From an optimization exercise on the open Yosys and OpenROAD flow, aimed at small area; shortcuts taken in it are not production practice.
In this exercise RTL edits were held to simulation tests only and were not proved equivalent to the original.
The series may have gaps, and a smaller design here may also do less where the tests do not look.

### Clock network drawn from the DEF, run 1

Bar = 100 um.
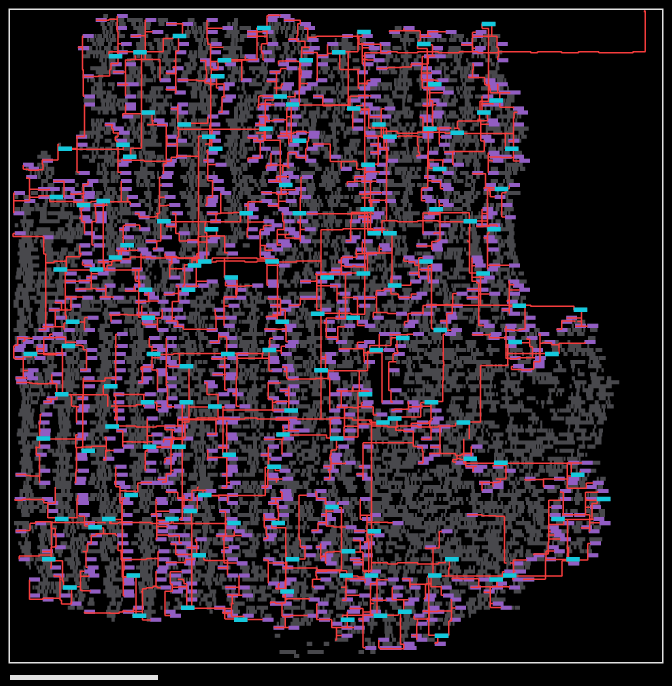
### Wiring heat map, run 1

Bar = 100 um. The die is cut into 22 by 22 equal tiles; dark blue is low, red is high, scaled to the fullest tile. Values are wire area over tile area, all layers added.
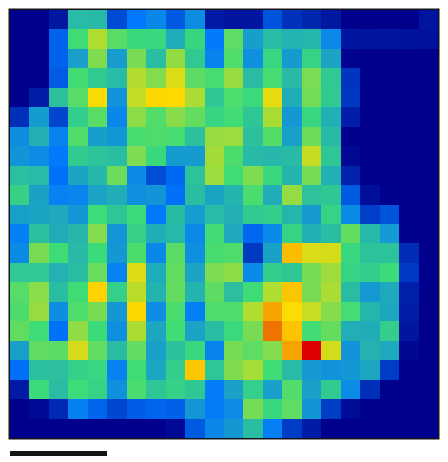
### Congestion heat map, run 1

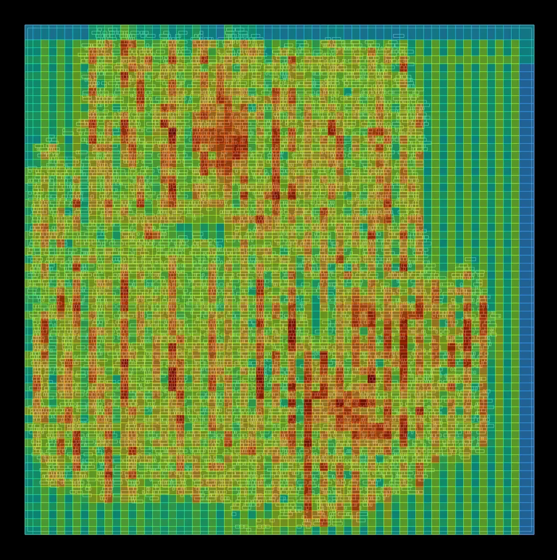
==> design/flow/design.v <==
module nco (
    input  wire       Clock,
    input  wire       ClkEn,
    input  wire       Reset,
    input  wire [7:0] Theta,
    output reg  [9:0] Sine,
    output reg  [9:0] Cosine
);
  reg [9:0] sin_rom;
  reg [9:0] cos_rom;
  reg [9:0] sin_q;
  reg [9:0] cos_q;
  always @(*) begin
    case (Theta)
      8'd0: begin sin_rom = 10'h000; cos_rom = 10'h100; end
      8'd1: begin sin_rom = 10'h006; cos_rom = 10'h100; end
      8'd2: begin sin_rom = 10'h00d; cos_rom = 10'h100; end
      8'd3: begin sin_rom = 10'h013; cos_rom = 10'h0ff; end
      8'd4: begin sin_rom = 10'h019; cos_rom = 10'h0ff; end
      8'd5: begin sin_rom = 10'h01f; cos_rom = 10'h0fe; end
      8'd6: begin sin_rom = 10'h026; cos_rom = 10'h0fd; end
      8'd7: begin sin_rom = 10'h02c; cos_rom = 10'h0fc; end
      8'd8: begin sin_rom = 10'h032; cos_rom = 10'h0fb; end
      8'd9: begin sin_rom = 10'h038; cos_rom = 10'h0fa; end
      8'd10: begin sin_rom = 10'h03e; cos_rom = 10'h0f8; end
      8'd11: begin sin_rom = 10'h044; cos_rom = 10'h0f7; end
      8'd12: begin sin_rom = 10'h04a; cos_rom = 10'h0f5; end
      8'd13: begin sin_rom = 10'h050; cos_rom = 10'h0f3; end
      8'd14: begin sin_rom = 10'h056; cos_rom = 10'h0f1; end
      8'd15: begin sin_rom = 10'h05c; cos_rom = 10'h0ef; end
      8'd16: begin sin_rom = 10'h062; cos_rom = 10'h0ed; end
      8'd17: begin sin_rom = 10'h068; cos_rom = 10'h0ea; end
      8'd18: begin sin_rom = 10'h06d; cos_rom = 10'h0e7; end
      8'd19: begin sin_rom = 10'h073; cos_rom = 10'h0e5; end
      8'd20: begin sin_rom = 10'h079; cos_rom = 10'h0e2; end
      8'd21: begin sin_rom = 10'h07e; cos_rom = 10'h0df; end
      8'd22: begin sin_rom = 10'h084; cos_rom = 10'h0dc; end
      8'd23: begin sin_rom = 10'h089; cos_rom = 10'h0d8; end
      8'd24: begin sin_rom = 10'h08e; cos_rom = 10'h0d5; end
      8'd25: begin sin_rom = 10'h093; cos_rom = 10'h0d1; end
      8'd26: begin sin_rom = 10'h098; cos_rom = 10'h0ce; end
      8'd27: begin sin_rom = 10'h09d; cos_rom = 10'h0ca; end
      8'd28: begin sin_rom = 10'h0a2; cos_rom = 10'h0c6; end
      8'd29: begin sin_rom = 10'h0a7; cos_rom = 10'h0c2; end
      8'd30: begin sin_rom = 10'h0ac; cos_rom = 10'h0be; end
      8'd31: begin sin_rom = 10'h0b1; cos_rom = 10'h0b9; end
      8'd32: begin sin_rom = 10'h0b5; cos_rom = 10'h0b5; end
      8'd33: begin sin_rom = 10'h0b9; cos_rom = 10'h0b1; end
      8'd34: begin sin_rom = 10'h0be; cos_rom = 10'h0ac; end
      8'd35: begin sin_rom = 10'h0c2; cos_rom = 10'h0a7; end
      8'd36: begin sin_rom = 10'h0c6; cos_rom = 10'h0a2; end
      8'd37: begin sin_rom = 10'h0ca; cos_rom = 10'h09d; end
      8'd38: begin sin_rom = 10'h0ce; cos_rom = 10'h098; end
      8'd39: begin sin_rom = 10'h0d1; cos_rom = 10'h093; end
      8'd40: begin sin_rom = 10'h0d5; cos_rom = 10'h08e; end
      8'd41: begin sin_rom = 10'h0d8; cos_rom = 10'h089; end
      8'd42: begin sin_rom = 10'h0dc; cos_rom = 10'h084; end
      8'd43: begin sin_rom = 10'h0df; cos_rom = 10'h07e; end
      8'd44: begin sin_rom = 10'h0e2; cos_rom = 10'h079; end
      8'd45: begin sin_rom = 10'h0e5; cos_rom = 10'h073; end
      8'd46: begin sin_rom = 10'h0e7; cos_rom = 10'h06d; end
      8'd47: begin sin_rom = 10'h0ea; cos_rom = 10'h068; end
      8'd48: begin sin_rom = 10'h0ed; cos_rom = 10'h062; end
      8'd49: begin sin_rom = 10'h0ef; cos_rom = 10'h05c; end
      8'd50: begin sin_rom = 10'h0f1; cos_rom = 10'h056; end
      8'd51: begin sin_rom = 10'h0f3; cos_rom = 10'h050; end
      8'd52: begin sin_rom = 10'h0f5; cos_rom = 10'h04a; end
      8'd53: begin sin_rom = 10'h0f7; cos_rom = 10'h044; end
      8'd54: begin sin_rom = 10'h0f8; cos_rom = 10'h03e; end
      8'd55: begin sin_rom = 10'h0fa; cos_rom = 10'h038; end
      8'd56: begin sin_rom = 10'h0fb; cos_rom = 10'h032; end
      8'd57: begin sin_rom = 10'h0fc; cos_rom = 10'h02c; end
      8'd58: begin sin_rom = 10'h0fd; cos_rom = 10'h026; end
      8'd59: begin sin_rom = 10'h0fe; cos_rom = 10'h01f; end
      8'd60: begin sin_rom = 10'h0ff; cos_rom = 10'h019; end
      8'd61: begin sin_rom = 10'h0ff; cos_rom = 10'h013; end
      8'd62: begin sin_rom = 10'h100; cos_rom = 10'h00d; end
      8'd63: begin sin_rom = 10'h100; cos_rom = 10'h006; end
      8'd64: begin sin_rom = 10'h100; cos_rom = 10'h000; end
      8'd65: begin sin_rom = 10'h100; cos_rom = 10'h3fa; end
      8'd66: begin sin_rom = 10'h100; cos_rom = 10'h3f3; end
      8'd67: begin sin_rom = 10'h0ff; cos_rom = 10'h3ed; end
      8'd68: begin sin_rom = 10'h0ff; cos_rom = 10'h3e7; end
      8'd69: begin sin_rom = 10'h0fe; cos_rom = 10'h3e1; end
      8'd70: begin sin_rom = 10'h0fd; cos_rom = 10'h3da; end
      8'd71: begin sin_rom = 10'h0fc; cos_rom = 10'h3d4; end
      8'd72: begin sin_rom = 10'h0fb; cos_rom = 10'h3ce; end
      8'd73: begin sin_rom = 10'h0fa; cos_rom = 10'h3c8; end
      8'd74: begin sin_rom = 10'h0f8; cos_rom = 10'h3c2; end
      8'd75: begin sin_rom = 10'h0f7; cos_rom = 10'h3bc; end
      8'd76: begin sin_rom = 10'h0f5; cos_rom = 10'h3b6; end
      8'd77: begin sin_rom = 10'h0f3; cos_rom = 10'h3b0; end
      8'd78: begin sin_rom = 10'h0f1; cos_rom = 10'h3aa; end
      8'd79: begin sin_rom = 10'h0ef; cos_rom = 10'h3a4; end
      8'd80: begin sin_rom = 10'h0ed; cos_rom = 10'h39e; end
      8'd81: begin sin_rom = 10'h0ea; cos_rom = 10'h398; end
      8'd82: begin sin_rom = 10'h0e7; cos_rom = 10'h393; end
      8'd83: begin sin_rom = 10'h0e5; cos_rom = 10'h38d; end
      8'd84: begin sin_rom = 10'h0e2; cos_rom = 10'h387; end
      8'd85: begin sin_rom = 10'h0df; cos_rom = 10'h382; end
      8'd86: begin sin_rom = 10'h0dc; cos_rom = 10'h37c; end
      8'd87: begin sin_rom = 10'h0d8; cos_rom = 10'h377; end
      8'd88: begin sin_rom = 10'h0d5; cos_rom = 10'h372; end
      8'd89: begin sin_rom = 10'h0d1; cos_rom = 10'h36d; end
      8'd90: begin sin_rom = 10'h0ce; cos_rom = 10'h368; end
      8'd91: begin sin_rom = 10'h0ca; cos_rom = 10'h363; end
      8'd92: begin sin_rom = 10'h0c6; cos_rom = 10'h35e; end
      8'd93: begin sin_rom = 10'h0c2; cos_rom = 10'h359; end
      8'd94: begin sin_rom = 10'h0be; cos_rom = 10'h354; end
      8'd95: begin sin_rom = 10'h0b9; cos_rom = 10'h34f; end
      8'd96: begin sin_rom = 10'h0b5; cos_rom = 10'h34b; end
      8'd97: begin sin_rom = 10'h0b1; cos_rom = 10'h347; end
      8'd98: begin sin_rom = 10'h0ac; cos_rom = 10'h342; end
      8'd99: begin sin_rom = 10'h0a7; cos_rom = 10'h33e; end
      8'd100: begin sin_rom = 10'h0a2; cos_rom = 10'h33a; end
      8'd101: begin sin_rom = 10'h09d; cos_rom = 10'h336; end
      8'd102: begin sin_rom = 10'h098; cos_rom = 10'h332; end
      8'd103: begin sin_rom = 10'h093; cos_rom = 10'h32f; end
      8'd104: begin sin_rom = 10'h08e; cos_rom = 10'h32b; end
      8'd105: begin sin_rom = 10'h089; cos_rom = 10'h328; end
      8'd106: begin sin_rom = 10'h084; cos_rom = 10'h324; end
      8'd107: begin sin_rom = 10'h07e; cos_rom = 10'h321; end
      8'd108: begin sin_rom = 10'h079; cos_rom = 10'h31e; end
      8'd109: begin sin_rom = 10'h073; cos_rom = 10'h31b; end
      8'd110: begin sin_rom = 10'h06d; cos_rom = 10'h319; end
      8'd111: begin sin_rom = 10'h068; cos_rom = 10'h316; end
      8'd112: begin sin_rom = 10'h062; cos_rom = 10'h313; end
      8'd113: begin sin_rom = 10'h05c; cos_rom = 10'h311; end
      8'd114: begin sin_rom = 10'h056; cos_rom = 10'h30f; end
      8'd115: begin sin_rom = 10'h050; cos_rom = 10'h30d; end
      8'd116: begin sin_rom = 10'h04a; cos_rom = 10'h30b; end
      8'd117: begin sin_rom = 10'h044; cos_rom = 10'h309; end
      8'd118: begin sin_rom = 10'h03e; cos_rom = 10'h308; end
      8'd119: begin sin_rom = 10'h038; cos_rom = 10'h306; end
      8'd120: begin sin_rom = 10'h032; cos_rom = 10'h305; end
      8'd121: begin sin_rom = 10'h02c; cos_rom = 10'h304; end
      8'd122: begin sin_rom = 10'h026; cos_rom = 10'h303; end
      8'd123: begin sin_rom = 10'h01f; cos_rom = 10'h302; end
      8'd124: begin sin_rom = 10'h019; cos_rom = 10'h301; end
      8'd125: begin sin_rom = 10'h013; cos_rom = 10'h301; end
      8'd126: begin sin_rom = 10'h00d; cos_rom = 10'h300; end
      8'd127: begin sin_rom = 10'h006; cos_rom = 10'h300; end
      8'd128: begin sin_rom = 10'h000; cos_rom = 10'h300; end
      8'd129: begin sin_rom = 10'h3fa; cos_rom = 10'h300; end
      8'd130: begin sin_rom = 10'h3f3; cos_rom = 10'h300; end
      8'd131: begin sin_rom = 10'h3ed; cos_rom = 10'h301; end
      8'd132: begin sin_rom = 10'h3e7; cos_rom = 10'h301; end
      8'd133: begin sin_rom = 10'h3e1; cos_rom = 10'h302; end
      8'd134: begin sin_rom = 10'h3da; cos_rom = 10'h303; end
      8'd135: begin sin_rom = 10'h3d4; cos_rom = 10'h304; end
      8'd136: begin sin_rom = 10'h3ce; cos_rom = 10'h305; end
      8'd137: begin sin_rom = 10'h3c8; cos_rom = 10'h306; end
      8'd138: begin sin_rom = 10'h3c2; cos_rom = 10'h308; end
      8'd139: begin sin_rom = 10'h3bc; cos_rom = 10'h309; end
      8'd140: begin sin_rom = 10'h3b6; cos_rom = 10'h30b; end
      8'd141: begin sin_rom = 10'h3b0; cos_rom = 10'h30d; end
      8'd142: begin sin_rom = 10'h3aa; cos_rom = 10'h30f; end
      8'd143: begin sin_rom = 10'h3a4; cos_rom = 10'h311; end
      8'd144: begin sin_rom = 10'h39e; cos_rom = 10'h313; end
      8'd145: begin sin_rom = 10'h398; cos_rom = 10'h316; end
      8'd146: begin sin_rom = 10'h393; cos_rom = 10'h319; end
      8'd147: begin sin_rom = 10'h38d; cos_rom = 10'h31b; end
      8'd148: begin sin_rom = 10'h387; cos_rom = 10'h31e; end
      8'd149: begin sin_rom = 10'h382; cos_rom = 10'h321; end
      8'd150: begin sin_rom = 10'h37c; cos_rom = 10'h324; end
      8'd151: begin sin_rom = 10'h377; cos_rom = 10'h328; end
      8'd152: begin sin_rom = 10'h372; cos_rom = 10'h32b; end
      8'd153: begin sin_rom = 10'h36d; cos_rom = 10'h32f; end
      8'd154: begin sin_rom = 10'h368; cos_rom = 10'h332; end
      8'd155: begin sin_rom = 10'h363; cos_rom = 10'h336; end
      8'd156: begin sin_rom = 10'h35e; cos_rom = 10'h33a; end
      8'd157: begin sin_rom = 10'h359; cos_rom = 10'h33e; end
      8'd158: begin sin_rom = 10'h354; cos_rom = 10'h342; end
      8'd159: begin sin_rom = 10'h34f; cos_rom = 10'h347; end
      8'd160: begin sin_rom = 10'h34b; cos_rom = 10'h34b; end
      8'd161: begin sin_rom = 10'h347; cos_rom = 10'h34f; end
      8'd162: begin sin_rom = 10'h342; cos_rom = 10'h354; end
      8'd163: begin sin_rom = 10'h33e; cos_rom = 10'h359; end
      8'd164: begin sin_rom = 10'h33a; cos_rom = 10'h35e; end
      8'd165: begin sin_rom = 10'h336; cos_rom = 10'h363; end
      8'd166: begin sin_rom = 10'h332; cos_rom = 10'h368; end
      8'd167: begin sin_rom = 10'h32f; cos_rom = 10'h36d; end
      8'd168: begin sin_rom = 10'h32b; cos_rom = 10'h372; end
      8'd169: begin sin_rom = 10'h328; cos_rom = 10'h377; end
      8'd170: begin sin_rom = 10'h324; cos_rom = 10'h37c; end
      8'd171: begin sin_rom = 10'h321; cos_rom = 10'h382; end
      8'd172: begin sin_rom = 10'h31e; cos_rom = 10'h387; end
      8'd173: begin sin_rom = 10'h31b; cos_rom = 10'h38d; end
      8'd174: begin sin_rom = 10'h319; cos_rom = 10'h393; end
      8'd175: begin sin_rom = 10'h316; cos_rom = 10'h398; end
      8'd176: begin sin_rom = 10'h313; cos_rom = 10'h39e; end
      8'd177: begin sin_rom = 10'h311; cos_rom = 10'h3a4; end
      8'd178: begin sin_rom = 10'h30f; cos_rom = 10'h3aa; end
      8'd179: begin sin_rom = 10'h30d; cos_rom = 10'h3b0; end
      8'd180: begin sin_rom = 10'h30b; cos_rom = 10'h3b6; end
      8'd181: begin sin_rom = 10'h309; cos_rom = 10'h3bc; end
      8'd182: begin sin_rom = 10'h308; cos_rom = 10'h3c2; end
      8'd183: begin sin_rom = 10'h306; cos_rom = 10'h3c8; end
      8'd184: begin sin_rom = 10'h305; cos_rom = 10'h3ce; end
      8'd185: begin sin_rom = 10'h304; cos_rom = 10'h3d4; end
      8'd186: begin sin_rom = 10'h303; cos_rom = 10'h3da; end
      8'd187: begin sin_rom = 10'h302; cos_rom = 10'h3e1; end
      8'd188: begin sin_rom = 10'h301; cos_rom = 10'h3e7; end
      8'd189: begin sin_rom = 10'h301; cos_rom = 10'h3ed; end
      8'd190: begin sin_rom = 10'h300; cos_rom = 10'h3f3; end
      8'd191: begin sin_rom = 10'h300; cos_rom = 10'h3fa; end
      8'd192: begin sin_rom = 10'h300; cos_rom = 10'h000; end
      8'd193: begin sin_rom = 10'h300; cos_rom = 10'h006; end
      8'd194: begin sin_rom = 10'h300; cos_rom = 10'h00d; end
      8'd195: begin sin_rom = 10'h301; cos_rom = 10'h013; end
      8'd196: begin sin_rom = 10'h301; cos_rom = 10'h019; end
      8'd197: begin sin_rom = 10'h302; cos_rom = 10'h01f; end
      8'd198: begin sin_rom = 10'h303; cos_rom = 10'h026; end
      8'd199: begin sin_rom = 10'h304; cos_rom = 10'h02c; end
      8'd200: begin sin_rom = 10'h305; cos_rom = 10'h032; end
      8'd201: begin sin_rom = 10'h306; cos_rom = 10'h038; end
      8'd202: begin sin_rom = 10'h308; cos_rom = 10'h03e; end
      8'd203: begin sin_rom = 10'h309; cos_rom = 10'h044; end
      8'd204: begin sin_rom = 10'h30b; cos_rom = 10'h04a; end
      8'd205: begin sin_rom = 10'h30d; cos_rom = 10'h050; end
      8'd206: begin sin_rom = 10'h30f; cos_rom = 10'h056; end
      8'd207: begin sin_rom = 10'h311; cos_rom = 10'h05c; end
      8'd208: begin sin_rom = 10'h313; cos_rom = 10'h062; end
      8'd209: begin sin_rom = 10'h316; cos_rom = 10'h068; end
      8'd210: begin sin_rom = 10'h319; cos_rom = 10'h06d; end
      8'd211: begin sin_rom = 10'h31b; cos_rom = 10'h073; end
      8'd212: begin sin_rom = 10'h31e; cos_rom = 10'h079; end
      8'd213: begin sin_rom = 10'h321; cos_rom = 10'h07e; end
      8'd214: begin sin_rom = 10'h324; cos_rom = 10'h084; end
      8'd215: begin sin_rom = 10'h328; cos_rom = 10'h089; end
      8'd216: begin sin_rom = 10'h32b; cos_rom = 10'h08e; end
      8'd217: begin sin_rom = 10'h32f; cos_rom = 10'h093; end
      8'd218: begin sin_rom = 10'h332; cos_rom = 10'h098; end
      8'd219: begin sin_rom = 10'h336; cos_rom = 10'h09d; end
      8'd220: begin sin_rom = 10'h33a; cos_rom = 10'h0a2; end
      8'd221: begin sin_rom = 10'h33e; cos_rom = 10'h0a7; end
      8'd222: begin sin_rom = 10'h342; cos_rom = 10'h0ac; end
      8'd223: begin sin_rom = 10'h347; cos_rom = 10'h0b1; end
      8'd224: begin sin_rom = 10'h34b; cos_rom = 10'h0b5; end
      8'd225: begin sin_rom = 10'h34f; cos_rom = 10'h0b9; end
      8'd226: begin sin_rom = 10'h354; cos_rom = 10'h0be; end
      8'd227: begin sin_rom = 10'h359; cos_rom = 10'h0c2; end
      8'd228: begin sin_rom = 10'h35e; cos_rom = 10'h0c6; end
      8'd229: begin sin_rom = 10'h363; cos_rom = 10'h0ca; end
      8'd230: begin sin_rom = 10'h368; cos_rom = 10'h0ce; end
      8'd231: begin sin_rom = 10'h36d; cos_rom = 10'h0d1; end
      8'd232: begin sin_rom = 10'h372; cos_rom = 10'h0d5; end
      8'd233: begin sin_rom = 10'h377; cos_rom = 10'h0d8; end
      8'd234: begin sin_rom = 10'h37c; cos_rom = 10'h0dc; end
      8'd235: begin sin_rom = 10'h382; cos_rom = 10'h0df; end
      8'd236: begin sin_rom = 10'h387; cos_rom = 10'h0e2; end
      8'd237: begin sin_rom = 10'h38d; cos_rom = 10'h0e5; end
      8'd238: begin sin_rom = 10'h393; cos_rom = 10'h0e7; end
      8'd239: begin sin_rom = 10'h398; cos_rom = 10'h0ea; end
      8'd240: begin sin_rom = 10'h39e; cos_rom = 10'h0ed; end
      8'd241: begin sin_rom = 10'h3a4; cos_rom = 10'h0ef; end
      8'd242: begin sin_rom = 10'h3aa; cos_rom = 10'h0f1; end
      8'd243: begin sin_rom = 10'h3b0; cos_rom = 10'h0f3; end
      8'd244: begin sin_rom = 10'h3b6; cos_rom = 10'h0f5; end
      8'd245: begin sin_rom = 10'h3bc; cos_rom = 10'h0f7; end
      8'd246: begin sin_rom = 10'h3c2; cos_rom = 10'h0f8; end
      8'd247: begin sin_rom = 10'h3c8; cos_rom = 10'h0fa; end
      8'd248: begin sin_rom = 10'h3ce; cos_rom = 10'h0fb; end
      8'd249: begin sin_rom = 10'h3d4; cos_rom = 10'h0fc; end
      8'd250: begin sin_rom = 10'h3da; cos_rom = 10'h0fd; end
      8'd251: begin sin_rom = 10'h3e1; cos_rom = 10'h0fe; end
      8'd252: begin sin_rom = 10'h3e7; cos_rom = 10'h0ff; end
      8'd253: begin sin_rom = 10'h3ed; cos_rom = 10'h0ff; end
      8'd254: begin sin_rom = 10'h3f3; cos_rom = 10'h100; end
      8'd255: begin sin_rom = 10'h3fa; cos_rom = 10'h100; end
      default: begin sin_rom = 10'h000; cos_rom = 10'h000; end
    endcase
  end
  always @(posedge Clock) begin
    if (Reset) begin
      sin_q  <= 10'd0;
      cos_q  <= 10'd0;
      Sine   <= 10'd0;
      Cosine <= 10'd0;
    end else if (ClkEn) begin
      sin_q  <= sin_rom;
      cos_q  <= cos_rom;
      Sine   <= sin_q;
      Cosine <= cos_q;
    end
  end
endmodule
module multi (
    input  wire        Clock,
    input  wire        ClkEn,
    input  wire        Aclr,
    input  wire [9:0]  DataA,
    input  wire [9:0]  DataB,
    output reg  [19:0] Result
);
  reg [19:0] prod_q;
  wire signed [20:0] prod = $signed({1'b0, DataA}) * $signed(DataB);
  always @(posedge Clock) begin
    if (Aclr) begin
      prod_q <= 20'd0;
      Result <= 20'd0;
    end else if (ClkEn) begin
      prod_q <= prod[19:0];
      Result <= prod_q;
    end
  end
endmodule
module multi_12bit (
    input  wire        Clock,
    input  wire        ClkEn,
    input  wire        Aclr,
    input  wire [11:0] DataA,
    input  wire [11:0] DataB,
    output reg  [23:0] Result
);
  reg [23:0] prod_q;
  wire signed [23:0] prod = $signed(DataA) * $signed(DataB);
  always @(posedge Clock) begin
    if (Aclr) begin
      prod_q <= 24'd0;
      Result <= 24'd0;
    end else if (ClkEn) begin
      prod_q <= prod;
      Result <= prod_q;
    end
  end
endmodule
module CIC
  (input wire               clk,
   input wire               rst,
   input wire [7:0]		gain,
   input wire signed [11:0]  d_in,
   output reg signed [11:0]  d_out,
   output reg                d_valid);
  parameter width = 48;
  parameter decimation_ratio = 100;
  reg signed [width-1:0] d_tmp, d_d_tmp;
  reg signed [width-1:0] d1;
  reg signed [width-1:0] d2;
  reg signed [width-1:0] d3;
  reg signed [width-1:0] d4;
  reg signed [width-1:0] d6, d_d6;
  reg signed [width-1:0] d7, d_d7;
  reg signed [width-1:0] d8, d_d8;
  reg signed [width-1:0] d9;
  reg [15:0] count;
  reg v_comb;   
  always @(posedge clk)
    if (rst)
      begin
        d1 <= 'b0;
        d2 <= 'b0;
        d3 <= 'b0;
        d4 <= 'b0;
        count <= 16'b0;
        d_tmp <= 'b0;
        v_comb <= 1'b0;
      end
    else
    begin
      d1 <= d_in + d1;
      d2 <= d1 + d2;
      d3 <= d2 + d3;
      d4 <= d3 + d4;
      if (count == decimation_ratio - 1)
        begin
          count <= 16'b0;
          d_tmp <= d4;
          v_comb <= 1'b1;
        end else if (count == decimation_ratio >> 1)
          begin
            count <= count + 16'd1;
            v_comb <= 1'b0;
          end else
            begin
              count <= count + 16'd1;
              v_comb <= 1'b0;
            end
    end
  always @(posedge clk)   
    if (rst)
      begin
        d_valid <= 1'b0;
        d_d_tmp <= 'b0;
        d6 <= 'b0;
        d_d6 <= 'b0;
        d7 <= 'b0;
        d_d7 <= 'b0;
        d8 <= 'b0;
        d_d8 <= 'b0;
        d9 <= 'b0;
        d_out <= 12'b0;
      end
    else
    begin
      d_valid <= v_comb;
      if (v_comb)
        begin
          d_d_tmp <= d_tmp;
          d6 <= d_tmp - d_d_tmp;
          d_d6 <= d6;
          d7 <= d6 - d_d6;
          d_d7 <= d7;
          d8 <= d7 - d_d7;
          d_d8 <= d8;
          d9 <= d8 - d_d8;
		  d_out <= d9[35:24];
        end
    end
endmodule
module FM_demodule (
    input clk,
    input rst,
    input ce,
    input mult_ce,
    input signed [11:0] I_in,
    input signed [11:0] Q_in,
    output signed [11:0] Demod_out
);
reg signed [11:0] I_delay1;
reg signed [11:0] Q_delay1;
reg signed [11:0] I_delay2;
reg signed [11:0] Q_delay2;
always @(posedge clk) begin
    if (rst) begin
        I_delay1 <= 'b0;
        Q_delay1 <= 'b0;
        I_delay2 <= 'b0;
        Q_delay2 <= 'b0;
    end
    else if (ce) begin
        I_delay1 <= I_in;
        Q_delay1 <= Q_in;
        I_delay2 <= I_delay1;
        Q_delay2 <= Q_delay1;
    end
end
wire signed [23:0] I_times_Q_delay_full;
wire signed [23:0] Q_times_I_delay_full;
multi_12bit I_x_Q (.Clock(clk), .ClkEn(mult_ce), .Aclr(rst), .DataA(I_delay1), .DataB(Q_delay2),
    .Result(I_times_Q_delay_full));
multi_12bit Q_x_I (.Clock(clk), .ClkEn(mult_ce), .Aclr(rst), .DataA(Q_delay1), .DataB(I_delay2),
    .Result(Q_times_I_delay_full));
reg signed [31:0] out;
always @(posedge clk) begin
    if (rst)
        out <= 'b0;
    else if (ce)
        out <= Q_times_I_delay_full - I_times_Q_delay_full;
end
assign Demod_out = out[21:10];
endmodule
module fm_rx (
	input clk,
	input rst,
	input [9:0] adc_data,
	output [11:0] audio,
	output reg audio_valid
);
reg [7:0] t;
reg [3:0] t_cnt;
always @ (posedge clk) begin
	if (rst) begin
		t <= 0;
		t_cnt <= 0;
	end
	else if(t_cnt == 0) begin
		t <= 0;
		t_cnt <= t_cnt + 1'b1;
	end
	else if (t_cnt == 1) begin
		t <= 64;
		t_cnt <= t_cnt + 1'b1;
	end
	else if (t_cnt == 2) begin
		t<= 128;
		t_cnt <= t_cnt + 1'b1;
	end
	else if (t_cnt == 3) begin
		t <= 192;
		t_cnt <= 0;
	end
end
wire [9:0] sin;
wire [9:0] cos;
nco nco_inst (.Clock(clk), .ClkEn(1'b1), .Reset(rst), .Theta(t), .Sine(sin), .Cosine(cos));
wire signed [19:0] mix_I_FULL;
wire signed [19:0] mix_Q_FULL;
wire signed [11:0] mix_I;
wire signed [11:0] mix_Q;
assign mix_I = mix_I_FULL[19:8];
assign mix_Q = mix_Q_FULL[19:8];
multi multi_inst_I (.Clock(clk), .ClkEn(1'b1), .Aclr(rst), .DataA(adc_data), .DataB(cos), .Result(mix_I_FULL));
multi multi_inst_Q (.Clock(clk), .ClkEn(1'b1), .Aclr(rst), .DataA(adc_data), .DataB(sin), .Result(mix_Q_FULL));
wire signed [11:0] cic_out_data_I;
wire cic_out_valid_I;
CIC #(.width(36)) cic_I (
	.clk(clk),
	.rst(rst),
	.gain(8'd3),
	.d_in(mix_I),
	.d_out(cic_out_data_I),
	.d_valid(cic_out_valid_I)
);
wire signed [11:0] cic_out_data_Q;
wire cic_out_valid_Q;
CIC #(.width(36)) cic_Q (
	.clk(clk),
	.rst(rst),
	.gain(8'd3),
	.d_in(mix_Q),
	.d_out(cic_out_data_Q),
	.d_valid(cic_out_valid_Q)
);
reg demod_mult_ce;
always @ (posedge clk) begin
	if (rst) begin
		demod_mult_ce <= 1'b0;
		audio_valid <= 1'b0;
	end
	else begin
		demod_mult_ce <= cic_out_valid_I;
		audio_valid <= cic_out_valid_I;
	end
end
FM_demodule FM_inst (
    .clk(clk),
    .rst(rst),
    .ce(cic_out_valid_I),
    .mult_ce(demod_mult_ce),
    .I_in(cic_out_data_I),
    .Q_in(cic_out_data_Q),
    .Demod_out(audio)
);
endmodule
==> design/flow/run.sh <==
#!/bin/bash
# synth_recipe.tcl (not shown) runs the flow's synth.tcl, then flattens the netlist and writes it again
# the make line also repeats each setting of config.mk as NAME=value (left out here)
make -C /OpenROAD-flow-scripts/flow DESIGN_CONFIG=/design/flow/config.mk WORK_HOME=/design/flow/orfs CLKGATE_MAP_FILE= SYNTH_SCRIPT=/design/flow/synth_recipe.tcl finish
==> design/flow/config.mk <==
export PLATFORM = sky130hd
export DESIGN_NAME = fm_rx
export DESIGN_NICKNAME = fm_rx
export VERILOG_FILES = /design/flow/design.v
export SDC_FILE = /design/flow/constraint.sdc
export NUM_CORES = 4
export LEC_CHECK = 0
export CAP_MARGIN = 20
export CORE_MARGIN = 2
export CORE_UTILIZATION = 40
export SLEW_MARGIN = 20
export SYNTH_MEMORY_MAX_BITS = 16384
==> design/flow/constraint.sdc <==
create_clock -name core_clock -period 7.0 [get_ports {clk}]
set_input_delay 1.4000 -clock core_clock [delete_from_list [all_inputs] [get_ports {clk}]]
set_output_delay 1.4000 -clock core_clock [all_outputs]
set_load 0.01 [all_outputs]
==> out/results.txt, run 1 <==
number of synthesized flops with an enable pin: 0
Ant. Diodes: 0
vias per cell: 5.12
final setup margin: 1080 ps
routed wl met3: 4460 um
Final Max Slew Viols: 0
CTS Buf Count: 139
final hold violation count: 0
I/O Pins: 25
clock latency (worst-skew pair): 790 ps
die height: 441 um
# clock sinks: 1158
placed inst area: 78800 um^2
Synth Instances: 8823
largest net degree at the start of global routing: 167
ANT nets after route: 0
most common cell after layout, fill and taps aside: dfxtp_1
ys async rst share: 0%
CTS tree: built
initial antenna violation count: 0
Top FF cell, synth: dfxtp_1
vias in the first global route: 56000
metal1 wirelength: 77000 um
Clock Skew: 22.4 ps
WS Path Type: flop to flop
# port buffers: 24
worst rel slew slack: 25.6%
launching point of the worst reg2reg path: FM_inst.Q_delay1[7]
Final HPWL DP: 119000 um
slowest CP cell: dfxtp_1
Die X: 441 um
GP Congestion: 0.864
Place WS: 1060 ps
CTS H-Tree Depth: 4
Setup crit start: FM_inst.Q_delay1[7]
Post CTS Setup Buffer Count: 0
crit path cell chain: and2_1 > fa_1 > ha_1 > fa_1 > fa_1 > inv_1 > fa_1 > inv_1 > ha_1 > nor2b_1 > o21ai_0 > a21boi_0 > o21ai_0 > a21oi_1 > a211o_1 > a21o_1 > a31oi_1 > or4b_2 > o311ai_0
Initial Util: 40.2%
setup violators final: 0
library cells used by synthesis: 93
DR top layer: met4
most frequent cells in the layout: 1154 x dfxtp_1, 1130 x nor2_1, 797 x inv_1, 776 x ha_1, 614 x nand2_1
DR WL met2: 76500 um
Layout area overhead: 9.61%
CTS resizes: 0
multi-input logic area: 48800 um^2
clock root cell: clkbuf_16
fin crit share: 84.5%
Max Cap Violations: 0
unrepaired setup endpoints after global routing: false
Required @ worst endpoint: 7660 ps
worst-path fanout max: 14
# fillers: 18500
Crit path largest cell delay: 690 ps
Yosys reg bits: 1158
Hold Path Origin: multi_inst_Q.prod_q[13]
Core ar.: 190000 um^2
hold crit path type: flop to flop
sequential-to-total area share from yosys stat: 30.4%
hold_buf cts: 0
Worst setup EP type: flop
cell area after layout: 83600 um^2
Cell Area, Synth: 76200 um^2
Initial DRT Pass Iterations: 5
Worst EP arrival: 6570 ps
clock-pin slew on the worst setup and hold paths: 60 ps
startpoint types: flop
FF+latch area: 23200 um^2
CTS Buffer Depth: 3
DIE AREA: 194000 um^2
Min Clock Period, post-route: 5920 ps
total grt overflow: 0
most numerous cell on the critical path: fa_1
Fin Setup TNS: 0 ps
Peak Freq: 169 MHz
outcome: timing/DRC/antenna clean
share of layout cells above drive strength 1: 4.02%
via count: 57900
# DRC: 0
initial drt markers: 2575
first-pass GRT wire length: 272000 um
worst slew pin tran: 1090 ps
Synth Area per Inst: 8.64 um^2
Syn Nets: 9881
Rows: 160
warnings from Yosys: 6
nets: 9758
About 'Clock network drawn from the DEF':
Key: purple = flip-flops [count 1158]; red = clock wires [length 16400 um]; cyan = clock drivers [count 139]
There are 140 routed clock nets. Position of the flops: all over the die.

About 'Wiring heat map':
26% of the tiles are over half the peak. 17% of the tiles are nearly empty. The emptiest ninth of the die: upper right. The mean over all tiles is 0.13.
DR WL/cell: 14.3 um
GRT Overall Usage: 16.4%
Routed WL: 162000 um

About 'Congestion heat map':
met3 GRT Util: 2.39%
GRT busiest layer: met2
GR Util met1: 21.1%
fin util: 44.0%
met2 global-route usage: 28.4%

[run 1: cell type report]
type | instances | area share, %
inverters | 803 | 3.61
clock buffers | 192 | 4.79
multi-input cells | 6535 | 58.4
well taps | 2511 | 3.76
repair buffers | 63 | 0.719
flip-flops and latches | 1158 | 27.8
clock inverters | 54 | 0.951
[run 1: kinds of logic (layout without fill, tap and decap cells)]
family                     Yosys count  in the layout  synth area share [%]
and+or+nand+nor                   2755           2755                  16.7
AOI/OAI and AO/OA                 1712           1712                  14.8
xor gates and xnor gates           455            455                  5.23
DFF                               1158           1158                  30.4
adders and majority gates         1046           1046                  19.8
buffers and inverters             1130           1112                  5.57
muxes                              567            567                  7.47
[run 1: path summary, 6_finish.rpt]
check / cells after the start / slack [ps] / to
worst max-delay path: 19 / 1080 / FM_inst.Q_x_I.prod_q[19]
worst min register to register: 1 / 430 / multi_inst_Q.Result[13]
worst max register to register: 19 / 1080 / FM_inst.Q_x_I.prod_q[19]
worst min-delay path: 1 / 430 / multi_inst_Q.Result[13]
[run 1: cell usage after synthesis (125+ instances only)]
cell	instances	area, um^2
dfxtp_1	1158	23200
nor2_1	1130	4240
inv_1	799	3000
ha_1	776	9710
nand2_1	614	2300
mux2i_1	549	5500
a21oi_1	533	2670
clkbuf_1	297	1110
xnor2_1	274	2400
fa_1	270	5410
a21o_1	248	1860
o21ai_0	230	1150
xor2_1	181	1590
nor3_1	165	826
nor2b_1	153	957
and2_1	149	932
nand3_1	125	626
[run 1: routing by layer]
layer / track usage [%] / vias up
li1: - / 30100
met1: 21.1 / 26900
met2: 28.4 / 684
met3: 2.39 / 230
met4: 4.56 / 0
met5: 0 / -
[run 1: metrics by stage]
stage               hold slack, ps  instances  util [%]
detailed placement             422      11100      41.5
finish                         432      11300      44.0
global route                   450      11300      44.0
CTS                            434      11300      44.0
global placement               419      11100      41.5
floorplan                      414       8823         -
[run 1: worst max-delay path, delay by kind of cell, from the launching register on]
kind / cells / cell delay (ps)
flip-flops: 1 / 690
AND/OR/NAND/NOR: 3 / 980
buffers and inverters: 2 / 90
AO/OA/AOI/OAI: 8 / 1510
adder cells (fa/ha/maj): 6 / 2540
### Metal 1, run 1

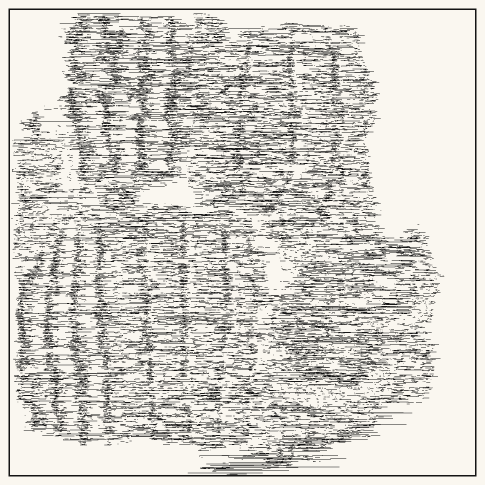

==> run 2: a larger rewrite; changed files in full <==
==> design/flow/design.v <==
module fm_rx (
	input clk,
	input rst,
	input [9:0] adc_data,
	output [11:0] audio,
	output reg audio_valid
);
reg [6:0] cnt;        
reg       started;    
reg [2:0] pc;         
reg       rst_d;
wire first = ~started;
wire c99 = (cnt == 7'd99);
always @(posedge clk) begin
	if (rst) begin
		cnt <= 7'd0;
		started <= 1'b0;
		pc <= 3'd0;
		rst_d <= 1'b1;
	end else begin
		cnt <= c99 ? 7'd0 : cnt + 7'd1;
		started <= started | c99;
		if (c99 && pc != 3'd6) pc <= pc + 3'd1;
		rst_d <= 1'b0;
	end
end
wire clr = rst | rst_d;
reg [9:0] a1, a2, a3;
always @(posedge clk) begin
	if (rst) begin
		a1 <= 10'd0;
		a2 <= 10'd0;
		a3 <= 10'd0;
	end else begin
		a1 <= (first && cnt[6:1] == 6'd0) ? 10'd0 : adc_data;
		a2 <= a1;
		a3 <= a2;
	end
end
wire [1:0] p1 = cnt[1:0];
wire [1:0] p2 = cnt[1:0] - 2'd1;
wire [1:0] p3 = cnt[1:0] - 2'd2;
wire m1 = first && (cnt == 7'd3);
wire g1 = first && (cnt == 7'd4);
wire m2 = g1;
wire g2 = first && (cnt == 7'd5);
wire [10:0] v1 = {1'b0, a1} + (g1 ? {1'b0, a2} : 11'd0);
wire signed [11:0] s1op = m1 ? 12'sd0 : (p1[1] ? -$signed({1'b0, v1}) : $signed({1'b0, v1}));
wire [11:0] w2 = (p2[0] ? {2'b0, a2} : {1'b0, a2, 1'b0}) + (g2 ? {2'b0, a3} : 12'd0);
wire signed [12:0] inj2 = m2 ? 13'sd0 : (p2[1] ? $signed({1'b0, w2}) : -$signed({1'b0, w2}));
wire signed [11:0] inj3 = p3[0] ? 12'sd0 : (p3[1] ? -$signed({2'b0, a3}) : $signed({2'b0, a3}));
reg [32:0] A1, B1;
reg [33:0] A2, B2;
reg [35:0] A3, B3;
reg [35:0] A4, B4;
wire zfb = (cnt == 7'd98) || c99;
wire [32:0] A1n = B1 + {{21{s1op[11]}}, s1op};
wire [33:0] A2n = B2 + {A1, 1'b0} + {{21{inj2[12]}}, inj2};
wire [35:0] A3n = B3 + {A2, 2'b0} + {{24{inj3[11]}}, inj3};
wire [35:0] A4n = (zfb ? 36'd0 : B4) + A3;
always @(posedge clk) begin
	if (clr) begin
		A1 <= 33'd0;
		A2 <= 34'd0;
		A3 <= 36'd0;
		A4 <= 36'd0;
	end else begin
		A1 <= A1n;
		A2 <= A2n;
		A3 <= A3n;
		A4 <= A4n;
	end
	B1 <= A1;
	B2 <= A2;
	B3 <= A3;
	B4 <= A4;
end
wire ldQ  = (cnt == 7'd98);
wire ldI  = c99;
wire stepI = started && (cnt <= 7'd2);
wire stepQ = c99 || (started && (cnt <= 7'd1));
wire mul  = (cnt >= 7'd3) && (cnt <= 7'd14);
reg [35:0] accI, cI1, cI2, cI3;
reg [33:0] accQ, cQ1, cQ2, cQ3;
wire [35:0] subI = accI - cI1;
wire [33:0] subQ = accQ - cQ1;
always @(posedge clk) begin
	accI[23:0] <= ldI ? B4[23:0] : subI[23:0];
	accQ[21:0] <= ldQ ? B4[23:2] : subQ[21:0];
	if (ldI)       accI[35:24] <= B4[35:24];
	else if (stepI) accI[35:24] <= subI[35:24];
	else if (mul)  accI[35:24] <= {accI[24], accI[35:25]};
	if (ldQ)       accQ[33:22] <= B4[35:24];
	else if (stepQ) accQ[33:22] <= subQ[33:22];
	else if (mul)  accQ[33:22] <= {accQ[22], accQ[33:23]};
end
always @(posedge clk) begin
	if (rst) begin
		cI1 <= 36'd0; cI2 <= 36'd0; cI3 <= 36'd0;
		cQ1 <= 34'd0; cQ2 <= 34'd0; cQ3 <= 34'd0;
	end else begin
		if (stepI) begin
			cI1 <= cI2; cI2 <= cI3; cI3 <= accI;
		end
		if (stepQ) begin
			cQ1 <= cQ2; cQ2 <= cQ3; cQ3 <= accQ;
		end
	end
end
reg signed [11:0] Ip, Qp;
reg signed [14:0] R;
reg e10, e11;
wire qb = accQ[22];
wire ib = accI[24];
wire last = (cnt == 7'd14);
wire signed [12:0] ppa = (qb ? {Ip[11], Ip} : 13'sd0) - (ib ? {Qp[11], Qp} : 13'sd0);
wire signed [14:0] pp = last ? -{{2{ppa[12]}}, ppa} : {{2{ppa[12]}}, ppa};
wire signed [14:0] rsum = ((cnt == 7'd3) ? 15'sd0 : R) + pp;
always @(posedge clk) begin
	if (mul) begin
		R <= rsum >>> 1;
		if (cnt == 7'd13) e10 <= rsum[0];
		if (last) e11 <= rsum[0];
	end
end
always @(posedge clk) begin
	if (rst) begin
		Ip <= 12'sd0;
		Qp <= 12'sd0;
	end else if (started && cnt == 7'd15) begin
		Ip <= accI[35:24];
		Qp <= accQ[33:22];
	end
end
reg [11:0] F0, F1, F2, F3, F4, F5;
always @(posedge clk) begin
	if (cnt == 7'd1) begin
		F0 <= {R[9:0], e11, e10};
		F1 <= F0; F2 <= F1; F3 <= F2; F4 <= F3; F5 <= F4;
	end
end
always @(posedge clk) begin
	if (rst)
		audio_valid <= 1'b0;
	else
		audio_valid <= started && (cnt == 7'd1);
end
assign audio = (pc == 3'd6) ? F5 : 12'd0;
endmodule
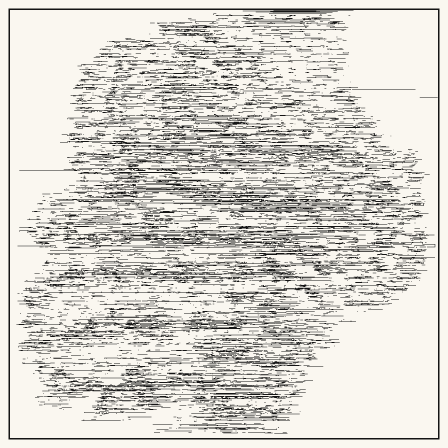
*Metal 1, run 2*
The layer carries 39.9 mm of wire. The longest straight run is 104 um. The wires run mostly horizontal. 4108 nets have wire on it.

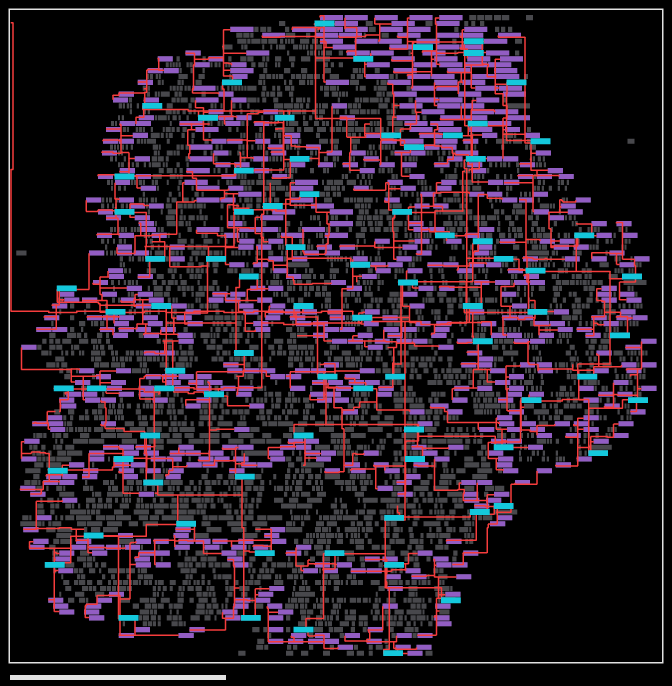
*Clock network drawn from the DEF, run 2*
Bar = 100 um.
Key: purple = flip-flops [count 713]; cyan = clock drivers [count 81]; red = clock wires [length 9610 um]
Position of the flops: all over the die.

==> out/results.txt, run 2 <==
outcome: timing/DRC/antenna clean
WS Path Type: flop to flop
# fillers: 8513
Initial DRT Pass Iterations: 5
final hold violation count: 0
setup violators final: 0
Worst EP arrival: 7210 ps
Cell Area, Synth: 35400 um^2
via count: 26500
Fin Setup TNS: 0 ps
# clock sinks: 713
sequential-to-total area share from yosys stat: 43.5%
Final HPWL DP: 55900 um
CTS tree: built
number of synthesized flops with an enable pin: 112
largest net degree at the start of global routing: 87
Syn Nets: 4257
worst-path fanout max: 8
Synth Instances: 3910
Required @ worst endpoint: 7510 ps
die height: 301 um
GRT Overall Usage: 17.6%
area share of the leading cell type in the synthesized netlist: 34.0%
share of layout cells above drive strength 1: 6.34%
most frequent cells in the layout: 607 x nand2_1, 600 x dfxtp_1, 448 x a21oi_1, 295 x nor2_1, 258 x ha_1
initial drt markers: 1729
final setup margin: 301 ps
CTS H-Tree Depth: 3
Final Hold Slack: 312 ps
cell taking the most area after synthesis: dfxtp_1
GP Congestion: 0.873
DR WL/cell: 15.4 um
warnings from Yosys: 1
synth cell count leaders: 610 x nand2_1, 601 x dfxtp_1, 451 x a21oi_1, 296 x nor2_1, 260 x ha_1
vias in the first global route: 25300
WP buf/inv: 1
Final Max Slew Viols: 0
Core ar.: 88000 um^2
# port buffers: 24
Synth Area per Inst: 9.05 um^2
CTS Buf Count: 81
top-count cell post-synth: nand2_1
DIE AREA: 90800 um^2
# DRC: 0
Min Clock Period, post-route: 6700 ps
slowest CP cell: or4b_4
placed inst area: 37000 um^2
cell area after layout: 39900 um^2
Initial Util: 40.2%
Die X: 301 um
CTS Buffer Depth: 3
Layout area overhead: 12.9%
CP delay by family, top: simple AND/OR/NAND/NOR gates
most common cell after layout, fill and taps aside: nand2_1
Inst Count DP: 4999
vias per cell: 5.15
clock root cell: clkbuf_16
I/O Pins: 25
nets: 4267
clock latency (worst-skew pair): 650 ps
ANT nets after route: 0
most numerous cell on the critical path: o21ai_2
worst slew pin tran: 1020 ps
Worst setup EP type: flop
Rows: 109
worst rel slew slack: 30.5%
first-pass GRT wire length: 131000 um
initial antenna violation count: 1
Routed WL: 79100 um
fin util: 45.4%
Ant. Diodes: 0
Place WS: 79.8 ps
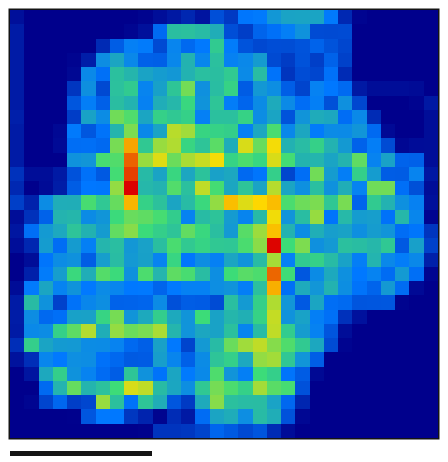
*Wiring heat map, run 2*
Bar = 100 um. The die is cut into 30 by 30 equal tiles; dark blue is low, red is high, scaled to the fullest tile. Values are wire area over tile area, all layers added.
The densest ninth of the die: centre. The mean over all tiles is 0.14. 21% of the tiles are nearly empty.

## run 2: cell count changes after synthesis, moves of 137 or more
cell	before	now
nor2_1	1130	296
inv_1	799	156
dfxtp_1	1158	601
mux2i_1	549	3
ha_1	776	260
fa_1	270	75
a21o_1	248	81
clkbuf_1	297	137
xnor2_1	274	137
## run 2: cells by family after synthesis
kind of cell               share of synthesized area (%)
DFF                                                 43.5
buffers and inverters                               3.24
and+or+nand+nor                                     17.5
xor gates and xnor gates                            5.79
muxes                                              0.403
adders and majority gates                           13.4
AOI/OAI and AO/OA                                   16.1
## run 2: layout make-up
type	count	area, um^2	share of cell area (%)
multi-input combinational	2892	19100	47.7
sequential	713	15400	38.6
clock buffer	110	2320	5.81
tap	1165	1460	3.65
timing repair buffer	75	638	1.60
inverter	157	589	1.48
clock inverter	41	482	1.21
## run 2: layer usage
| layer | GRT usage [%] | share of wire (%) |
|---|---|---|
| met1 | 25.4 | 50 |
| met2 | 26.9 | 43 |
| met3 | 2.64 | 4.3 |
| met4 | 5.65 | 2.6 |
| met5 | 0 | 0 |
## run 2: repair_timing
item	4_1_cts	5_1_grt
buffers inserted	0	4
endpoints found under the setup margin	0	18
gates resized for setup	0	31
## run 2: path summary, 6_finish.rpt
check	slack [ps]	endpoint	start	cells past startpoint
setup / recovery	300	A2[33]	cnt[5]	26
hold / removal	310	B4[12]	A4[12]	0
setup reg to reg	300	A2[33]	cnt[5]	26
hold reg to reg	310	B4[12]	A4[12]	0
### Congestion heat map, run 2

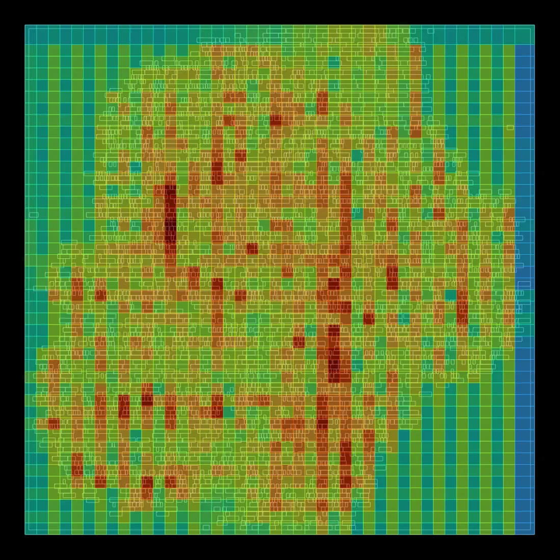

==> run 3: a larger rewrite; changed files in full <==
==> design/flow/design.v <==
module CIC (
    input             clk,
    input             proc,     
    input             stst,     
    input             src,      
    input      [11:0] rd,       
    input             mask,     
    input             rot,      
    output     [11:0] y         
);
  reg [35:0] W0, W1, W2, W3;
  reg        cy;
  wire [11:0] ad = src ? rd : W0[11:0];
  wire [11:0] bd = mask ? 12'd0 : W1[11:0];
  wire [11:0] diff;
  wire        co;
  rca #(12) sub (.a(ad), .b(~bd), .ci(stst | cy), .s(diff), .co(co));
  always @(posedge clk) begin
    if (proc) begin
      W0 <= {diff, W0[35:12]};
      W1 <= {W2[11:0], W1[35:12]};
      W2 <= {W3[11:0], W2[35:12]};
      W3 <= {ad, W3[35:12]};
      cy <= co;
    end else if (rot) begin
      W0[35:24] <= {W0[24], W0[35:25]};
    end
  end
  assign y = W0[35:24];
endmodule
module rca #(parameter W = 12) (
    input  [W-1:0] a,
    input  [W-1:0] b,
    input          ci,
    output [W-1:0] s,
    output         co
);
  wire [W:0] c;
  assign c[0] = ci;
  genvar i;
  generate
    for (i = 0; i < W; i = i + 1) begin : bit_
      assign s[i]   = a[i] ^ b[i] ^ c[i];
      assign c[i+1] = (a[i] & b[i]) | (c[i] & (a[i] ^ b[i]));
    end
  endgenerate
  assign co = c[W];
endmodule
module csa_digit #(parameter W = 12) (
    input  [W-1:0] p,
    input  [W-1:0] q,
    input  [W-1:0] r,
    input          ki,
    input          ci,
    output [W-1:0] s,
    output         ko,
    output         co
);
  wire [W-1:0] x = p ^ q ^ r;
  wire [W-1:0] k = (p & q) | (p & r) | (q & r);
  rca #(W) add (.a(x), .b({k[W-2:0], ki}), .ci(ci), .s(s), .co(co));
  assign ko = k[W-1];
endmodule
module fm_rx (
	input clk,
	input rst,
	input [9:0] adc_data,
	output [11:0] audio,
	output reg audio_valid
);
reg [6:0] cnt;        
reg       started;    
reg [2:0] pc;         
reg       rst_d;
wire first = ~started;
wire c99 = (cnt == 7'd99);
always @(posedge clk) begin
	if (rst) begin
		cnt <= 7'd0;
		started <= 1'b0;
		pc <= 3'd0;
		rst_d <= 1'b1;
	end else begin
		cnt <= c99 ? 7'd0 : cnt + 7'd1;
		started <= started | c99;
		if (c99 && pc != 3'd6) pc <= pc + 3'd1;
		rst_d <= 1'b0;
	end
end
wire clr = rst | rst_d;
reg [10:0] a1;
reg [11:0] a2;
reg [9:0]  a3;
wire g0 = first && (cnt == 7'd3);
wire g1 = first && (cnt == 7'd4);
wire g2 = first && (cnt == 7'd5);
wire [11:0] a2_g = {a1, 1'b0} - a2;
wire [11:0] a3_g = a2 - {2'b0, a3};
always @(posedge clk) begin
	if (rst) begin
		a1 <= 11'd0;
		a2 <= 12'd0;
		a3 <= 10'd0;
	end else begin
		a1 <= (first && cnt[6:1] == 6'd0) ? 11'd0 : ({1'b0, adc_data} + (g0 ? a1 : 11'd0));
		a2 <= g1 ? a2_g : {1'b0, a1};
		a3 <= g2 ? a3_g[10:1] : a2[9:0];
	end
end
wire [1:0] p1 = cnt[1:0];
wire [1:0] p2 = cnt[1:0] - 2'd1;
wire [1:0] p3 = cnt[1:0] - 2'd2;
wire m1 = g0;         
wire m2 = g1;         
wire        neg1 = p1[1] & ~m1;
wire [11:0] op1  = m1 ? 12'd0 : ({1'b0, a1} ^ {12{neg1}});
wire        f2   = ~p2[0] & ~g2;                  
wire [12:0] v2   = f2 ? {a2, 1'b0} : {1'b0, a2};
wire        neg2 = ~p2[1] & ~m2;
wire [13:0] op2  = m2 ? 14'd0 : ({1'b0, v2} ^ {14{neg2}});
wire        isl3 = ~p3[0];
wire        neg3 = p3[1] & isl3;
wire [11:0] op3  = isl3 ? ({2'b0, a3} ^ {12{neg3}}) : 12'd0;
reg [32:0] X1, Y1;
reg [33:0] X2, Y2;
reg [35:0] X3, Y3, X4, Y4;
reg c01, c11, c02, k02, c12, k12, c03, k03, c13, k13, c04, c14;
reg [2:0] s1r;
reg       s1s;
reg [3:0] s2r;
reg       s2s;
reg       s3r, s3s;
wire z0 = (cnt == 7'd98) || c99;
wire z1 = c99 || (cnt == 7'd0);
wire z2 = (cnt == 7'd0) || (cnt == 7'd1);
wire [8:0]  n1d0;  wire n1c0;
wire [11:0] n1d1;  wire n1c1;
wire [11:0] n1d2;  wire n1c2;
rca #(9)  s1a (.a(Y1[8:0]),   .b(op1[8:0]),              .ci(neg1), .s(n1d0), .co(n1c0));
rca #(12) s1b (.a(X1[20:9]),  .b({{9{s1r[2]}}, s1r}),    .ci(c01),  .s(n1d1), .co(n1c1));
rca #(12) s1c (.a(Y1[32:21]), .b({12{s1s}}),             .ci(c11),  .s(n1d2), .co(n1c2));
wire [9:0]  n2d0;  wire n2k0, n2c0;
wire [11:0] n2d1;  wire n2k1, n2c1;
wire [11:0] n2d2;  wire n2k2, n2c2;
csa_digit #(10) s2a (.p(Y2[9:0]),   .q({X1[8:0], 1'b0}), .r(op2[9:0]),            .ki(neg2), .ci(1'b0), .s(n2d0), .ko(n2k0), .co(n2c0));
csa_digit #(12) s2b (.p(X2[21:10]), .q(Y1[20:9]),        .r({{8{s2r[3]}}, s2r}),  .ki(k02),  .ci(c02),  .s(n2d1), .ko(n2k1), .co(n2c1));
csa_digit #(12) s2c (.p(Y2[33:22]), .q(X1[32:21]),       .r({12{s2s}}),           .ki(k12),  .ci(c12),  .s(n2d2), .ko(n2k2), .co(n2c2));
wire [11:0] n3d0;  wire n3k0, n3c0;
wire [11:0] n3d1;  wire n3k1, n3c1;
wire [11:0] n3d2;  wire n3k2, n3c2;
csa_digit #(12) s3a (.p(Y3[11:0]),  .q({X2[9:0], 2'b00}), .r(op3),          .ki(neg3), .ci(1'b0), .s(n3d0), .ko(n3k0), .co(n3c0));
csa_digit #(12) s3b (.p(X3[23:12]), .q(Y2[21:10]),        .r({12{s3r}}),    .ki(k03),  .ci(c03),  .s(n3d1), .ko(n3k1), .co(n3c1));
csa_digit #(12) s3c (.p(Y3[35:24]), .q(X2[33:22]),        .r({12{s3s}}),    .ki(k13),  .ci(c13),  .s(n3d2), .ko(n3k2), .co(n3c2));
wire [11:0] n4d0;  wire n4c0;
wire [11:0] n4d1;  wire n4c1;
wire [11:0] n4d2;  wire n4c2;
rca #(12) s4a (.a(z0 ? 12'd0 : Y4[11:0]),  .b(X3[11:0]),  .ci(1'b0), .s(n4d0), .co(n4c0));
rca #(12) s4b (.a(z1 ? 12'd0 : X4[23:12]), .b(Y3[23:12]), .ci(c04),  .s(n4d1), .co(n4c1));
rca #(12) s4c (.a(z2 ? 12'd0 : Y4[35:24]), .b(X3[35:24]), .ci(c14),  .s(n4d2), .co(n4c2));
always @(posedge clk) begin
	if (clr) begin
		X1[8:0] <= 9'd0;    Y1[20:9] <= 12'd0;  X1[32:21] <= 12'd0;
		X2[9:0] <= 10'd0;   Y2[21:10] <= 12'd0; X2[33:22] <= 12'd0;
		X3[11:0] <= 12'd0;  Y3[23:12] <= 12'd0; X3[35:24] <= 12'd0;
		X4[11:0] <= 12'd0;  Y4[23:12] <= 12'd0; X4[35:24] <= 12'd0;
		{c01, c11, c02, k02, c12, k12, c03, k03, c13, k13, c04, c14} <= 12'd0;
		s1r <= 3'd0; s1s <= 1'b0; s2r <= 4'd0; s2s <= 1'b0; s3r <= 1'b0; s3s <= 1'b0;
	end else begin
		X1[8:0] <= n1d0;    Y1[20:9] <= n1d1;   X1[32:21] <= n1d2;
		X2[9:0] <= n2d0;    Y2[21:10] <= n2d1;  X2[33:22] <= n2d2;
		X3[11:0] <= n3d0;   Y3[23:12] <= n3d1;  X3[35:24] <= n3d2;
		X4[11:0] <= n4d0;   Y4[23:12] <= n4d1;  X4[35:24] <= n4d2;
		c01 <= n1c0;  c11 <= n1c1;
		c02 <= n2c0;  k02 <= n2k0;  c12 <= n2c1;  k12 <= n2k1;
		c03 <= n3c0;  k03 <= n3k0;  c13 <= n3c1;  k13 <= n3k1;
		c04 <= n4c0;  c14 <= n4c1;
		s1r <= op1[11:9];  s1s <= s1r[2];
		s2r <= op2[13:10]; s2s <= s2r[3];
		s3r <= op3[11];    s3s <= s3r;
	end
	X1[20:9] <= Y1[20:9];   Y1[8:0] <= X1[8:0];   Y1[32:21] <= X1[32:21];
	X2[21:10] <= Y2[21:10]; Y2[9:0] <= X2[9:0];   Y2[33:22] <= X2[33:22];
	X3[23:12] <= Y3[23:12]; Y3[11:0] <= X3[11:0]; Y3[35:24] <= X3[35:24];
	X4[23:12] <= Y4[23:12]; Y4[11:0] <= X4[11:0]; Y4[35:24] <= X4[35:24];
end
wire procI = c99 || (cnt <= 7'd7);
wire ststI = c99 || (cnt == 7'd2) || (cnt == 7'd5);
wire srcI  = c99 || (cnt <= 7'd1);
wire [11:0] rdI = c99 ? Y4[11:0] : (cnt == 7'd0) ? X4[23:12] : Y4[35:24];
wire procQ = (cnt >= 7'd98) || (cnt <= 7'd6);
wire ststQ = (cnt == 7'd98) || (cnt == 7'd1) || (cnt == 7'd4);
wire srcQ  = (cnt >= 7'd98) || (cnt == 7'd0);
wire [11:0] rdQ = (cnt == 7'd98) ? Y4[11:0] : c99 ? X4[23:12] : Y4[35:24];
wire cmask = (pc == 3'd0) || (pc == 3'd1 && cnt < 7'd50);
wire mul   = (cnt >= 7'd8) && (cnt <= 7'd19);
wire [11:0] Id, Qd;
CIC comb_I (.clk(clk), .proc(procI), .stst(ststI), .src(srcI), .rd(rdI),
            .mask(cmask), .rot(mul), .y(Id));
CIC comb_Q (.clk(clk), .proc(procQ), .stst(ststQ), .src(srcQ), .rd(rdQ),
            .mask(cmask), .rot(mul), .y(Qd));
reg signed [11:0] Ip, Qp;
reg signed [14:0] R;
reg e10, e11;
wire qb = Qd[0];
wire ib = Id[0];
wire last = (cnt == 7'd19);
wire signed [12:0] ppa = (qb ? {Ip[11], Ip} : 13'sd0) - (ib ? {Qp[11], Qp} : 13'sd0);
wire signed [14:0] pp = last ? -{{2{ppa[12]}}, ppa} : {{2{ppa[12]}}, ppa};
wire signed [14:0] rsum = ((cnt == 7'd8) ? 15'sd0 : R) + pp;
always @(posedge clk) begin
	if (mul) begin
		R <= rsum >>> 1;
		if (cnt == 7'd18) e10 <= rsum[0];
		if (last) e11 <= rsum[0];
	end
end
always @(posedge clk) begin
	if (rst) begin
		Ip <= 12'sd0;
		Qp <= 12'sd0;
	end else if (started && cnt == 7'd20) begin
		Ip <= Id;
		Qp <= Qd;
	end
end
reg [11:0] F0, F1, F2, F3, F4, F5;
always @(posedge clk) begin
	if (cnt == 7'd1) begin
		F0 <= {R[9:0], e11, e10};
		F1 <= F0; F2 <= F1; F3 <= F2; F4 <= F3; F5 <= F4;
	end
end
always @(posedge clk) begin
	if (rst)
		audio_valid <= 1'b0;
	else
		audio_valid <= started && (cnt == 7'd1);
end
assign audio = (pc == 3'd6) ? F5 : 12'd0;
endmodule
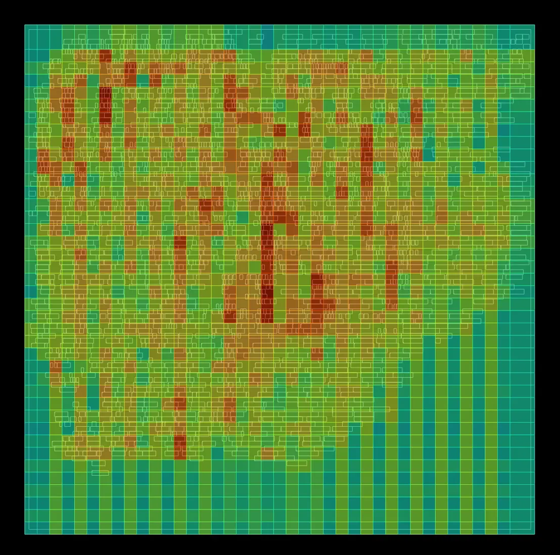
*Congestion heat map, run 3*
DR WL/cell: 16.3 um
fin util: 45.7%
GR Util met1: 20.9%
met2 global-route usage: 23.2%

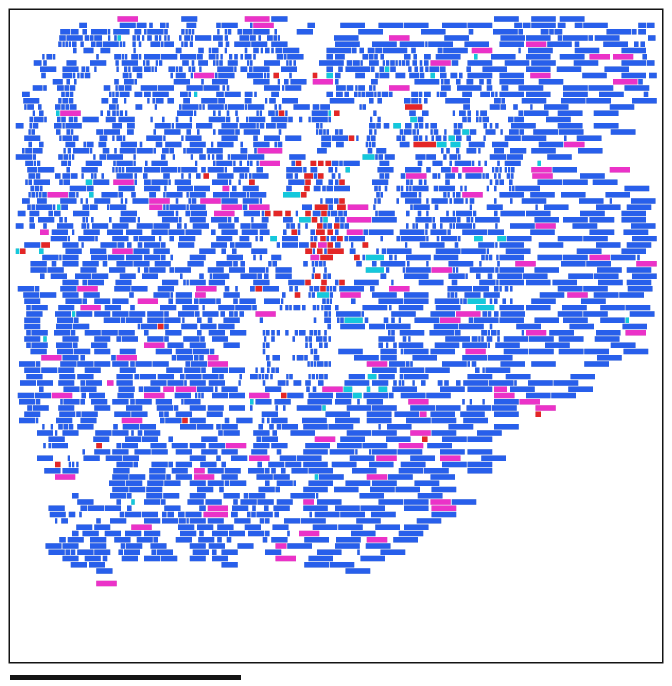
*Cells by drive strength, run 3*
Bar = 100 um.
Key: magenta = _6 and larger [cells 102, share 4.2%]; cyan = _2 cells [cells 46, share 1.9%]; red = _3 and _4 cells [cells 59, share 2.4%]; blue = _0 and _1 cells [cells 2245, share 92%]
final setup margin: 249 ps
Layout area overhead: 13.5%
cell area after layout: 35300 um^2
Buffers, non-clock: 70

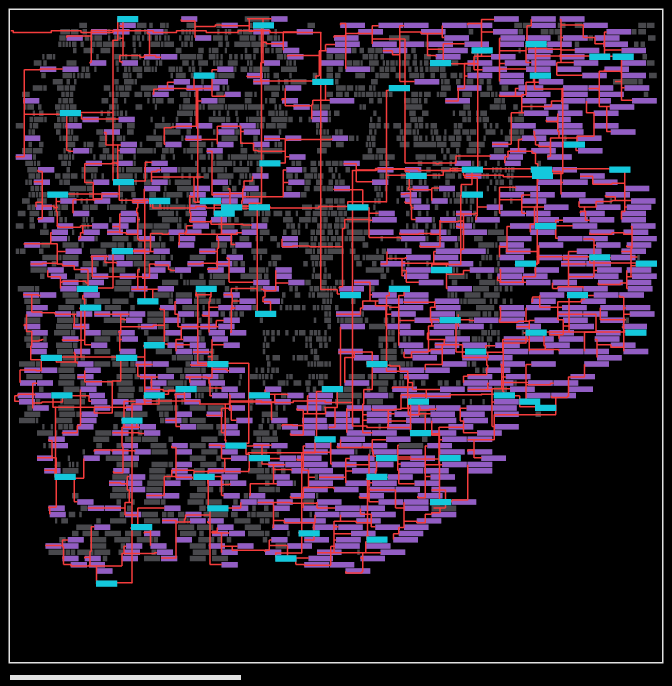
*Clock network drawn from the DEF, run 3*
Bar = 100 um.
Key: purple = flip-flops [count 749]; cyan = clock drivers [count 77]; red = clock wires [length 9030 um]
Position of the flops: all over the die. There are 78 routed clock nets.

==> out/results.txt, run 3 <==
outcome: timing/DRC/antenna clean
hold_buf cts: 0
Final Non-Filler Cells: 3493
clock root cell: clkbuf_16
Worst setup EP type: flop
GRT Overall Usage: 14.8%
DIE AREA: 79900 um^2
crit path cell chain: or3_4 > buf_4 > nor3_4 > nand2_1 > o21a_1 > o21a_1 > fa_1 > fa_2 > fa_2 > fa_1 > fa_1 > fa_2 > fa_2 > fa_1 > fa_1 > fa_1 > inv_1 > fa_1 > fa_1 > mux2_2
nets: 2700
Cell Area, Synth: 31100 um^2
ANT nets after route: 0
CP delay by family, top: adder cells
number of synthesized flops with an enable pin: 378
Required @ worst endpoint: 7360 ps
Setup crit start: cnt[3]
Peak Freq: 148 MHz
library cells used by synthesis: 69
synth cell count leaders: 378 x edfxtp_1, 371 x dfxtp_1, 226 x fa_1, 195 x nand2_1, 194 x and2_1
R2R cell count: 20
# clock sinks: 749
Clock Skew: 28.4 ps
slowest CP cell: fa_1
via count: 16500
Synth area leaders: edfxtp_1 37%, dfxtp_1 24%, fa_1 15%
flop2flop setup slack: 250 ps
setup violators final: 0
top-count cell post-synth: edfxtp_1
hold crit path type: flop to flop
Hold Path Origin: Y4[13]
Initial DRT Pass Iterations: 5
die height: 283 um
Routed WL: 56900 um
vias per cell: 4.71
CTS Buf Count: 77
CTS tree: built
cell taking the most area after synthesis: edfxtp_1
Crit path largest cell delay: 440 ps
warnings from Yosys: 2
Initial Util: 40.3%
Inst Count DP: 3349
share of layout cells above drive strength 1: 8.44%
most common cell after layout, fill and taps aside: edfxtp_1
Hold Path End: X4[13]
worst rel slew slack: 35.0%
most numerous cell on the critical path: fa_1
area share of the leading cell type in the synthesized netlist: 36.5%
Yosys reg bits: 749
clock-pin slew on the worst setup and hold paths: 70 ps
initial drt markers: 999
first-pass GRT wire length: 92100 um
startpoint types: flop
WP buf/inv: 2
# DRC: 0
WS Path Type: flop to flop
fin crit share: 96.4%
launching point of the worst reg2reg path: cnt[3]
worst-path fanout max: 3
sequential-to-total area share from yosys stat: 60.4%
final hold violation count: 0
Core ar.: 77200 um^2
CTS Buffer Depth: 3
Top FF cell, synth: edfxtp_1
largest net degree at the start of global routing: 157
Place WS: 84.2 ps
Syn Nets: 2631
# port buffers: 24
worst slew pin tran: 974 ps
Rows: 102
Die X: 283 um
unrepaired setup endpoints after global routing: false
CTS H-Tree Depth: 3
Min-Delay Path Depth: 0
most frequent cells in the layout: 378 x edfxtp_1, 370 x dfxtp_1, 221 x fa_1, 195 x nand2_1, 193 x and2_1
Min Clock Period, post-route: 6750 ps
ys async rst share: 0%
Worst EP arrival: 7110 ps
Final Max Slew Viols: 0
vias in the first global route: 16900
Max Cap Violations: 0
clock latency (worst-skew pair): 610 ps
Final HPWL DP: 38500 um
total grt overflow: 0
Synth Instances: 2323
R2R Path End: comb_Q.W0[35]
initial antenna violation count: 4
GP Congestion: 0.843
Fin Setup TNS: 0 ps
Synth Area per Inst: 13.4 um^2
I/O Pins: 25
==> run 3: changes by cell type in the layout (fill, tap and decap cells not counted), moves of 45 or more <==
cell / change
a21o_1: -72
dfxtp_1: -230
nor2_1: -190
and2_1: +134
a21oi_1: -343
xor2_1: -55
nor2b_1: -45
edfxtp_1: +266
o21ai_0: -101
xnor2_1: -78
ha_1: -189
nand2_1: -412
fa_1: +147
==> run 3: cell families after synthesis <==
| kind of cell | Yosys count | share of synthesized area [%] |
|---|---|---|
| flops | 749 | 60.4 |
| simple gates | 667 | 10.9 |
| fa+ha+maj | 296 | 17.4 |
| buf+inv | 256 | 3.21 |
| compound gates | 236 | 4.66 |
| xor+xnor | 99 | 2.79 |
| mux | 20 | 0.668 |
==> run 3: through the flow <==
stage                     util, %  cell area [um^2]  hold WS [ps]
after floorplan                 -             31100           310
after global placement       42.3             32700           310
after detailed placement     42.3             32700           312
after CTS                    45.6             35200           318
after global routing         45.7             35300           326
final                        45.7             35300           318
==> run 3: worst max path at each step <==
stage                     to  slack, ps  cells after the start
2_1_floorplan  comb_Q.W0[35]         20                     22
3_3_place_gp   comb_Q.W0[35]         80                     19
3_5_place_dp   comb_Q.W0[35]         80                     20
4_1_cts        comb_Q.W0[35]          8                     19
5_1_grt        comb_Q.W0[35]         40                     20
6_report       comb_Q.W0[35]        250                     20
==> run 3: per-layer routing <==
layer / up-vias / share of wire [%] / routed length (um) / track usage (%)
met2: 252 / 46 / 26300 / 23.2
met4: 0 / 2.4 / 1360 / 4.31
met3: 91 / 3.8 / 2150 / 2.79
met5: - / 0 / 0 / 0
met1: 8216 / 48 / 27000 / 20.9
li1: 7898 / - / - / -
==> run 3: timing repair <==
item	4_1_cts	5_1_grt
endpoints found under the setup margin	1	4
resized for setup	1	12
pin swaps	0	1
setup buffers	0	4
endpoints found under the hold margin	0	0
cloned	0	0
==> run 3: layout make-up <==
| cell class | instances | area, um^2 |
|---|---|---|
| sequential | 749 | 18800 |
| timing repair buffer | 70 | 604 |
| tap | 1040 | 1300 |
| inverter | 176 | 661 |
| multi-input combinational | 1318 | 11400 |
| clock inverter | 38 | 438 |
| antenna | 1 | 2.50 |
| clock buffer | 101 | 2100 |
| fill | 6841 | 41900 |
### Metal 1, run 3

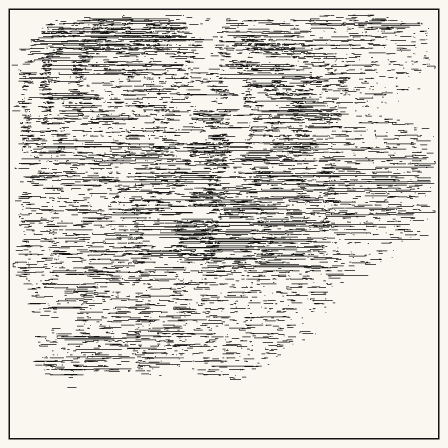

## Run 4: files that changed since run 3, shown whole
==> design/flow/design.v <==
module CIC (
    input             clk,
    input             proc,     
    input             stst,     
    input             src,      
    input      [8:0]  rd,       
    input             mask,     
    output     [11:0] y         
);
  reg [35:0] W0, W1, W2, W3;
  reg        cy;
  wire [8:0] ad = src ? rd : W0[8:0];
  wire [8:0] bd = mask ? 9'd0 : W1[8:0];
  wire [8:0] diff;
  wire       co;
  rca #(9) sub (.a(ad), .b(~bd), .ci(stst | cy), .s(diff), .co(co));
  always @(posedge clk) begin
    W0 <= {proc ? diff     : W0[8:0], W0[35:9]};
    W1 <= {proc ? W2[8:0]  : W1[8:0], W1[35:9]};
    W2 <= {proc ? W3[8:0]  : W2[8:0], W2[35:9]};
    W3 <= {proc ? ad       : W3[8:0], W3[35:9]};
    cy <= co;
  end
  assign y = W0[35:24];
endmodule
module rca #(parameter W = 12) (
    input  [W-1:0] a,
    input  [W-1:0] b,
    input          ci,
    output [W-1:0] s,
    output         co
);
  wire [W:0] c;
  assign c[0] = ci;
  genvar i;
  generate
    for (i = 0; i < W; i = i + 1) begin : bit_
      assign s[i]   = a[i] ^ b[i] ^ c[i];
      assign c[i+1] = (a[i] & b[i]) | (c[i] & (a[i] ^ b[i]));
    end
  endgenerate
  assign co = c[W];
endmodule
module csa_digit #(parameter W = 12) (
    input  [W-1:0] p,
    input  [W-1:0] q,
    input  [W-1:0] r,
    input          ki,
    input          ci,
    output [W-1:0] s,
    output         ko,
    output         co
);
  wire [W-1:0] x = p ^ q ^ r;
  wire [W-1:0] k = (p & q) | (p & r) | (q & r);
  rca #(W) add (.a(x), .b({k[W-2:0], ki}), .ci(ci), .s(s), .co(co));
  assign ko = k[W-1];
endmodule
module fm_rx (
	input clk,
	input rst,
	input [9:0] adc_data,
	output [11:0] audio,
	output reg audio_valid
);
reg [6:0] cnt;        
reg       started;    
reg [2:0] pc;         
reg       rst_d, rst_dd;
wire first = ~started;
wire c99 = (cnt == 7'd99);
always @(posedge clk) begin
	if (rst) begin
		cnt <= 7'd0;
		started <= 1'b0;
		pc <= 3'd0;
		rst_d <= 1'b1;
		rst_dd <= 1'b1;
	end else begin
		cnt <= c99 ? 7'd0 : cnt + 7'd1;
		started <= started | c99;
		if (c99 && pc != 3'd6) pc <= pc + 3'd1;
		rst_d <= 1'b0;
		rst_dd <= rst_d;
	end
end
wire clr = rst | rst_d | rst_dd;
reg [10:0] a1;
reg [11:0] a2;
reg [9:0]  a3;
wire g0 = first && (cnt == 7'd3);
wire g1 = first && (cnt == 7'd4);
wire g2 = first && (cnt == 7'd5);
wire [11:0] a2_g = {a1, 1'b0} - a2;
wire [11:0] a3_g = a2 - {2'b0, a3};
always @(posedge clk) begin
	if (rst) begin
		a1 <= 11'd0;
		a2 <= 12'd0;
		a3 <= 10'd0;
	end else begin
		a1 <= (first && cnt[6:1] == 6'd0) ? 11'd0 : ({1'b0, adc_data} + (g0 ? a1 : 11'd0));
		a2 <= g1 ? a2_g : {1'b0, a1};
		a3 <= g2 ? a3_g[10:1] : a2[9:0];
	end
end
wire [1:0] p1 = cnt[1:0];
wire [1:0] p2 = cnt[1:0] - 2'd1;
wire [1:0] p3 = cnt[1:0] - 2'd2;
wire m1 = g0;         
wire m2 = g1;         
wire        neg1 = p1[1] & ~m1;
wire [11:0] op1  = m1 ? 12'd0 : ({1'b0, a1} ^ {12{neg1}});
wire        f2   = ~p2[0] & ~g2;                  
wire [12:0] v2   = f2 ? {a2, 1'b0} : {1'b0, a2};
wire        neg2 = ~p2[1] & ~m2;
wire [13:0] op2  = m2 ? 14'd0 : ({1'b0, v2} ^ {14{neg2}});
wire        isl3 = ~p3[0];
wire        neg3 = p3[1] & isl3;
wire [11:0] op3  = isl3 ? ({2'b0, a3} ^ {12{neg3}}) : 12'd0;
reg [32:0] X1, Y1;
reg [33:0] X2, Y2;
reg [35:0] X3, Y3, X4, Y4;
reg [2:0] c1r, c4r;               
reg [2:0] c2r, k2r, c3r, k3r;     
reg [5:0] s1r;  reg s1b, s1c;     
reg [6:0] s2r;  reg s2b, s2c;
reg [2:0] s3r;  reg s3b, s3c;
wire z0 = clr || (cnt == 7'd98) || c99;
wire z1 = clr || c99 || (cnt == 7'd0);
wire z2 = clr || (cnt == 7'd0) || (cnt == 7'd1);
wire z3 = clr || (cnt == 7'd1) || (cnt == 7'd2);
wire [5:0] n1d0; wire [8:0] n1d1, n1d2, n1d3; wire [3:0] n1c;
rca #(6) s1a (.a(Y1[5:0]),   .b(op1[5:0]),               .ci(neg1),   .s(n1d0), .co(n1c[0]));
rca #(9) s1b_(.a(X1[14:6]),  .b({{3{s1r[5]}}, s1r}),     .ci(c1r[0]), .s(n1d1), .co(n1c[1]));
rca #(9) s1c_(.a(Y1[23:15]), .b({9{s1b}}),               .ci(c1r[1]), .s(n1d2), .co(n1c[2]));
rca #(9) s1d (.a(X1[32:24]), .b({9{s1c}}),               .ci(c1r[2]), .s(n1d3), .co(n1c[3]));
wire [6:0] n2d0; wire [8:0] n2d1, n2d2, n2d3; wire [3:0] n2c, n2k;
csa_digit #(7) s2a (.p(Y2[6:0]),   .q({X1[5:0], 1'b0}), .r(op2[6:0]),            .ki(neg2),   .ci(1'b0),   .s(n2d0), .ko(n2k[0]), .co(n2c[0]));
csa_digit #(9) s2b_(.p(X2[15:7]),  .q(Y1[14:6]),        .r({{2{s2r[6]}}, s2r}),  .ki(k2r[0]), .ci(c2r[0]), .s(n2d1), .ko(n2k[1]), .co(n2c[1]));
csa_digit #(9) s2c_(.p(Y2[24:16]), .q(X1[23:15]),       .r({9{s2b}}),            .ki(k2r[1]), .ci(c2r[1]), .s(n2d2), .ko(n2k[2]), .co(n2c[2]));
csa_digit #(9) s2d (.p(X2[33:25]), .q(Y1[32:24]),       .r({9{s2c}}),            .ki(k2r[2]), .ci(c2r[2]), .s(n2d3), .ko(n2k[3]), .co(n2c[3]));
wire [8:0] n3d0, n3d1, n3d2, n3d3; wire [3:0] n3c, n3k;
csa_digit #(9) s3a (.p(Y3[8:0]),   .q({X2[6:0], 2'b00}), .r(op3[8:0]),           .ki(neg3),   .ci(1'b0),   .s(n3d0), .ko(n3k[0]), .co(n3c[0]));
csa_digit #(9) s3b_(.p(X3[17:9]),  .q(Y2[15:7]),         .r({{6{s3r[2]}}, s3r}), .ki(k3r[0]), .ci(c3r[0]), .s(n3d1), .ko(n3k[1]), .co(n3c[1]));
csa_digit #(9) s3c_(.p(Y3[26:18]), .q(X2[24:16]),        .r({9{s3b}}),           .ki(k3r[1]), .ci(c3r[1]), .s(n3d2), .ko(n3k[2]), .co(n3c[2]));
csa_digit #(9) s3d (.p(X3[35:27]), .q(Y2[33:25]),        .r({9{s3c}}),           .ki(k3r[2]), .ci(c3r[2]), .s(n3d3), .ko(n3k[3]), .co(n3c[3]));
wire [8:0] n4d0, n4d1, n4d2, n4d3; wire [3:0] n4c;
rca #(9) s4a (.a(z0 ? 9'd0 : Y4[8:0]),   .b(X3[8:0]),   .ci(1'b0),   .s(n4d0), .co(n4c[0]));
rca #(9) s4b (.a(z1 ? 9'd0 : X4[17:9]),  .b(Y3[17:9]),  .ci(c4r[0]), .s(n4d1), .co(n4c[1]));
rca #(9) s4c (.a(z2 ? 9'd0 : Y4[26:18]), .b(X3[26:18]), .ci(c4r[1]), .s(n4d2), .co(n4c[2]));
rca #(9) s4d (.a(z3 ? 9'd0 : X4[35:27]), .b(Y3[35:27]), .ci(c4r[2]), .s(n4d3), .co(n4c[3]));
always @(posedge clk) begin
	if (clr) begin
		X1[5:0] <= 6'd0;  Y1[14:6] <= 9'd0;  X1[23:15] <= 9'd0;  Y1[32:24] <= 9'd0;
		X2[6:0] <= 7'd0;  Y2[15:7] <= 9'd0;  X2[24:16] <= 9'd0;  Y2[33:25] <= 9'd0;
		X3[8:0] <= 9'd0;  Y3[17:9] <= 9'd0;  X3[26:18] <= 9'd0;  Y3[35:27] <= 9'd0;
		c1r <= 3'd0; c2r <= 3'd0; k2r <= 3'd0; c3r <= 3'd0; k3r <= 3'd0; c4r <= 3'd0;
		s1r <= 6'd0; s1b <= 1'b0; s1c <= 1'b0;
		s2r <= 7'd0; s2b <= 1'b0; s2c <= 1'b0;
		s3r <= 3'd0; s3b <= 1'b0; s3c <= 1'b0;
	end else begin
		X1[5:0] <= n1d0;  Y1[14:6] <= n1d1;  X1[23:15] <= n1d2;  Y1[32:24] <= n1d3;
		X2[6:0] <= n2d0;  Y2[15:7] <= n2d1;  X2[24:16] <= n2d2;  Y2[33:25] <= n2d3;
		X3[8:0] <= n3d0;  Y3[17:9] <= n3d1;  X3[26:18] <= n3d2;  Y3[35:27] <= n3d3;
		c1r <= n1c[2:0];
		c2r <= n2c[2:0];  k2r <= n2k[2:0];
		c3r <= n3c[2:0];  k3r <= n3k[2:0];
		c4r <= n4c[2:0];
		s1r <= op1[11:6];  s1b <= s1r[5];  s1c <= s1b;
		s2r <= op2[13:7];  s2b <= s2r[6];  s2c <= s2b;
		s3r <= op3[11:9];  s3b <= s3r[2];  s3c <= s3b;
	end
	X4[8:0] <= n4d0;  Y4[17:9] <= n4d1;  X4[26:18] <= n4d2;  Y4[35:27] <= n4d3;
	Y1[5:0] <= X1[5:0];  X1[14:6] <= Y1[14:6];  Y1[23:15] <= X1[23:15];  X1[32:24] <= Y1[32:24];
	Y2[6:0] <= X2[6:0];  X2[15:7] <= Y2[15:7];  Y2[24:16] <= X2[24:16];  X2[33:25] <= Y2[33:25];
	Y3[8:0] <= X3[8:0];  X3[17:9] <= Y3[17:9];  Y3[26:18] <= X3[26:18];  X3[35:27] <= Y3[35:27];
	Y4[8:0] <= X4[8:0];  X4[17:9] <= Y4[17:9];  Y4[26:18] <= X4[26:18];  X4[35:27] <= Y4[35:27];
end
wire proc = (cnt >= 7'd98) || (cnt <= 7'd9);
wire stst = (cnt == 7'd98) || (cnt == 7'd2) || (cnt == 7'd6);
wire src  = (cnt >= 7'd98) || (cnt <= 7'd1);
wire [1:0] dsel = cnt[1:0];    
wire [8:0] rdI = (dsel == 2'd2) ? X4[8:0] : (dsel == 2'd3) ? Y4[17:9] : (dsel == 2'd0) ? X4[26:18] : Y4[35:27];
wire [8:0] rdQ = (dsel == 2'd2) ? Y4[8:0] : (dsel == 2'd3) ? X4[17:9] : (dsel == 2'd0) ? Y4[26:18] : X4[35:27];
wire cmask = (pc == 3'd0) || (pc == 3'd1 && cnt < 7'd50);
wire [11:0] Id, Qd;
CIC comb_I (.clk(clk), .proc(proc), .stst(stst), .src(src), .rd(rdI), .mask(cmask), .y(Id));
CIC comb_Q (.clk(clk), .proc(proc), .stst(stst), .src(src), .rd(rdQ), .mask(cmask), .y(Qd));
reg signed [11:0] Ip, Qp;
reg signed [14:0] R;
reg e10, e11;
wire mstep = (cnt[1:0] == 2'd2) && (cnt >= 7'd10) && (cnt <= 7'd54);
wire last = (cnt == 7'd54);
wire signed [12:0] ppa = (Ip[0] ? {Qd[11], Qd} : 13'sd0) - (Qp[0] ? {Id[11], Id} : 13'sd0);
wire signed [14:0] pp = last ? -{{2{ppa[12]}}, ppa} : {{2{ppa[12]}}, ppa};
wire signed [14:0] rsum = ((cnt == 7'd10) ? 15'sd0 : R) + pp;
always @(posedge clk) begin
	if (mstep) begin
		R <= rsum >>> 1;
		if (cnt == 7'd50) e10 <= rsum[0];
		if (last) e11 <= rsum[0];
	end
end
always @(posedge clk) begin
	if (rst) begin
		Ip <= 12'sd0;
		Qp <= 12'sd0;
	end else if (mstep) begin
		Ip <= {Ip[0], Ip[11:1]};
		Qp <= {Qp[0], Qp[11:1]};
	end else if (started && cnt == 7'd58) begin
		Ip <= Id;
		Qp <= Qd;
	end
end
reg [11:0] F0, F1, F2, F3, F4, F5;
always @(posedge clk) begin
	if (cnt == 7'd1) begin
		F0 <= {R[9:0], e11, e10};
		F1 <= F0; F2 <= F1; F3 <= F2; F4 <= F3; F5 <= F4;
	end
end
always @(posedge clk) begin
	if (rst)
		audio_valid <= 1'b0;
	else
		audio_valid <= started && (cnt == 7'd1);
end
assign audio = (pc == 3'd6) ? F5 : 12'd0;
endmodule
==> design/flow/config.mk <==
export PLATFORM = sky130hd
export DESIGN_NAME = fm_rx
export DESIGN_NICKNAME = fm_rx
export VERILOG_FILES = /design/flow/design.v
export SDC_FILE = /design/flow/constraint.sdc
export NUM_CORES = 4
export LEC_CHECK = 0
export CAP_MARGIN = 20
export CORE_MARGIN = 2
export CORE_UTILIZATION = 40
export CTS_BUF_LIST = sky130_fd_sc_hd__clkbuf_4
export SLEW_MARGIN = 20
export SYNTH_MEMORY_MAX_BITS = 16384
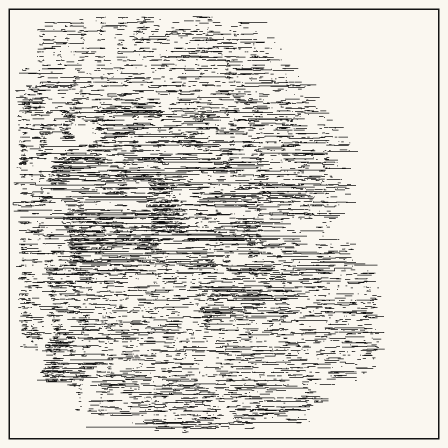
*Metal 1, run 4*
The layer holds 46% of the routed length. The layer carries 25.8 mm of wire. The wires run mostly horizontal. The longest straight run is 66.0 um.

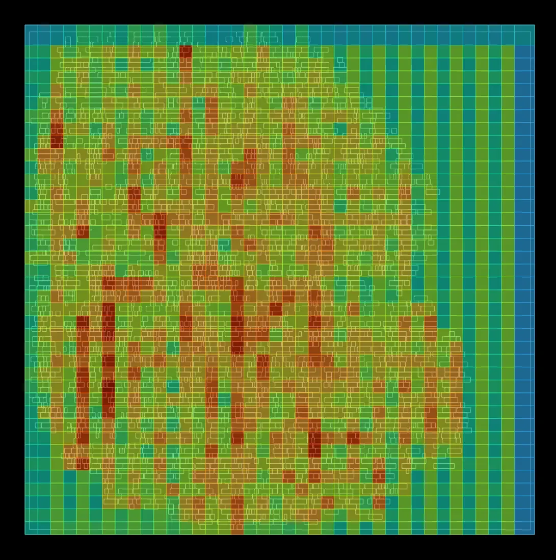
*Congestion heat map, run 4*
met3 GRT Util: 4.48%
GR Util met1: 20.7%

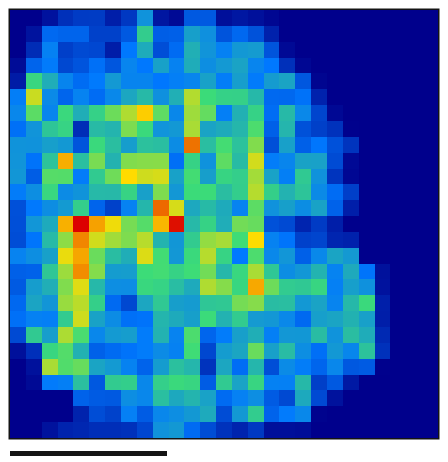
*Wiring heat map, run 4*
Bar = 100 um. The die is cut into 27 by 27 equal tiles; dark blue is low, red is high, scaled to the fullest tile. Values are wire area over tile area, all layers added.
The fullest tile reaches 0.45. The mean over all tiles is 0.12. 24% of the tiles are nearly empty. The emptiest ninth of the die: upper right. 12% of the tiles are over half the peak.

==> out/results.txt, run 4 <==
outcome: timing/DRC/antenna clean
clock latency (worst-skew pair): 980 ps
unrepaired setup endpoints after global routing: false
die height: 273 um
most frequent cells in the layout: 678 x dfxtp_1, 276 x clkbuf_4, 272 x nand2_1, 220 x fa_1, 186 x nor2_1
sequential-to-total area share from yosys stat: 56.0%
DR WL/cell: 15.2 um
Fin Setup TNS: 0 ps
Min-Delay Path Depth: 0
GP Congestion: 0.848
# clock sinks: 766
cell taking the most area after synthesis: dfxtp_1
Setup crit start: cnt[1]
flop2flop setup slack: 910 ps
Worst EP arrival: 6960 ps
Initial Util: 40.4%
Crit path largest cell delay: 520 ps
Inst Count DP: 3365
setup violators final: 0
most common cell after layout, fill and taps aside: dfxtp_1
launching point of the worst reg2reg path: cnt[1]
R2R cell count: 20
Max Cap Violations: 0
final hold violation count: 0
worst setup path end: comb_I.W0[35]
hold_buf cts: 0
R2R Path End: comb_I.W0[35]
ANT nets after route: 0
via count: 17000
vias in the first global route: 18200
worst rel slew slack: 37.4%
warnings from Yosys: 2
Syn Nets: 2761
vias per cell: 4.61
crit path cell chain: inv_1 > nor3_1 > nor3b_1 > a21oi_1 > nor2_1 > nor2_1 > fa_1 > fa_1 > fa_1 > fa_1 > fa_1 > inv_1 > fa_1 > inv_1 > fa_1 > fa_1 > inv_1 > fa_1 > nand2_1 > nand2_1
initial drt markers: 737
Min Clock Period, post-route: 6090 ps
Initial DRT Pass Iterations: 5
Synth Area per Inst: 11.8 um^2
nets: 2907
CTS resizes: 0
# DRC: 0
Cell Area, Synth: 28900 um^2
Worst setup EP type: flop
Clock Skew: 55.4 ps
clock root cell: clkbuf_4
Synth Instances: 2459
Required @ worst endpoint: 7870 ps
fin crit share: 87.0%
top-count cell post-synth: dfxtp_1
Final Non-Filler Cells: 3699
Yosys reg bits: 766
CTS tree: built
Final HPWL DP: 38600 um
Final Max Slew Viols: 0
Core ar.: 71600 um^2
CTS Buf Count: 188
worst slew pin tran: 929 ps
CP Depth: 20
Die X: 273 um
# port buffers: 24
DIE AREA: 74500 um^2
startpoint types: flop
Top FF cell, synth: dfxtp_1
Post CTS Setup Buffer Count: 0
CP delay by family, top: adder cells
GRT Overall Usage: 15.9%
synth cell count leaders: 678 x dfxtp_1, 272 x nand2_1, 220 x fa_1, 187 x nor2_1, 158 x and2_1
Routed WL: 56200 um
first-pass GRT wire length: 94400 um
Rows: 98
total grt overflow: 0
Peak Freq: 164 MHz
area share of the leading cell type in the synthesized netlist: 46.9%
library cells used by synthesis: 70
CTS H-Tree Depth: 4
initial antenna violation count: 2
number of synthesized flops with an enable pin: 88
Layout area overhead: 12.9%
WS Path Type: flop to flop
CTS Buffer Depth: 3
slowest CP cell: dfxtp_1
Synth area leaders: dfxtp_1 47%, fa_1 15%, edfxtp_1 9.1%
hold crit path type: flop to flop
ys async rst share: 0%
clock-pin slew on the worst setup and hold paths: 70 ps
largest net degree at the start of global routing: 85
share of layout cells above drive strength 1: 12.5%
worst-path fanout max: 10
I/O Pins: 25
most numerous cell on the critical path: fa_1
-- run 4: kinds of logic (layout without fill, tap and decap cells) --
kind of cell	after synthesis	in the layout	synth area share [%]
mux	45	45	1.56
other cells	0	1	0
xor+xnor	99	99	3.00
compound gates	261	261	5.56
simple gates	762	762	12.6
flops	766	766	56.0
buf+inv	236	525	3.07
fa+ha+maj	290	290	18.2
-- run 4: worst min-delay path by stage --
stage / from / end / slack, ps
finish: comb_Q.W3[20] / comb_Q.W3[11] / 290
global route: comb_I.W1[21] / comb_I.W1[12] / 290
detailed placement: comb_I.W1[14] / comb_I.W1[5] / 310
global placement: comb_I.W2[16] / comb_I.W2[7] / 310
CTS: comb_I.W1[21] / comb_I.W1[12] / 290
floorplan: comb_I.W0[9] / comb_I.W0[0] / 310
-- run 4: area by class of cell --
type                    count  area [um^2]
diodes                      1         2.50
clock buffers             276         2070
clock inverters            57          404
fillers                  6625        38900
inverters                 150          563
multi-input cells        1457        11900
flip-flops and latches    766        16200
well taps                 950         1190
repair buffers             42          370
-- run 4: routing by layer --
layer,global-route usage [%],wire length [um]
met1,20.7,25800
met5,0,0
met4,6.21,1310
met2,25.2,26400
met3,4.48,2730
-- run 4: worst reg2reg max path: cells and delay by family (launching register included) --
| family | cells | cell delay [ps] |
|---|---|---|
| and+or+nand+nor | 6 | 1150 |
| DFF | 1 | 520 |
| adders and majority gates | 9 | 3800 |
| buffers and inverters | 4 | 450 |
| AOI/OAI and AO/OA | 1 | 60 |
-- run 4: per-stage QoR --
stage                     hold slack [ps]  area [um^2]  worst slack, ps  util, %
after floorplan                       310        28900              648        -
after global placement                310        30200             1110     42.2
after detailed placement              312        30200             1000     42.2
after CTS                             294        32700              968     45.6
after global routing                  292        32700              619     45.6
final                                 291        32700              912     45.6
### Cells by drive strength, run 4

Bar = 100 um.
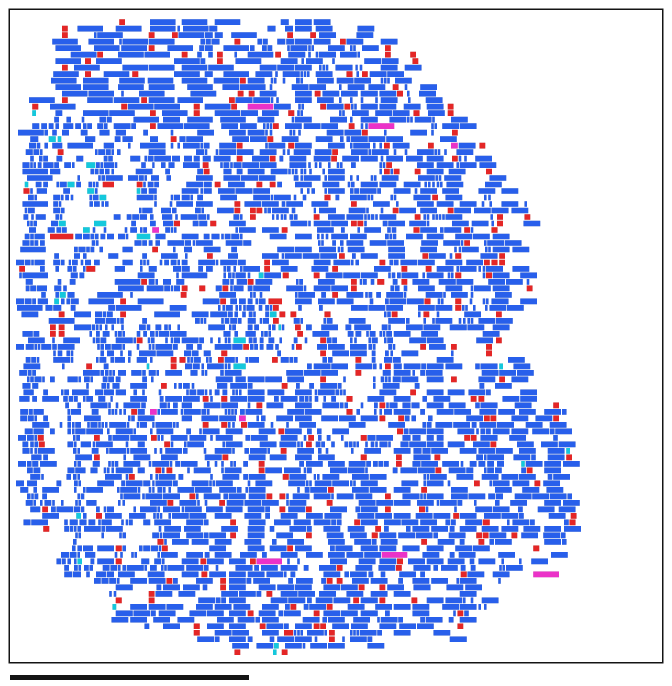

==> run 5, diff against run 4 <==
--- a/design/flow/config.mk
+++ b/design/flow/config.mk
@@ -8,6 +8,5 @@
 export CAP_MARGIN = 20
 export CORE_MARGIN = 2
 export CORE_UTILIZATION = 40
-export CTS_BUF_LIST = sky130_fd_sc_hd__clkbuf_4
 export SLEW_MARGIN = 20
 export SYNTH_MEMORY_MAX_BITS = 16384
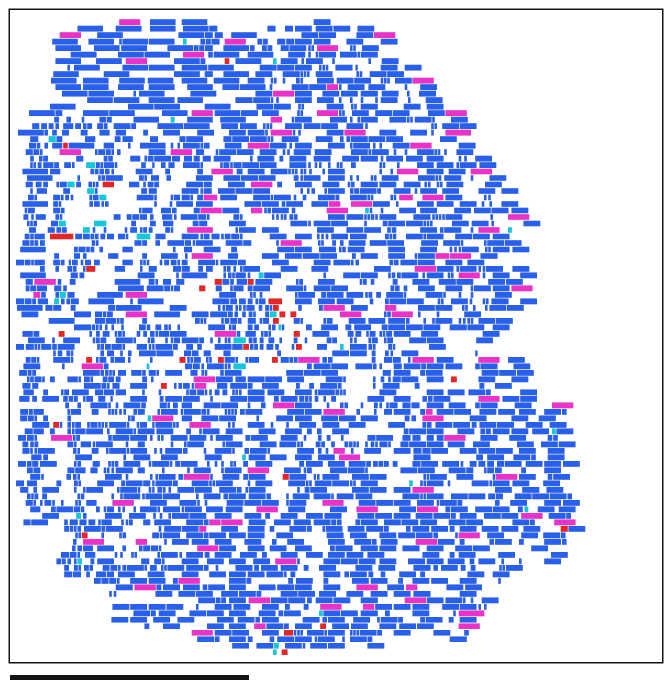
*Cells by drive strength, run 5*
Bar = 100 um.
Key: magenta = _6 and larger [cells 102, share 4.0%]; red = _3 and _4 cells [cells 30, share 1.2%]; cyan = _2 cells [cells 33, share 1.3%]; blue = _0 and _1 cells [cells 2392, share 94%]
final setup margin: 898 ps
Layout area overhead: 13.2%
Buffers, non-clock: 42
cell area after layout: 32800 um^2

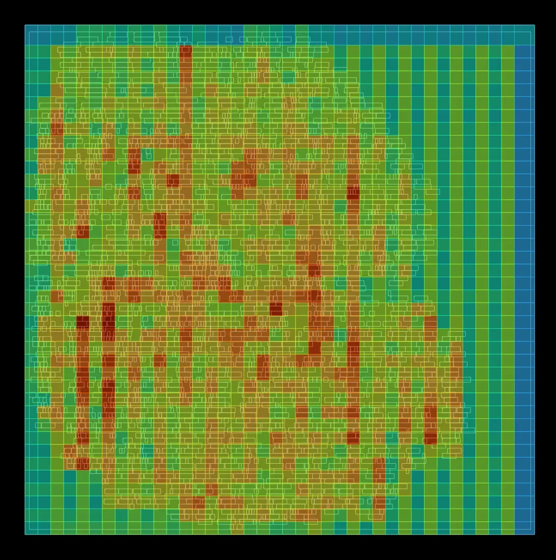
*Congestion heat map, run 5*
GR Util met1: 21.2%
DR WL/cell: 15.8 um

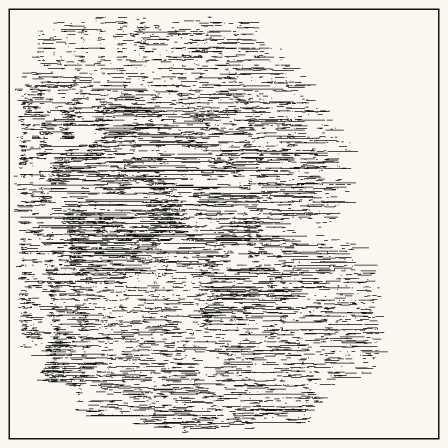
*Metal 1, run 5*
The layer carries 25.9 mm of wire. The wires run mostly horizontal. The layer holds 47% of the routed length.

==> out/results.txt, run 5 <==
outcome: timing/DRC/antenna clean
GRT Overall Usage: 15.5%
Final HPWL DP: 38600 um
via count: 16300
DIE AREA: 74500 um^2
ANT nets after route: 0
fin crit share: 87.2%
area share of the leading cell type in the synthesized netlist: 46.9%
Yosys reg bits: 766
first-pass GRT wire length: 92300 um
Rows: 98
hold crit path type: flop to flop
# DRC: 0
Worst EP arrival: 6610 ps
initial drt markers: 932
Post-Synth Adder-Cell Area: 18.2%
slowest CP cell: dfxtp_1
Compound-Gate Fraction of Synth Area: 5.56%
CTS Buffer Depth: 3
Max Cap Violations: 0
initial antenna violation count: 1
library cells used by synthesis: 70
Required @ worst endpoint: 7510 ps
Cell Area, Synth: 28900 um^2
startpoint types: flop
Core ar.: 71600 um^2
share of layout cells above drive strength 1: 6.45%
unrepaired setup endpoints after global routing: false
hold_buf cts: 0
most common cell after layout, fill and taps aside: dfxtp_1
sequential-to-total area share from yosys stat: 56.0%
largest family of logic cells by synthesized area: adder cells
Die X: 273 um
Initial DRT Pass Iterations: 5
setup violators final: 0
Syn Nets: 2761
number of synthesized flops with an enable pin: 88
synth cell count leaders: 678 x dfxtp_1, 272 x nand2_1, 220 x fa_1, 187 x nor2_1, 158 x and2_1
top-count cell post-synth: dfxtp_1
final hold violation count: 0
clock-pin slew on the worst setup and hold paths: 60 ps
total grt overflow: 0
Min-Delay Path Depth: 0
warnings from Yosys: 2
CTS resizes: 0
CTS tree: built
FF+latch area: 16200 um^2
most frequent cells in the layout: 678 x dfxtp_1, 272 x nand2_1, 220 x fa_1, 186 x nor2_1, 158 x and2_1
Final Non-Filler Cells: 3508
Synth Area per Inst: 11.8 um^2
Final Hold Slack: 313 ps
vias per cell: 4.65
Final Max Slew Viols: 0
worst-path fanout max: 10
Inst Count DP: 3365
cell taking the most area after synthesis: dfxtp_1
most numerous cell on the critical path: fa_1
CTS Buf Count: 78
GP Congestion: 0.848
WS Path Type: flop to flop
worst rel slew slack: 37.9%
R2R cell count: 20
Min Clock Period, post-route: 6100 ps
Top FF cell, synth: dfxtp_1
crit path cell chain: inv_1 > nor3_1 > nor3b_1 > a21oi_1 > nor2_1 > nor2_1 > fa_1 > fa_1 > fa_1 > fa_1 > fa_1 > inv_1 > fa_1 > inv_1 > fa_1 > fa_1 > inv_1 > fa_1 > nand2_1 > nand2_1
clock root cell: clkbuf_16
Peak Freq: 164 MHz
# port buffers: 24
die height: 273 um
nets: 2797
-- run 5: cell types whose count changed in the layout (fill, tap and decap cells not counted), sizes merged --
cell      delta
clkbuf     -165
clkinv      -25
inv          +3
bufinv       -2
clkinvlp     -2
-- run 5: per-stage QoR --
step	utilization (%)
global route	45.7
detailed placement	42.2
floorplan	-
global placement	42.2
finish	45.7
CTS	45.7
-- run 5: path summary, 6_finish.rpt --
check,startpoint,endpoint,slack [ps]
max,cnt[1],comb_I.W0[35],900
min,comb_Q.W3[14],comb_Q.W3[5],310
max reg2reg,cnt[1],comb_I.W0[35],900
min reg2reg,comb_Q.W3[14],comb_Q.W3[5],310
-- run 5: area by class of cell --
class | instances | area share [%]
Sequential cell | 766 | 49.5
Multi-Input combinational cell | 1457 | 36.2
Clock buffer | 111 | 6.83
Tap cell | 950 | 3.63
Inverter | 150 | 1.72
Timing Repair Buffer | 42 | 1.13
Clock inverter | 31 | 0.963
Antenna cell | 1 | 0.00764
-- run 5: kinds of logic (layout without fill, tap and decap cells) --
logic type	count (synthesis)	after routing
DFF	766	766
and+or+nand+nor	762	762
adders and majority gates	290	290
AOI/OAI and AO/OA	261	261
buffers and inverters	236	334
xor gates and xnor gates	99	99
muxes	45	45
other	0	1
-- run 5: per-layer routing --
metal / track usage [%] / wire, um
met4: 5.82 / 1510
met5: 0 / 0
met2: 24.8 / 25600
met3: 2.53 / 2280
met1: 21.2 / 25900
-- run 5: critical path: cells and delay by family, from the launching register on --
kind	cells	cell delay, ps
AOI/OAI and AO/OA	1	60
DFF	1	520
and+or+nand+nor	6	1170
adders and majority gates	9	3820
buffers and inverters	4	450
### Clock network drawn from the DEF, run 5

Bar = 100 um.
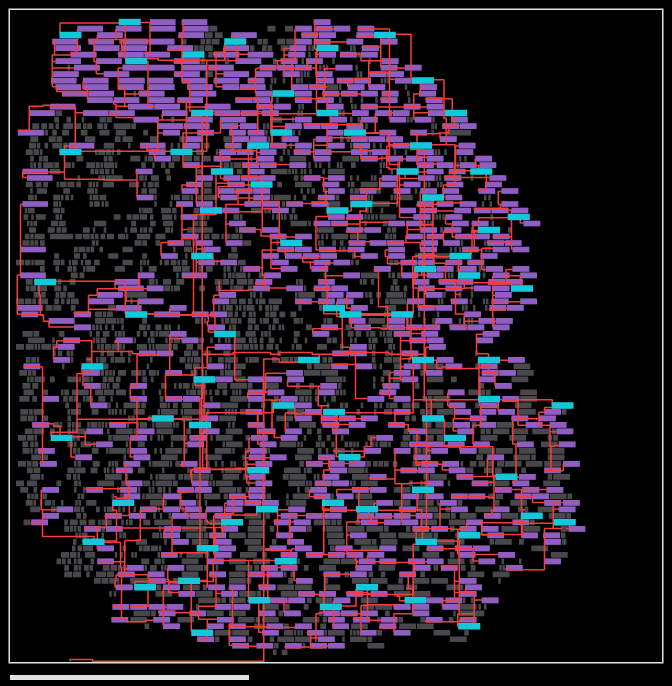

==> run 6, diff against run 5 <==
--- a/design/flow/design.v
+++ b/design/flow/design.v
@@ -91,15 +91,19 @@
 wire g0 = first && (cnt == 7'd3);
 wire g1 = first && (cnt == 7'd4);
 wire g2 = first && (cnt == 7'd5);
-wire [11:0] a2_g = {a1, 1'b0} - a2;
-wire [11:0] a3_g = a2 - {2'b0, a3};
+wire [10:0] a1_n;
+wire [11:0] a2_g, a3_g;
+wire        a1_c, a2_c, a3_c;
+rca #(11) add_a1 (.a({1'b0, adc_data}), .b(g0 ? a1 : 11'd0), .ci(1'b0), .s(a1_n), .co(a1_c));
+rca #(12) sub_a2 (.a({a1, 1'b0}), .b(~a2), .ci(1'b1), .s(a2_g), .co(a2_c));
+rca #(12) sub_a3 (.a(a2), .b(~{2'b0, a3}), .ci(1'b1), .s(a3_g), .co(a3_c));
 always @(posedge clk) begin
 	if (rst) begin
 		a1 <= 11'd0;
 		a2 <= 12'd0;
 		a3 <= 10'd0;
 	end else begin
-		a1 <= (first && cnt[6:1] == 6'd0) ? 11'd0 : ({1'b0, adc_data} + (g0 ? a1 : 11'd0));
+		a1 <= (first && cnt[6:1] == 6'd0) ? 11'd0 : a1_n;
 		a2 <= g1 ? a2_g : {1'b0, a1};
 		a3 <= g2 ? a3_g[10:1] : a2[9:0];
 	end
@@ -215,11 +219,16 @@
 	end
 end
 reg [11:0] F0, F1, F2, F3, F4, F5;
-always @(posedge clk) begin
-	if (cnt == 7'd1) begin
-		F0 <= {R[9:0], e11, e10};
-		F1 <= F0; F2 <= F1; F3 <= F2; F4 <= F3; F5 <= F4;
-	end
+wire [11:0] Xn = {R[9:0], e11, e10};
+wire fsh = (cnt >= 7'd98) || (cnt <= 7'd1);
+wire [2:0] xd = (dsel == 2'd2) ? Xn[2:0] : (dsel == 2'd3) ? Xn[5:3] : (dsel == 2'd0) ? Xn[8:6] : Xn[11:9];
+always @(posedge clk) begin
+	F0 <= {fsh ? xd      : F0[2:0], F0[11:3]};
+	F1 <= {fsh ? F0[2:0] : F1[2:0], F1[11:3]};
+	F2 <= {fsh ? F1[2:0] : F2[2:0], F2[11:3]};
+	F3 <= {fsh ? F2[2:0] : F3[2:0], F3[11:3]};
+	F4 <= {fsh ? F3[2:0] : F4[2:0], F4[11:3]};
+	F5 <= {fsh ? F4[2:0] : F5[2:0], F5[11:3]};
 end
 always @(posedge clk) begin
 	if (rst)
--- a/design/flow/config.mk
+++ b/design/flow/config.mk
@@ -8,5 +8,8 @@
 export CAP_MARGIN = 20
 export CORE_MARGIN = 2
 export CORE_UTILIZATION = 40
+export CTS_BUF_LIST = sky130_fd_sc_hd__clkbuf_16
+export CTS_CLUSTER_DIAMETER = 150
+export CTS_CLUSTER_SIZE = 30
 export SLEW_MARGIN = 20
 export SYNTH_MEMORY_MAX_BITS = 16384
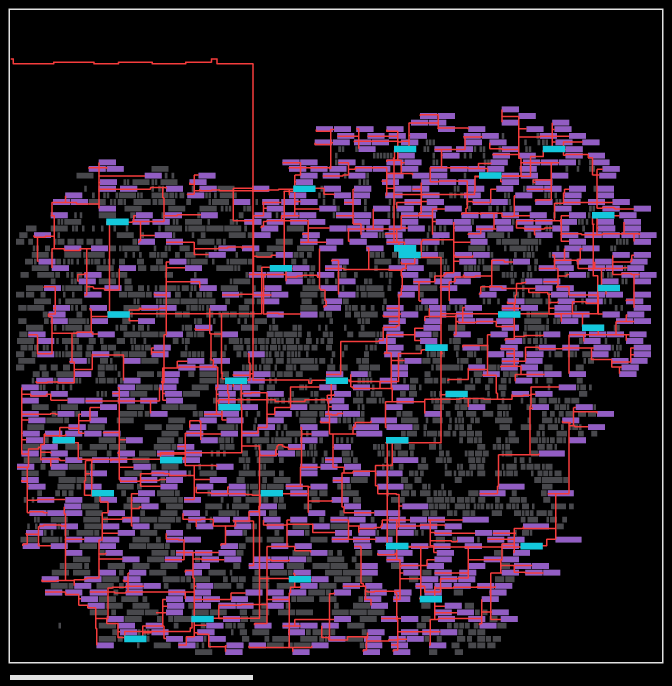
*Clock network drawn from the DEF, run 6*
Bar = 100 um.
Key: purple = flip-flops [count 766]; cyan = clock drivers [count 29]; red = clock wires [length 7320 um]
There are 30 routed clock nets.
Clock Skew: 17.1 ps
clock latency (worst-skew pair): 610 ps

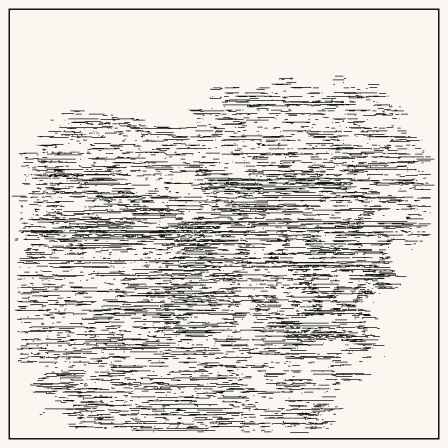
*Metal 1, run 6*
The layer holds 49% of the routed length. The longest straight run is 103 um.

==> out/results.txt, run 6 <==
outcome: timing/DRC/antenna clean
startpoint types: flop
synth cell count leaders: 750 x dfxtp_1, 245 x fa_1, 241 x nand2_1, 195 x nor2_1, 170 x and2_1
library cells used by synthesis: 58
Top FF cell, synth: dfxtp_1
nets: 2622
total grt overflow: 0
Initial DRT Pass Iterations: 5
number of synthesized flops with an enable pin: 16
Yosys reg bits: 766
# DRC: 0
R2R Path End: comb_I.W0[35]
Synth area leaders: dfxtp_1 54%, fa_1 18%, and2_1 3.8%
Post-Synth Adder-Cell Area: 19.5%
ys async rst share: 0%
first-pass GRT wire length: 83900 um
ANT nets after route: 0
# port buffers: 24
CTS Buf Count: 29
worst-path fanout max: 55
vias in the first global route: 15700
# fillers: 6354
Die X: 268 um
CTS H-Tree Depth: 1
WP buf/inv: 4
R2R cell count: 18
Core ar.: 68800 um^2
final hold violation count: 0
Cell Area, Synth: 27900 um^2
crit path cell chain: nor3_2 > nor3b_1 > a221o_2 > buf_4 > o21ai_0 > fa_1 > fa_1 > fa_1 > fa_1 > inv_1 > fa_1 > inv_1 > fa_1 > fa_1 > inv_1 > fa_1 > nand2_1 > nand2_1
DIE AREA: 71800 um^2
most common cell after layout, fill and taps aside: dfxtp_1
cell taking the most area after synthesis: dfxtp_1
hold_buf cts: 0
Max Cap Violations: 0
Post CTS Setup Buffer Count: 0
Synth Area per Inst: 11.9 um^2
Hold Path End: F0[8]
unrepaired setup endpoints after global routing: false
Final Hold Slack: 320 ps
Hold Path Origin: F0[11]
Syn Nets: 2641
# clock sinks: 766
CP delay by family, top: adder cells
worst slew pin tran: 1040 ps
Min Clock Period, post-route: 6240 ps
warnings from Yosys: 2
hold crit path type: flop to flop
Final HPWL DP: 36100 um
GP Congestion: 0.859
Compound-Gate Fraction of Synth Area: 4.37%
CTS tree: built
Fin Setup TNS: 0 ps
Layout area overhead: 7.22%
clock root cell: clkbuf_16
most numerous cell on the critical path: fa_1
initial drt markers: 817
launching point of the worst reg2reg path: cnt[4]
mux cell area share after synthesis: 2.62%
Min-Delay Path Depth: 0
setup violators final: 0
Initial Util: 40.5%
flop2flop setup slack: 760 ps
CTS Buffer Depth: 3
clock-pin slew on the worst setup and hold paths: 120 ps
Synth Area in Simple Gates: 11.9%
Synth Instances: 2342
vias per cell: 4.59
most frequent cells in the layout: 750 x dfxtp_1, 245 x fa_1, 241 x nand2_1, 194 x nor2_1, 170 x and2_1
top-count cell post-synth: dfxtp_1
Rows: 96
area share of the leading cell type in the synthesized netlist: 53.9%
Peak Freq: 160 MHz
largest net degree at the start of global routing: 74
CTS resizes: 0
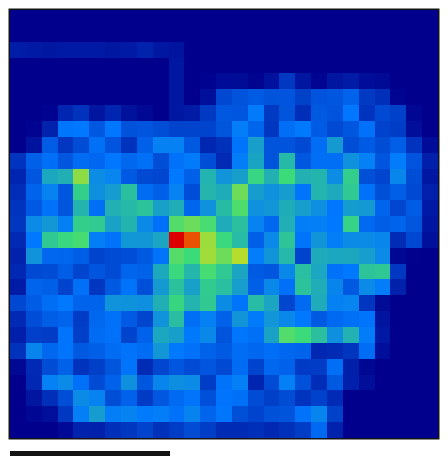
*Wiring heat map, run 6*
Bar = 100 um. The die is cut into 27 by 27 equal tiles; dark blue is low, red is high, scaled to the fullest tile. Values are wire area over tile area, all layers added.
2.2% of the tiles are over half the peak. The fullest tile reaches 0.63. The densest ninth of the die: centre. 26% of the tiles are nearly empty.
via count: 14900
GRT Overall Usage: 14.5%
Routed WL: 49600 um

-- run 6: changes by cell type after synthesis, moves of 15 or more --
cell	before	now
mux2_2	0	15
inv_1	149	134
a21oi_1	103	72
edfxtp_1	88	16
fa_1	220	245
o21ai_0	51	29
dfxtp_1	678	750
ha_1	70	42
a211oi_1	28	46
nand2_1	272	241
-- run 6: cells by family (layout without fill, tap and decap cells) --
kind of cell,count (synthesis),after routing
AO/OA/AOI/OAI,194,194
multiplexers,71,71
AND/OR/NAND/NOR,707,707
adder cells (fa/ha/maj),287,287
XOR/XNOR,90,90
buffers and inverters,227,211
flip-flops,766,766
-- run 6: worst max-delay path by stage --
stage | cells after the start | endpoint | startpoint
after floorplan | 25 | comb_I.W0[35] | cnt[0]
after global placement | 15 | a1[10] | adc_data[0]
after detailed placement | 18 | comb_I.W0[35] | cnt[4]
after CTS | 18 | comb_I.W0[35] | cnt[4]
after global routing | 20 | comb_Q.W0[35] | cnt[4]
final | 18 | comb_I.W0[35] | cnt[4]
-- run 6: layout make-up --
cell class	count	area (um^2)	area share (%)
inverters	135	507	1.70
clock inverters	5	36.3	0.121
repair buffers	42	390	1.31
well taps	931	1160	3.90
clock buffers	29	726	2.43
multi-input cells	1349	11600	38.7
flip-flops and latches	766	15500	51.9
-- run 6: layer usage --
| metal | share of wire, % | track usage [%] | vias up |
|---|---|---|---|
| met5 | 0 | 0 | - |
| met4 | 2.0 | 3.02 | 0 |
| met3 | 2.9 | 1.53 | 67 |
| met2 | 46 | 23.3 | 203 |
| met1 | 49 | 21.1 | 7343 |
| li1 | - | - | 7323 |
-- run 6: per-stage QoR --
stage | area [um^2] | setup WS (ps) | cells
finish | 29900 | 763 | 3257
global route | 29900 | 364 | 3257
CTS | 29900 | 769 | 3257
detailed placement | 29100 | 828 | 3223
global placement | 29100 | 911 | 3222
floorplan | 27900 | 723 | 2342
### Congestion heat map, run 6

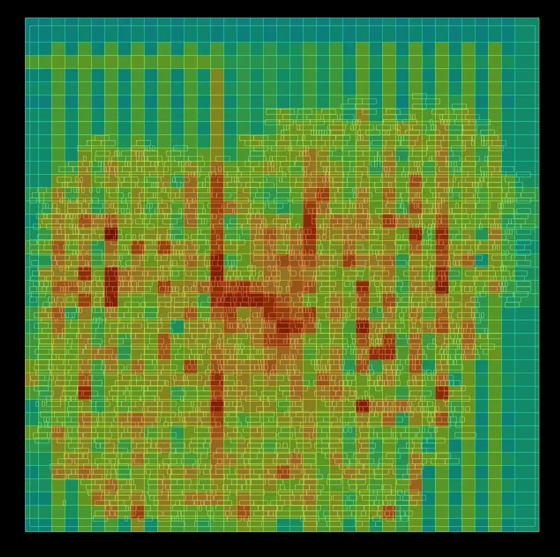

==> run 7, diff against run 6 <==
--- a/design/flow/config.mk
+++ b/design/flow/config.mk
@@ -8,8 +8,5 @@
 export CAP_MARGIN = 20
 export CORE_MARGIN = 2
 export CORE_UTILIZATION = 40
-export CTS_BUF_LIST = sky130_fd_sc_hd__clkbuf_16
-export CTS_CLUSTER_DIAMETER = 150
-export CTS_CLUSTER_SIZE = 30
 export SLEW_MARGIN = 20
 export SYNTH_MEMORY_MAX_BITS = 16384
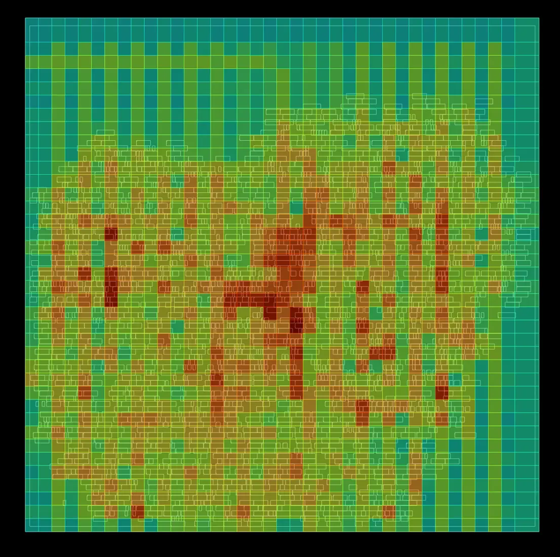
*Congestion heat map, run 7*
GR Util met1: 21.3%
met3 GRT Util: 2.98%
met2 global-route usage: 23.8%
DR WL/cell: 15.3 um

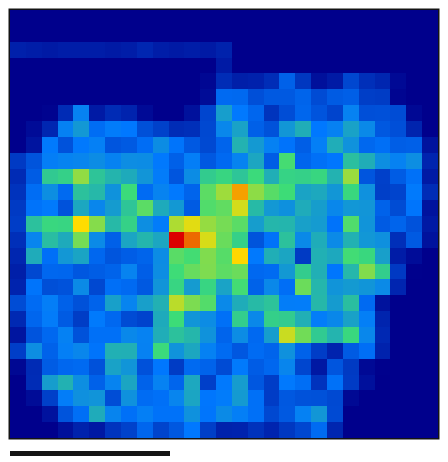
*Wiring heat map, run 7*
Bar = 100 um. The die is cut into 27 by 27 equal tiles; dark blue is low, red is high, scaled to the fullest tile. Values are wire area over tile area, all layers added.
The fullest tile reaches 0.56. 6.2% of the tiles are over half the peak. The densest ninth of the die: centre. 26% of the tiles are nearly empty. The mean over all tiles is 0.11.
GRT Overall Usage: 15.2%
via count: 15400
Routed WL: 51500 um

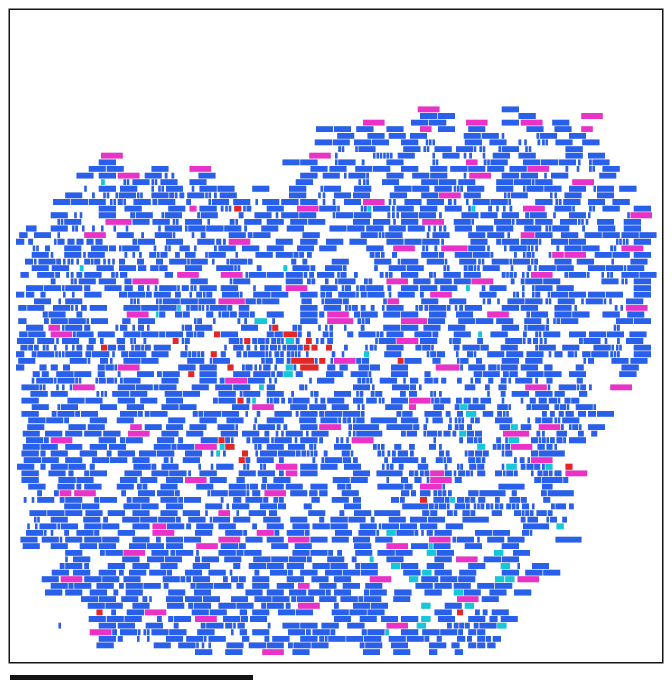
*Cells by drive strength, run 7*
Bar = 100 um.
Key: cyan = _2 cells [cells 46, share 1.9%]; red = _3 and _4 cells [cells 27, share 1.1%]; magenta = _6 and larger [cells 102, share 4.2%]; blue = _0 and _1 cells [cells 2253, share 93%]
final setup margin: 727 ps
Layout area overhead: 13.6%
cell area after layout: 31700 um^2

==> out/results.txt, run 7 <==
Clock Skew: 30.4 ps
unrepaired setup endpoints after global routing: false
# DRC: 0
Required @ worst endpoint: 7510 ps
ys async rst share: 0%
die height: 268 um
CTS H-Tree Depth: 3
startpoint types: flop
Die X: 268 um
Core ar.: 68800 um^2
# fillers: 6190
Initial Util: 40.5%
Min Clock Period, post-route: 6270 ps
clock latency (worst-skew pair): 640 ps
number of synthesized flops with an enable pin: 16
XOR/XNOR Fraction of Synth Area: 2.88%
initial antenna violation count: 0
total grt overflow: 0
flop2flop setup slack: 730 ps
Compound-Gate Fraction of Synth Area: 4.37%
ANT nets after route: 0
Rows: 96
most common cell after layout, fill and taps aside: dfxtp_1
cell taking the most area after synthesis: dfxtp_1
placed inst area: 29100 um^2
CTS resizes: 0
Top FF cell, synth: dfxtp_1
Synth Area per Inst: 11.9 um^2
Ant. Diodes: 0
clock root cell: clkbuf_16
mux cell area share after synthesis: 2.62%
Syn Nets: 2641
Max Cap Violations: 0
Post CTS Setup Buffer Count: 0
vias per cell: 4.58
sequential-to-total area share from yosys stat: 55.6%
synth cell count leaders: 750 x dfxtp_1, 245 x fa_1, 241 x nand2_1, 195 x nor2_1, 170 x and2_1
hold_buf cts: 0
worst rel slew slack: 31.7%
Final Hold Slack: 318 ps
vias in the first global route: 16300
WS Path Type: flop to flop
final hold violation count: 0
Hold Path Origin: comb_I.W3[16]
setup violators final: 0
Final Max Slew Viols: 0
Yosys reg bits: 766
Setup crit start: cnt[4]
worst slew pin tran: 1020 ps
worst-path fanout max: 55
library cells used by synthesis: 58
Worst EP arrival: 6780 ps
share of layout cells above drive strength 1: 7.21%
Synth area leaders: dfxtp_1 54%, fa_1 18%, and2_1 3.8%
initial drt markers: 857
largest net degree at the start of global routing: 74
DIE AREA: 71800 um^2
R2R Path End: comb_I.W0[35]
Min-Delay Path Depth: 0
launching point of the worst reg2reg path: cnt[4]
# port buffers: 24
CTS Buf Count: 76
CTS tree: built
outcome: timing/DRC/antenna clean
area share of the leading cell type in the synthesized netlist: 53.9%
most frequent cells in the layout: 750 x dfxtp_1, 245 x fa_1, 241 x nand2_1, 194 x nor2_1, 170 x and2_1
Peak Freq: 159 MHz
largest family of logic cells by synthesized area: adder cells
# clock sinks: 766
CTS Buffer Depth: 3
fin crit share: 89.6%
Fin Setup TNS: 0 ps
first-pass GRT wire length: 87000 um
top-count cell post-synth: dfxtp_1
nets: 2669
clock-pin slew on the worst setup and hold paths: 60 ps
Post-Synth Adder-Cell Area: 19.5%
warnings from Yosys: 2
Synth Instances: 2342
Hold Path End: comb_I.W3[7]
Worst setup EP type: flop
hold crit path type: flop to flop
fin util: 46.0%
GP Congestion: 0.859
Synth Area in Simple Gates: 11.9%
R2R cell count: 18
Initial DRT Pass Iterations: 5
Final HPWL DP: 36100 um
I/O Pins: 25
Cell Area, Synth: 27900 um^2
[run 7: cell type report]
cell class	instances	area [um^2]	area share [%]
timing repair buffer	42	390	1.23
sequential	766	15500	48.9
inverter	135	507	1.60
clock buffer	105	2140	6.76
multi-input combinational	1349	11600	36.5
tap	931	1160	3.68
clock inverter	31	405	1.28
[run 7: worst max-delay path, stage by stage (launching register included)]
cell and delay [ps]:
dfxtp_1 420, nor3_2 450, nor3b_1 510, a221o_2 290, buf_4 510, o21ai_0 240
fa_1 480, fa_1 490, fa_1 500, fa_1 450, inv_1 100, fa_1 170
inv_1 60, fa_1 440, fa_1 420, inv_1 80, fa_1 380, nand2_1 70
nand2_1 60
[run 7: kinds of logic (layout without fill, tap and decap cells)]
kind of cell,count (synthesis),after routing
buffers and inverters,227,313
adder cells (fa/ha/maj),287,287
multiplexers,71,71
flip-flops,766,766
AND/OR/NAND/NOR,707,707
AO/OA/AOI/OAI,194,194
XOR/XNOR,90,90
[run 7: layer usage]
metal / wire (um) / global-route usage, % / part of all wire, %
met1: 24700 / 21.3 / 48
met2: 23300 / 23.8 / 45
met3: 2010 / 2.98 / 3.9
met4: 1460 / 5.06 / 2.8
met5: 0 / 0 / 0
[run 7: worst max path at each step]
| stage | end | slack, ps | cells past startpoint |
|---|---|---|---|
| floorplan | comb_I.W0[35] | 720 | 25 |
| global placement | a1[10] | 910 | 15 |
| detailed placement | comb_I.W0[35] | 830 | 18 |
| CTS | comb_I.W0[35] | 750 | 18 |
| global route | comb_I.W0[35] | 360 | 18 |
| finish | comb_I.W0[35] | 730 | 18 |
[run 7: per-stage QoR]
stage | worst slack, ps | instances
finish | 727 | 3359
global route | 358 | 3359
CTS | 749 | 3359
detailed placement | 828 | 3223
global placement | 911 | 3222
floorplan | 723 | 2342
### Metal 1, run 7

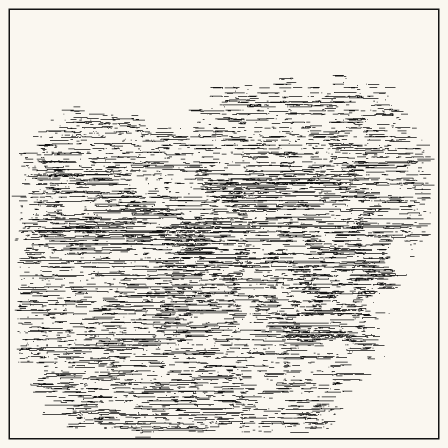

==> run 8, diff against run 7 <==
--- a/design/flow/design.v
+++ b/design/flow/design.v
@@ -98,15 +98,9 @@
 rca #(12) sub_a2 (.a({a1, 1'b0}), .b(~a2), .ci(1'b1), .s(a2_g), .co(a2_c));
 rca #(12) sub_a3 (.a(a2), .b(~{2'b0, a3}), .ci(1'b1), .s(a3_g), .co(a3_c));
 always @(posedge clk) begin
-	if (rst) begin
-		a1 <= 11'd0;
-		a2 <= 12'd0;
-		a3 <= 10'd0;
-	end else begin
-		a1 <= (first && cnt[6:1] == 6'd0) ? 11'd0 : a1_n;
-		a2 <= g1 ? a2_g : {1'b0, a1};
-		a3 <= g2 ? a3_g[10:1] : a2[9:0];
-	end
+	a1 <= (rst || (first && cnt[6:1] == 6'd0)) ? 11'd0 : a1_n;
+	a2 <= g1 ? a2_g : {1'b0, a1};
+	a3 <= g2 ? a3_g[10:1] : a2[9:0];
 end
 wire [1:0] p1 = cnt[1:0];
 wire [1:0] p2 = cnt[1:0] - 2'd1;
@@ -192,16 +186,16 @@
 CIC comb_I (.clk(clk), .proc(proc), .stst(stst), .src(src), .rd(rdI), .mask(cmask), .y(Id));
 CIC comb_Q (.clk(clk), .proc(proc), .stst(stst), .src(src), .rd(rdQ), .mask(cmask), .y(Qd));
 reg signed [11:0] Ip, Qp;
-reg signed [14:0] R;
+reg [14:0] R;
 reg e10, e11;
 wire mstep = (cnt[1:0] == 2'd2) && (cnt >= 7'd10) && (cnt <= 7'd54);
 wire last = (cnt == 7'd54);
-wire signed [12:0] ppa = (Ip[0] ? {Qd[11], Qd} : 13'sd0) - (Qp[0] ? {Id[11], Id} : 13'sd0);
-wire signed [14:0] pp = last ? -{{2{ppa[12]}}, ppa} : {{2{ppa[12]}}, ppa};
-wire signed [14:0] rsum = ((cnt == 7'd10) ? 15'sd0 : R) + pp;
+wire [14:0] u = {{3{Qd[11]}}, Qd} & {15{Ip[0]}};
+wire [14:0] v = {{3{Id[11]}}, Id} & {15{Qp[0]}};
+wire [14:0] rsum = ((cnt == 7'd10) ? 15'd0 : R) + (u ^ {15{last}}) + (v ^ {15{~last}}) + 15'd1;
 always @(posedge clk) begin
 	if (mstep) begin
-		R <= rsum >>> 1;
+		R <= {rsum[14], rsum[14:1]};
 		if (cnt == 7'd50) e10 <= rsum[0];
 		if (last) e11 <= rsum[0];
 	end
--- a/design/flow/config.mk
+++ b/design/flow/config.mk
@@ -8,5 +8,8 @@
 export CAP_MARGIN = 20
 export CORE_MARGIN = 2
 export CORE_UTILIZATION = 40
+export CTS_BUF_LIST = sky130_fd_sc_hd__clkbuf_16
+export CTS_CLUSTER_DIAMETER = 130
+export CTS_CLUSTER_SIZE = 28
 export SLEW_MARGIN = 20
 export SYNTH_MEMORY_MAX_BITS = 16384
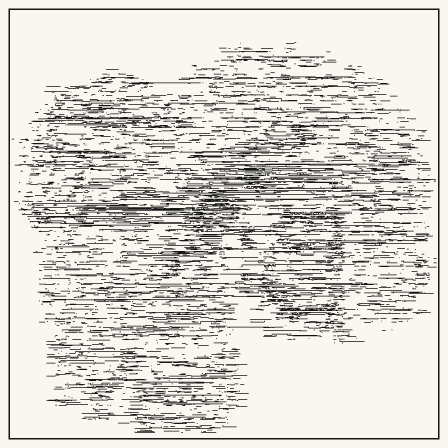
*Metal 1, run 8*
The longest straight run is 87.9 um. The layer carries 22.8 mm of wire. The layer holds 48% of the routed length. The wires run mostly horizontal. 2392 nets have wire on it.
Routed WL: 47200 um
via count: 14300
GR Util met1: 20.1%

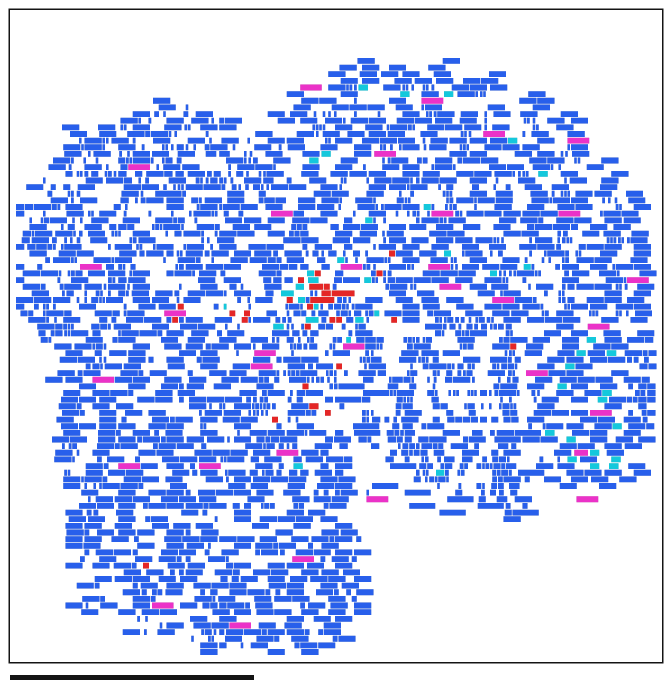
*Cells by drive strength, run 8*
Bar = 100 um.
Key: magenta = _6 and larger [cells 32, share 1.4%]; cyan = _2 cells [cells 43, share 1.9%]; blue = _0 and _1 cells [cells 2149, share 95%]; red = _3 and _4 cells [cells 27, share 1.2%]
Layout area overhead: 7.18%
cell area after layout: 29700 um^2

==> out/results.txt, run 8 <==
top-count cell post-synth: dfxtp_1
Final Max Slew Viols: 0
sequential cell area share: 52.3%
clock-pin slew on the worst setup and hold paths: 110 ps
GRT busiest layer: met2
worst-path fanout max: 53
number of synthesized flops with an enable pin: 17
CTS H-Tree Depth: 1
nonclk inv count: 134
R2R cell count: 21
# DRC: 0
R2R Path End: comb_Q.W0[35]
outcome: timing/DRC/antenna clean
Post CTS Setup Buffer Count: 0
startpoint types: flop
Clock Skew: 44.5 ps
DR top layer: met4
flop2flop setup slack: 720 ps
nets: 2546
most frequent cells in the layout: 749 x dfxtp_1, 279 x nand2_1, 257 x fa_1, 171 x and2_1, 137 x inv_1
fin util: 43.2%
slowest CP cell: buf_4
cell taking the most area after synthesis: dfxtp_1
DR WL/cell: 14.8 um
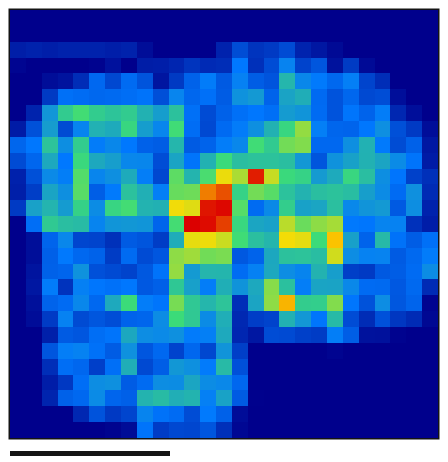
*Wiring heat map, run 8*
Bar = 100 um. The die is cut into 27 by 27 equal tiles; dark blue is low, red is high, scaled to the fullest tile. Values are wire area over tile area, all layers added.
7.1% of the tiles are over half the peak. The mean over all tiles is 0.10. 26% of the tiles are nearly empty. The fullest tile reaches 0.49. The densest ninth of the die: centre.

## run 8: cells by family after synthesis
group | Yosys count | synth area share (%)
compound gates | 186 | 4.25
xor+xnor | 92 | 2.91
fa+ha+maj | 287 | 20.0
buf+inv | 221 | 3.33
flops | 766 | 56.0
mux | 76 | 2.85
simple gates | 628 | 10.7
## run 8: worst min path at each step
stage,to,cells past startpoint
after floorplan,F0[0],0
after global placement,comb_Q.W0[13],0
after detailed placement,F1[3],0
after CTS,comb_I.W1[18],0
after global routing,comb_Q.W2[15],0
final,comb_I.W1[18],0

-- separate check: timing with driven ports --
Ports are ideal in the flow. The routed layouts listed here were re-timed in OpenROAD. Step 1, drivers: a clkbuf_16 drives clk and a buf_2 each remaining input, both assumed. Step 2 also shifts input and output timing later by t, the mid clock arrival at the registers, as if the neighbouring blocks saw the same clock. Three values: ideal, step 1, step 2; two values: the first two.
| run | shift t [ns] | setup WS [ns] | worst slew at a driven data input, ns | cell pins on the clock port's net |
|---|---|---|---|---|
| run 1 | 0.861 | 1.084 / 1.084 / 1.084 | 0.05 | 1 |
| run 2 | 0.695 | 0.301 / 0.301 / 0.301 | 0.05 | 1 |
| run 3 | 0.663 | 0.249 / 0.249 / 0.249 | 0.06 | 1 |
| run 4 | 1.021 | 0.912 / 0.912 / 0.912 | 0.03 | 1 |
| run 5 | 0.666 | 0.898 / 0.898 / 0.898 | 0.03 | 1 |
| run 6 | 0.667 | 0.763 / 0.763 / 0.763 | 0.07 | 1 |
| run 7 | 0.688 | 0.727 / 0.727 / 0.727 | 0.08 | 1 |
| run 8 | 0.669 | 0.718 / 0.718 / 0.540 | 0.08 | 1 |
After both steps every run listed still meets setup and hold. The setup slack of run 8, which loses most, moves by 0.000 ns with the drivers and by -0.178 ns with both steps.
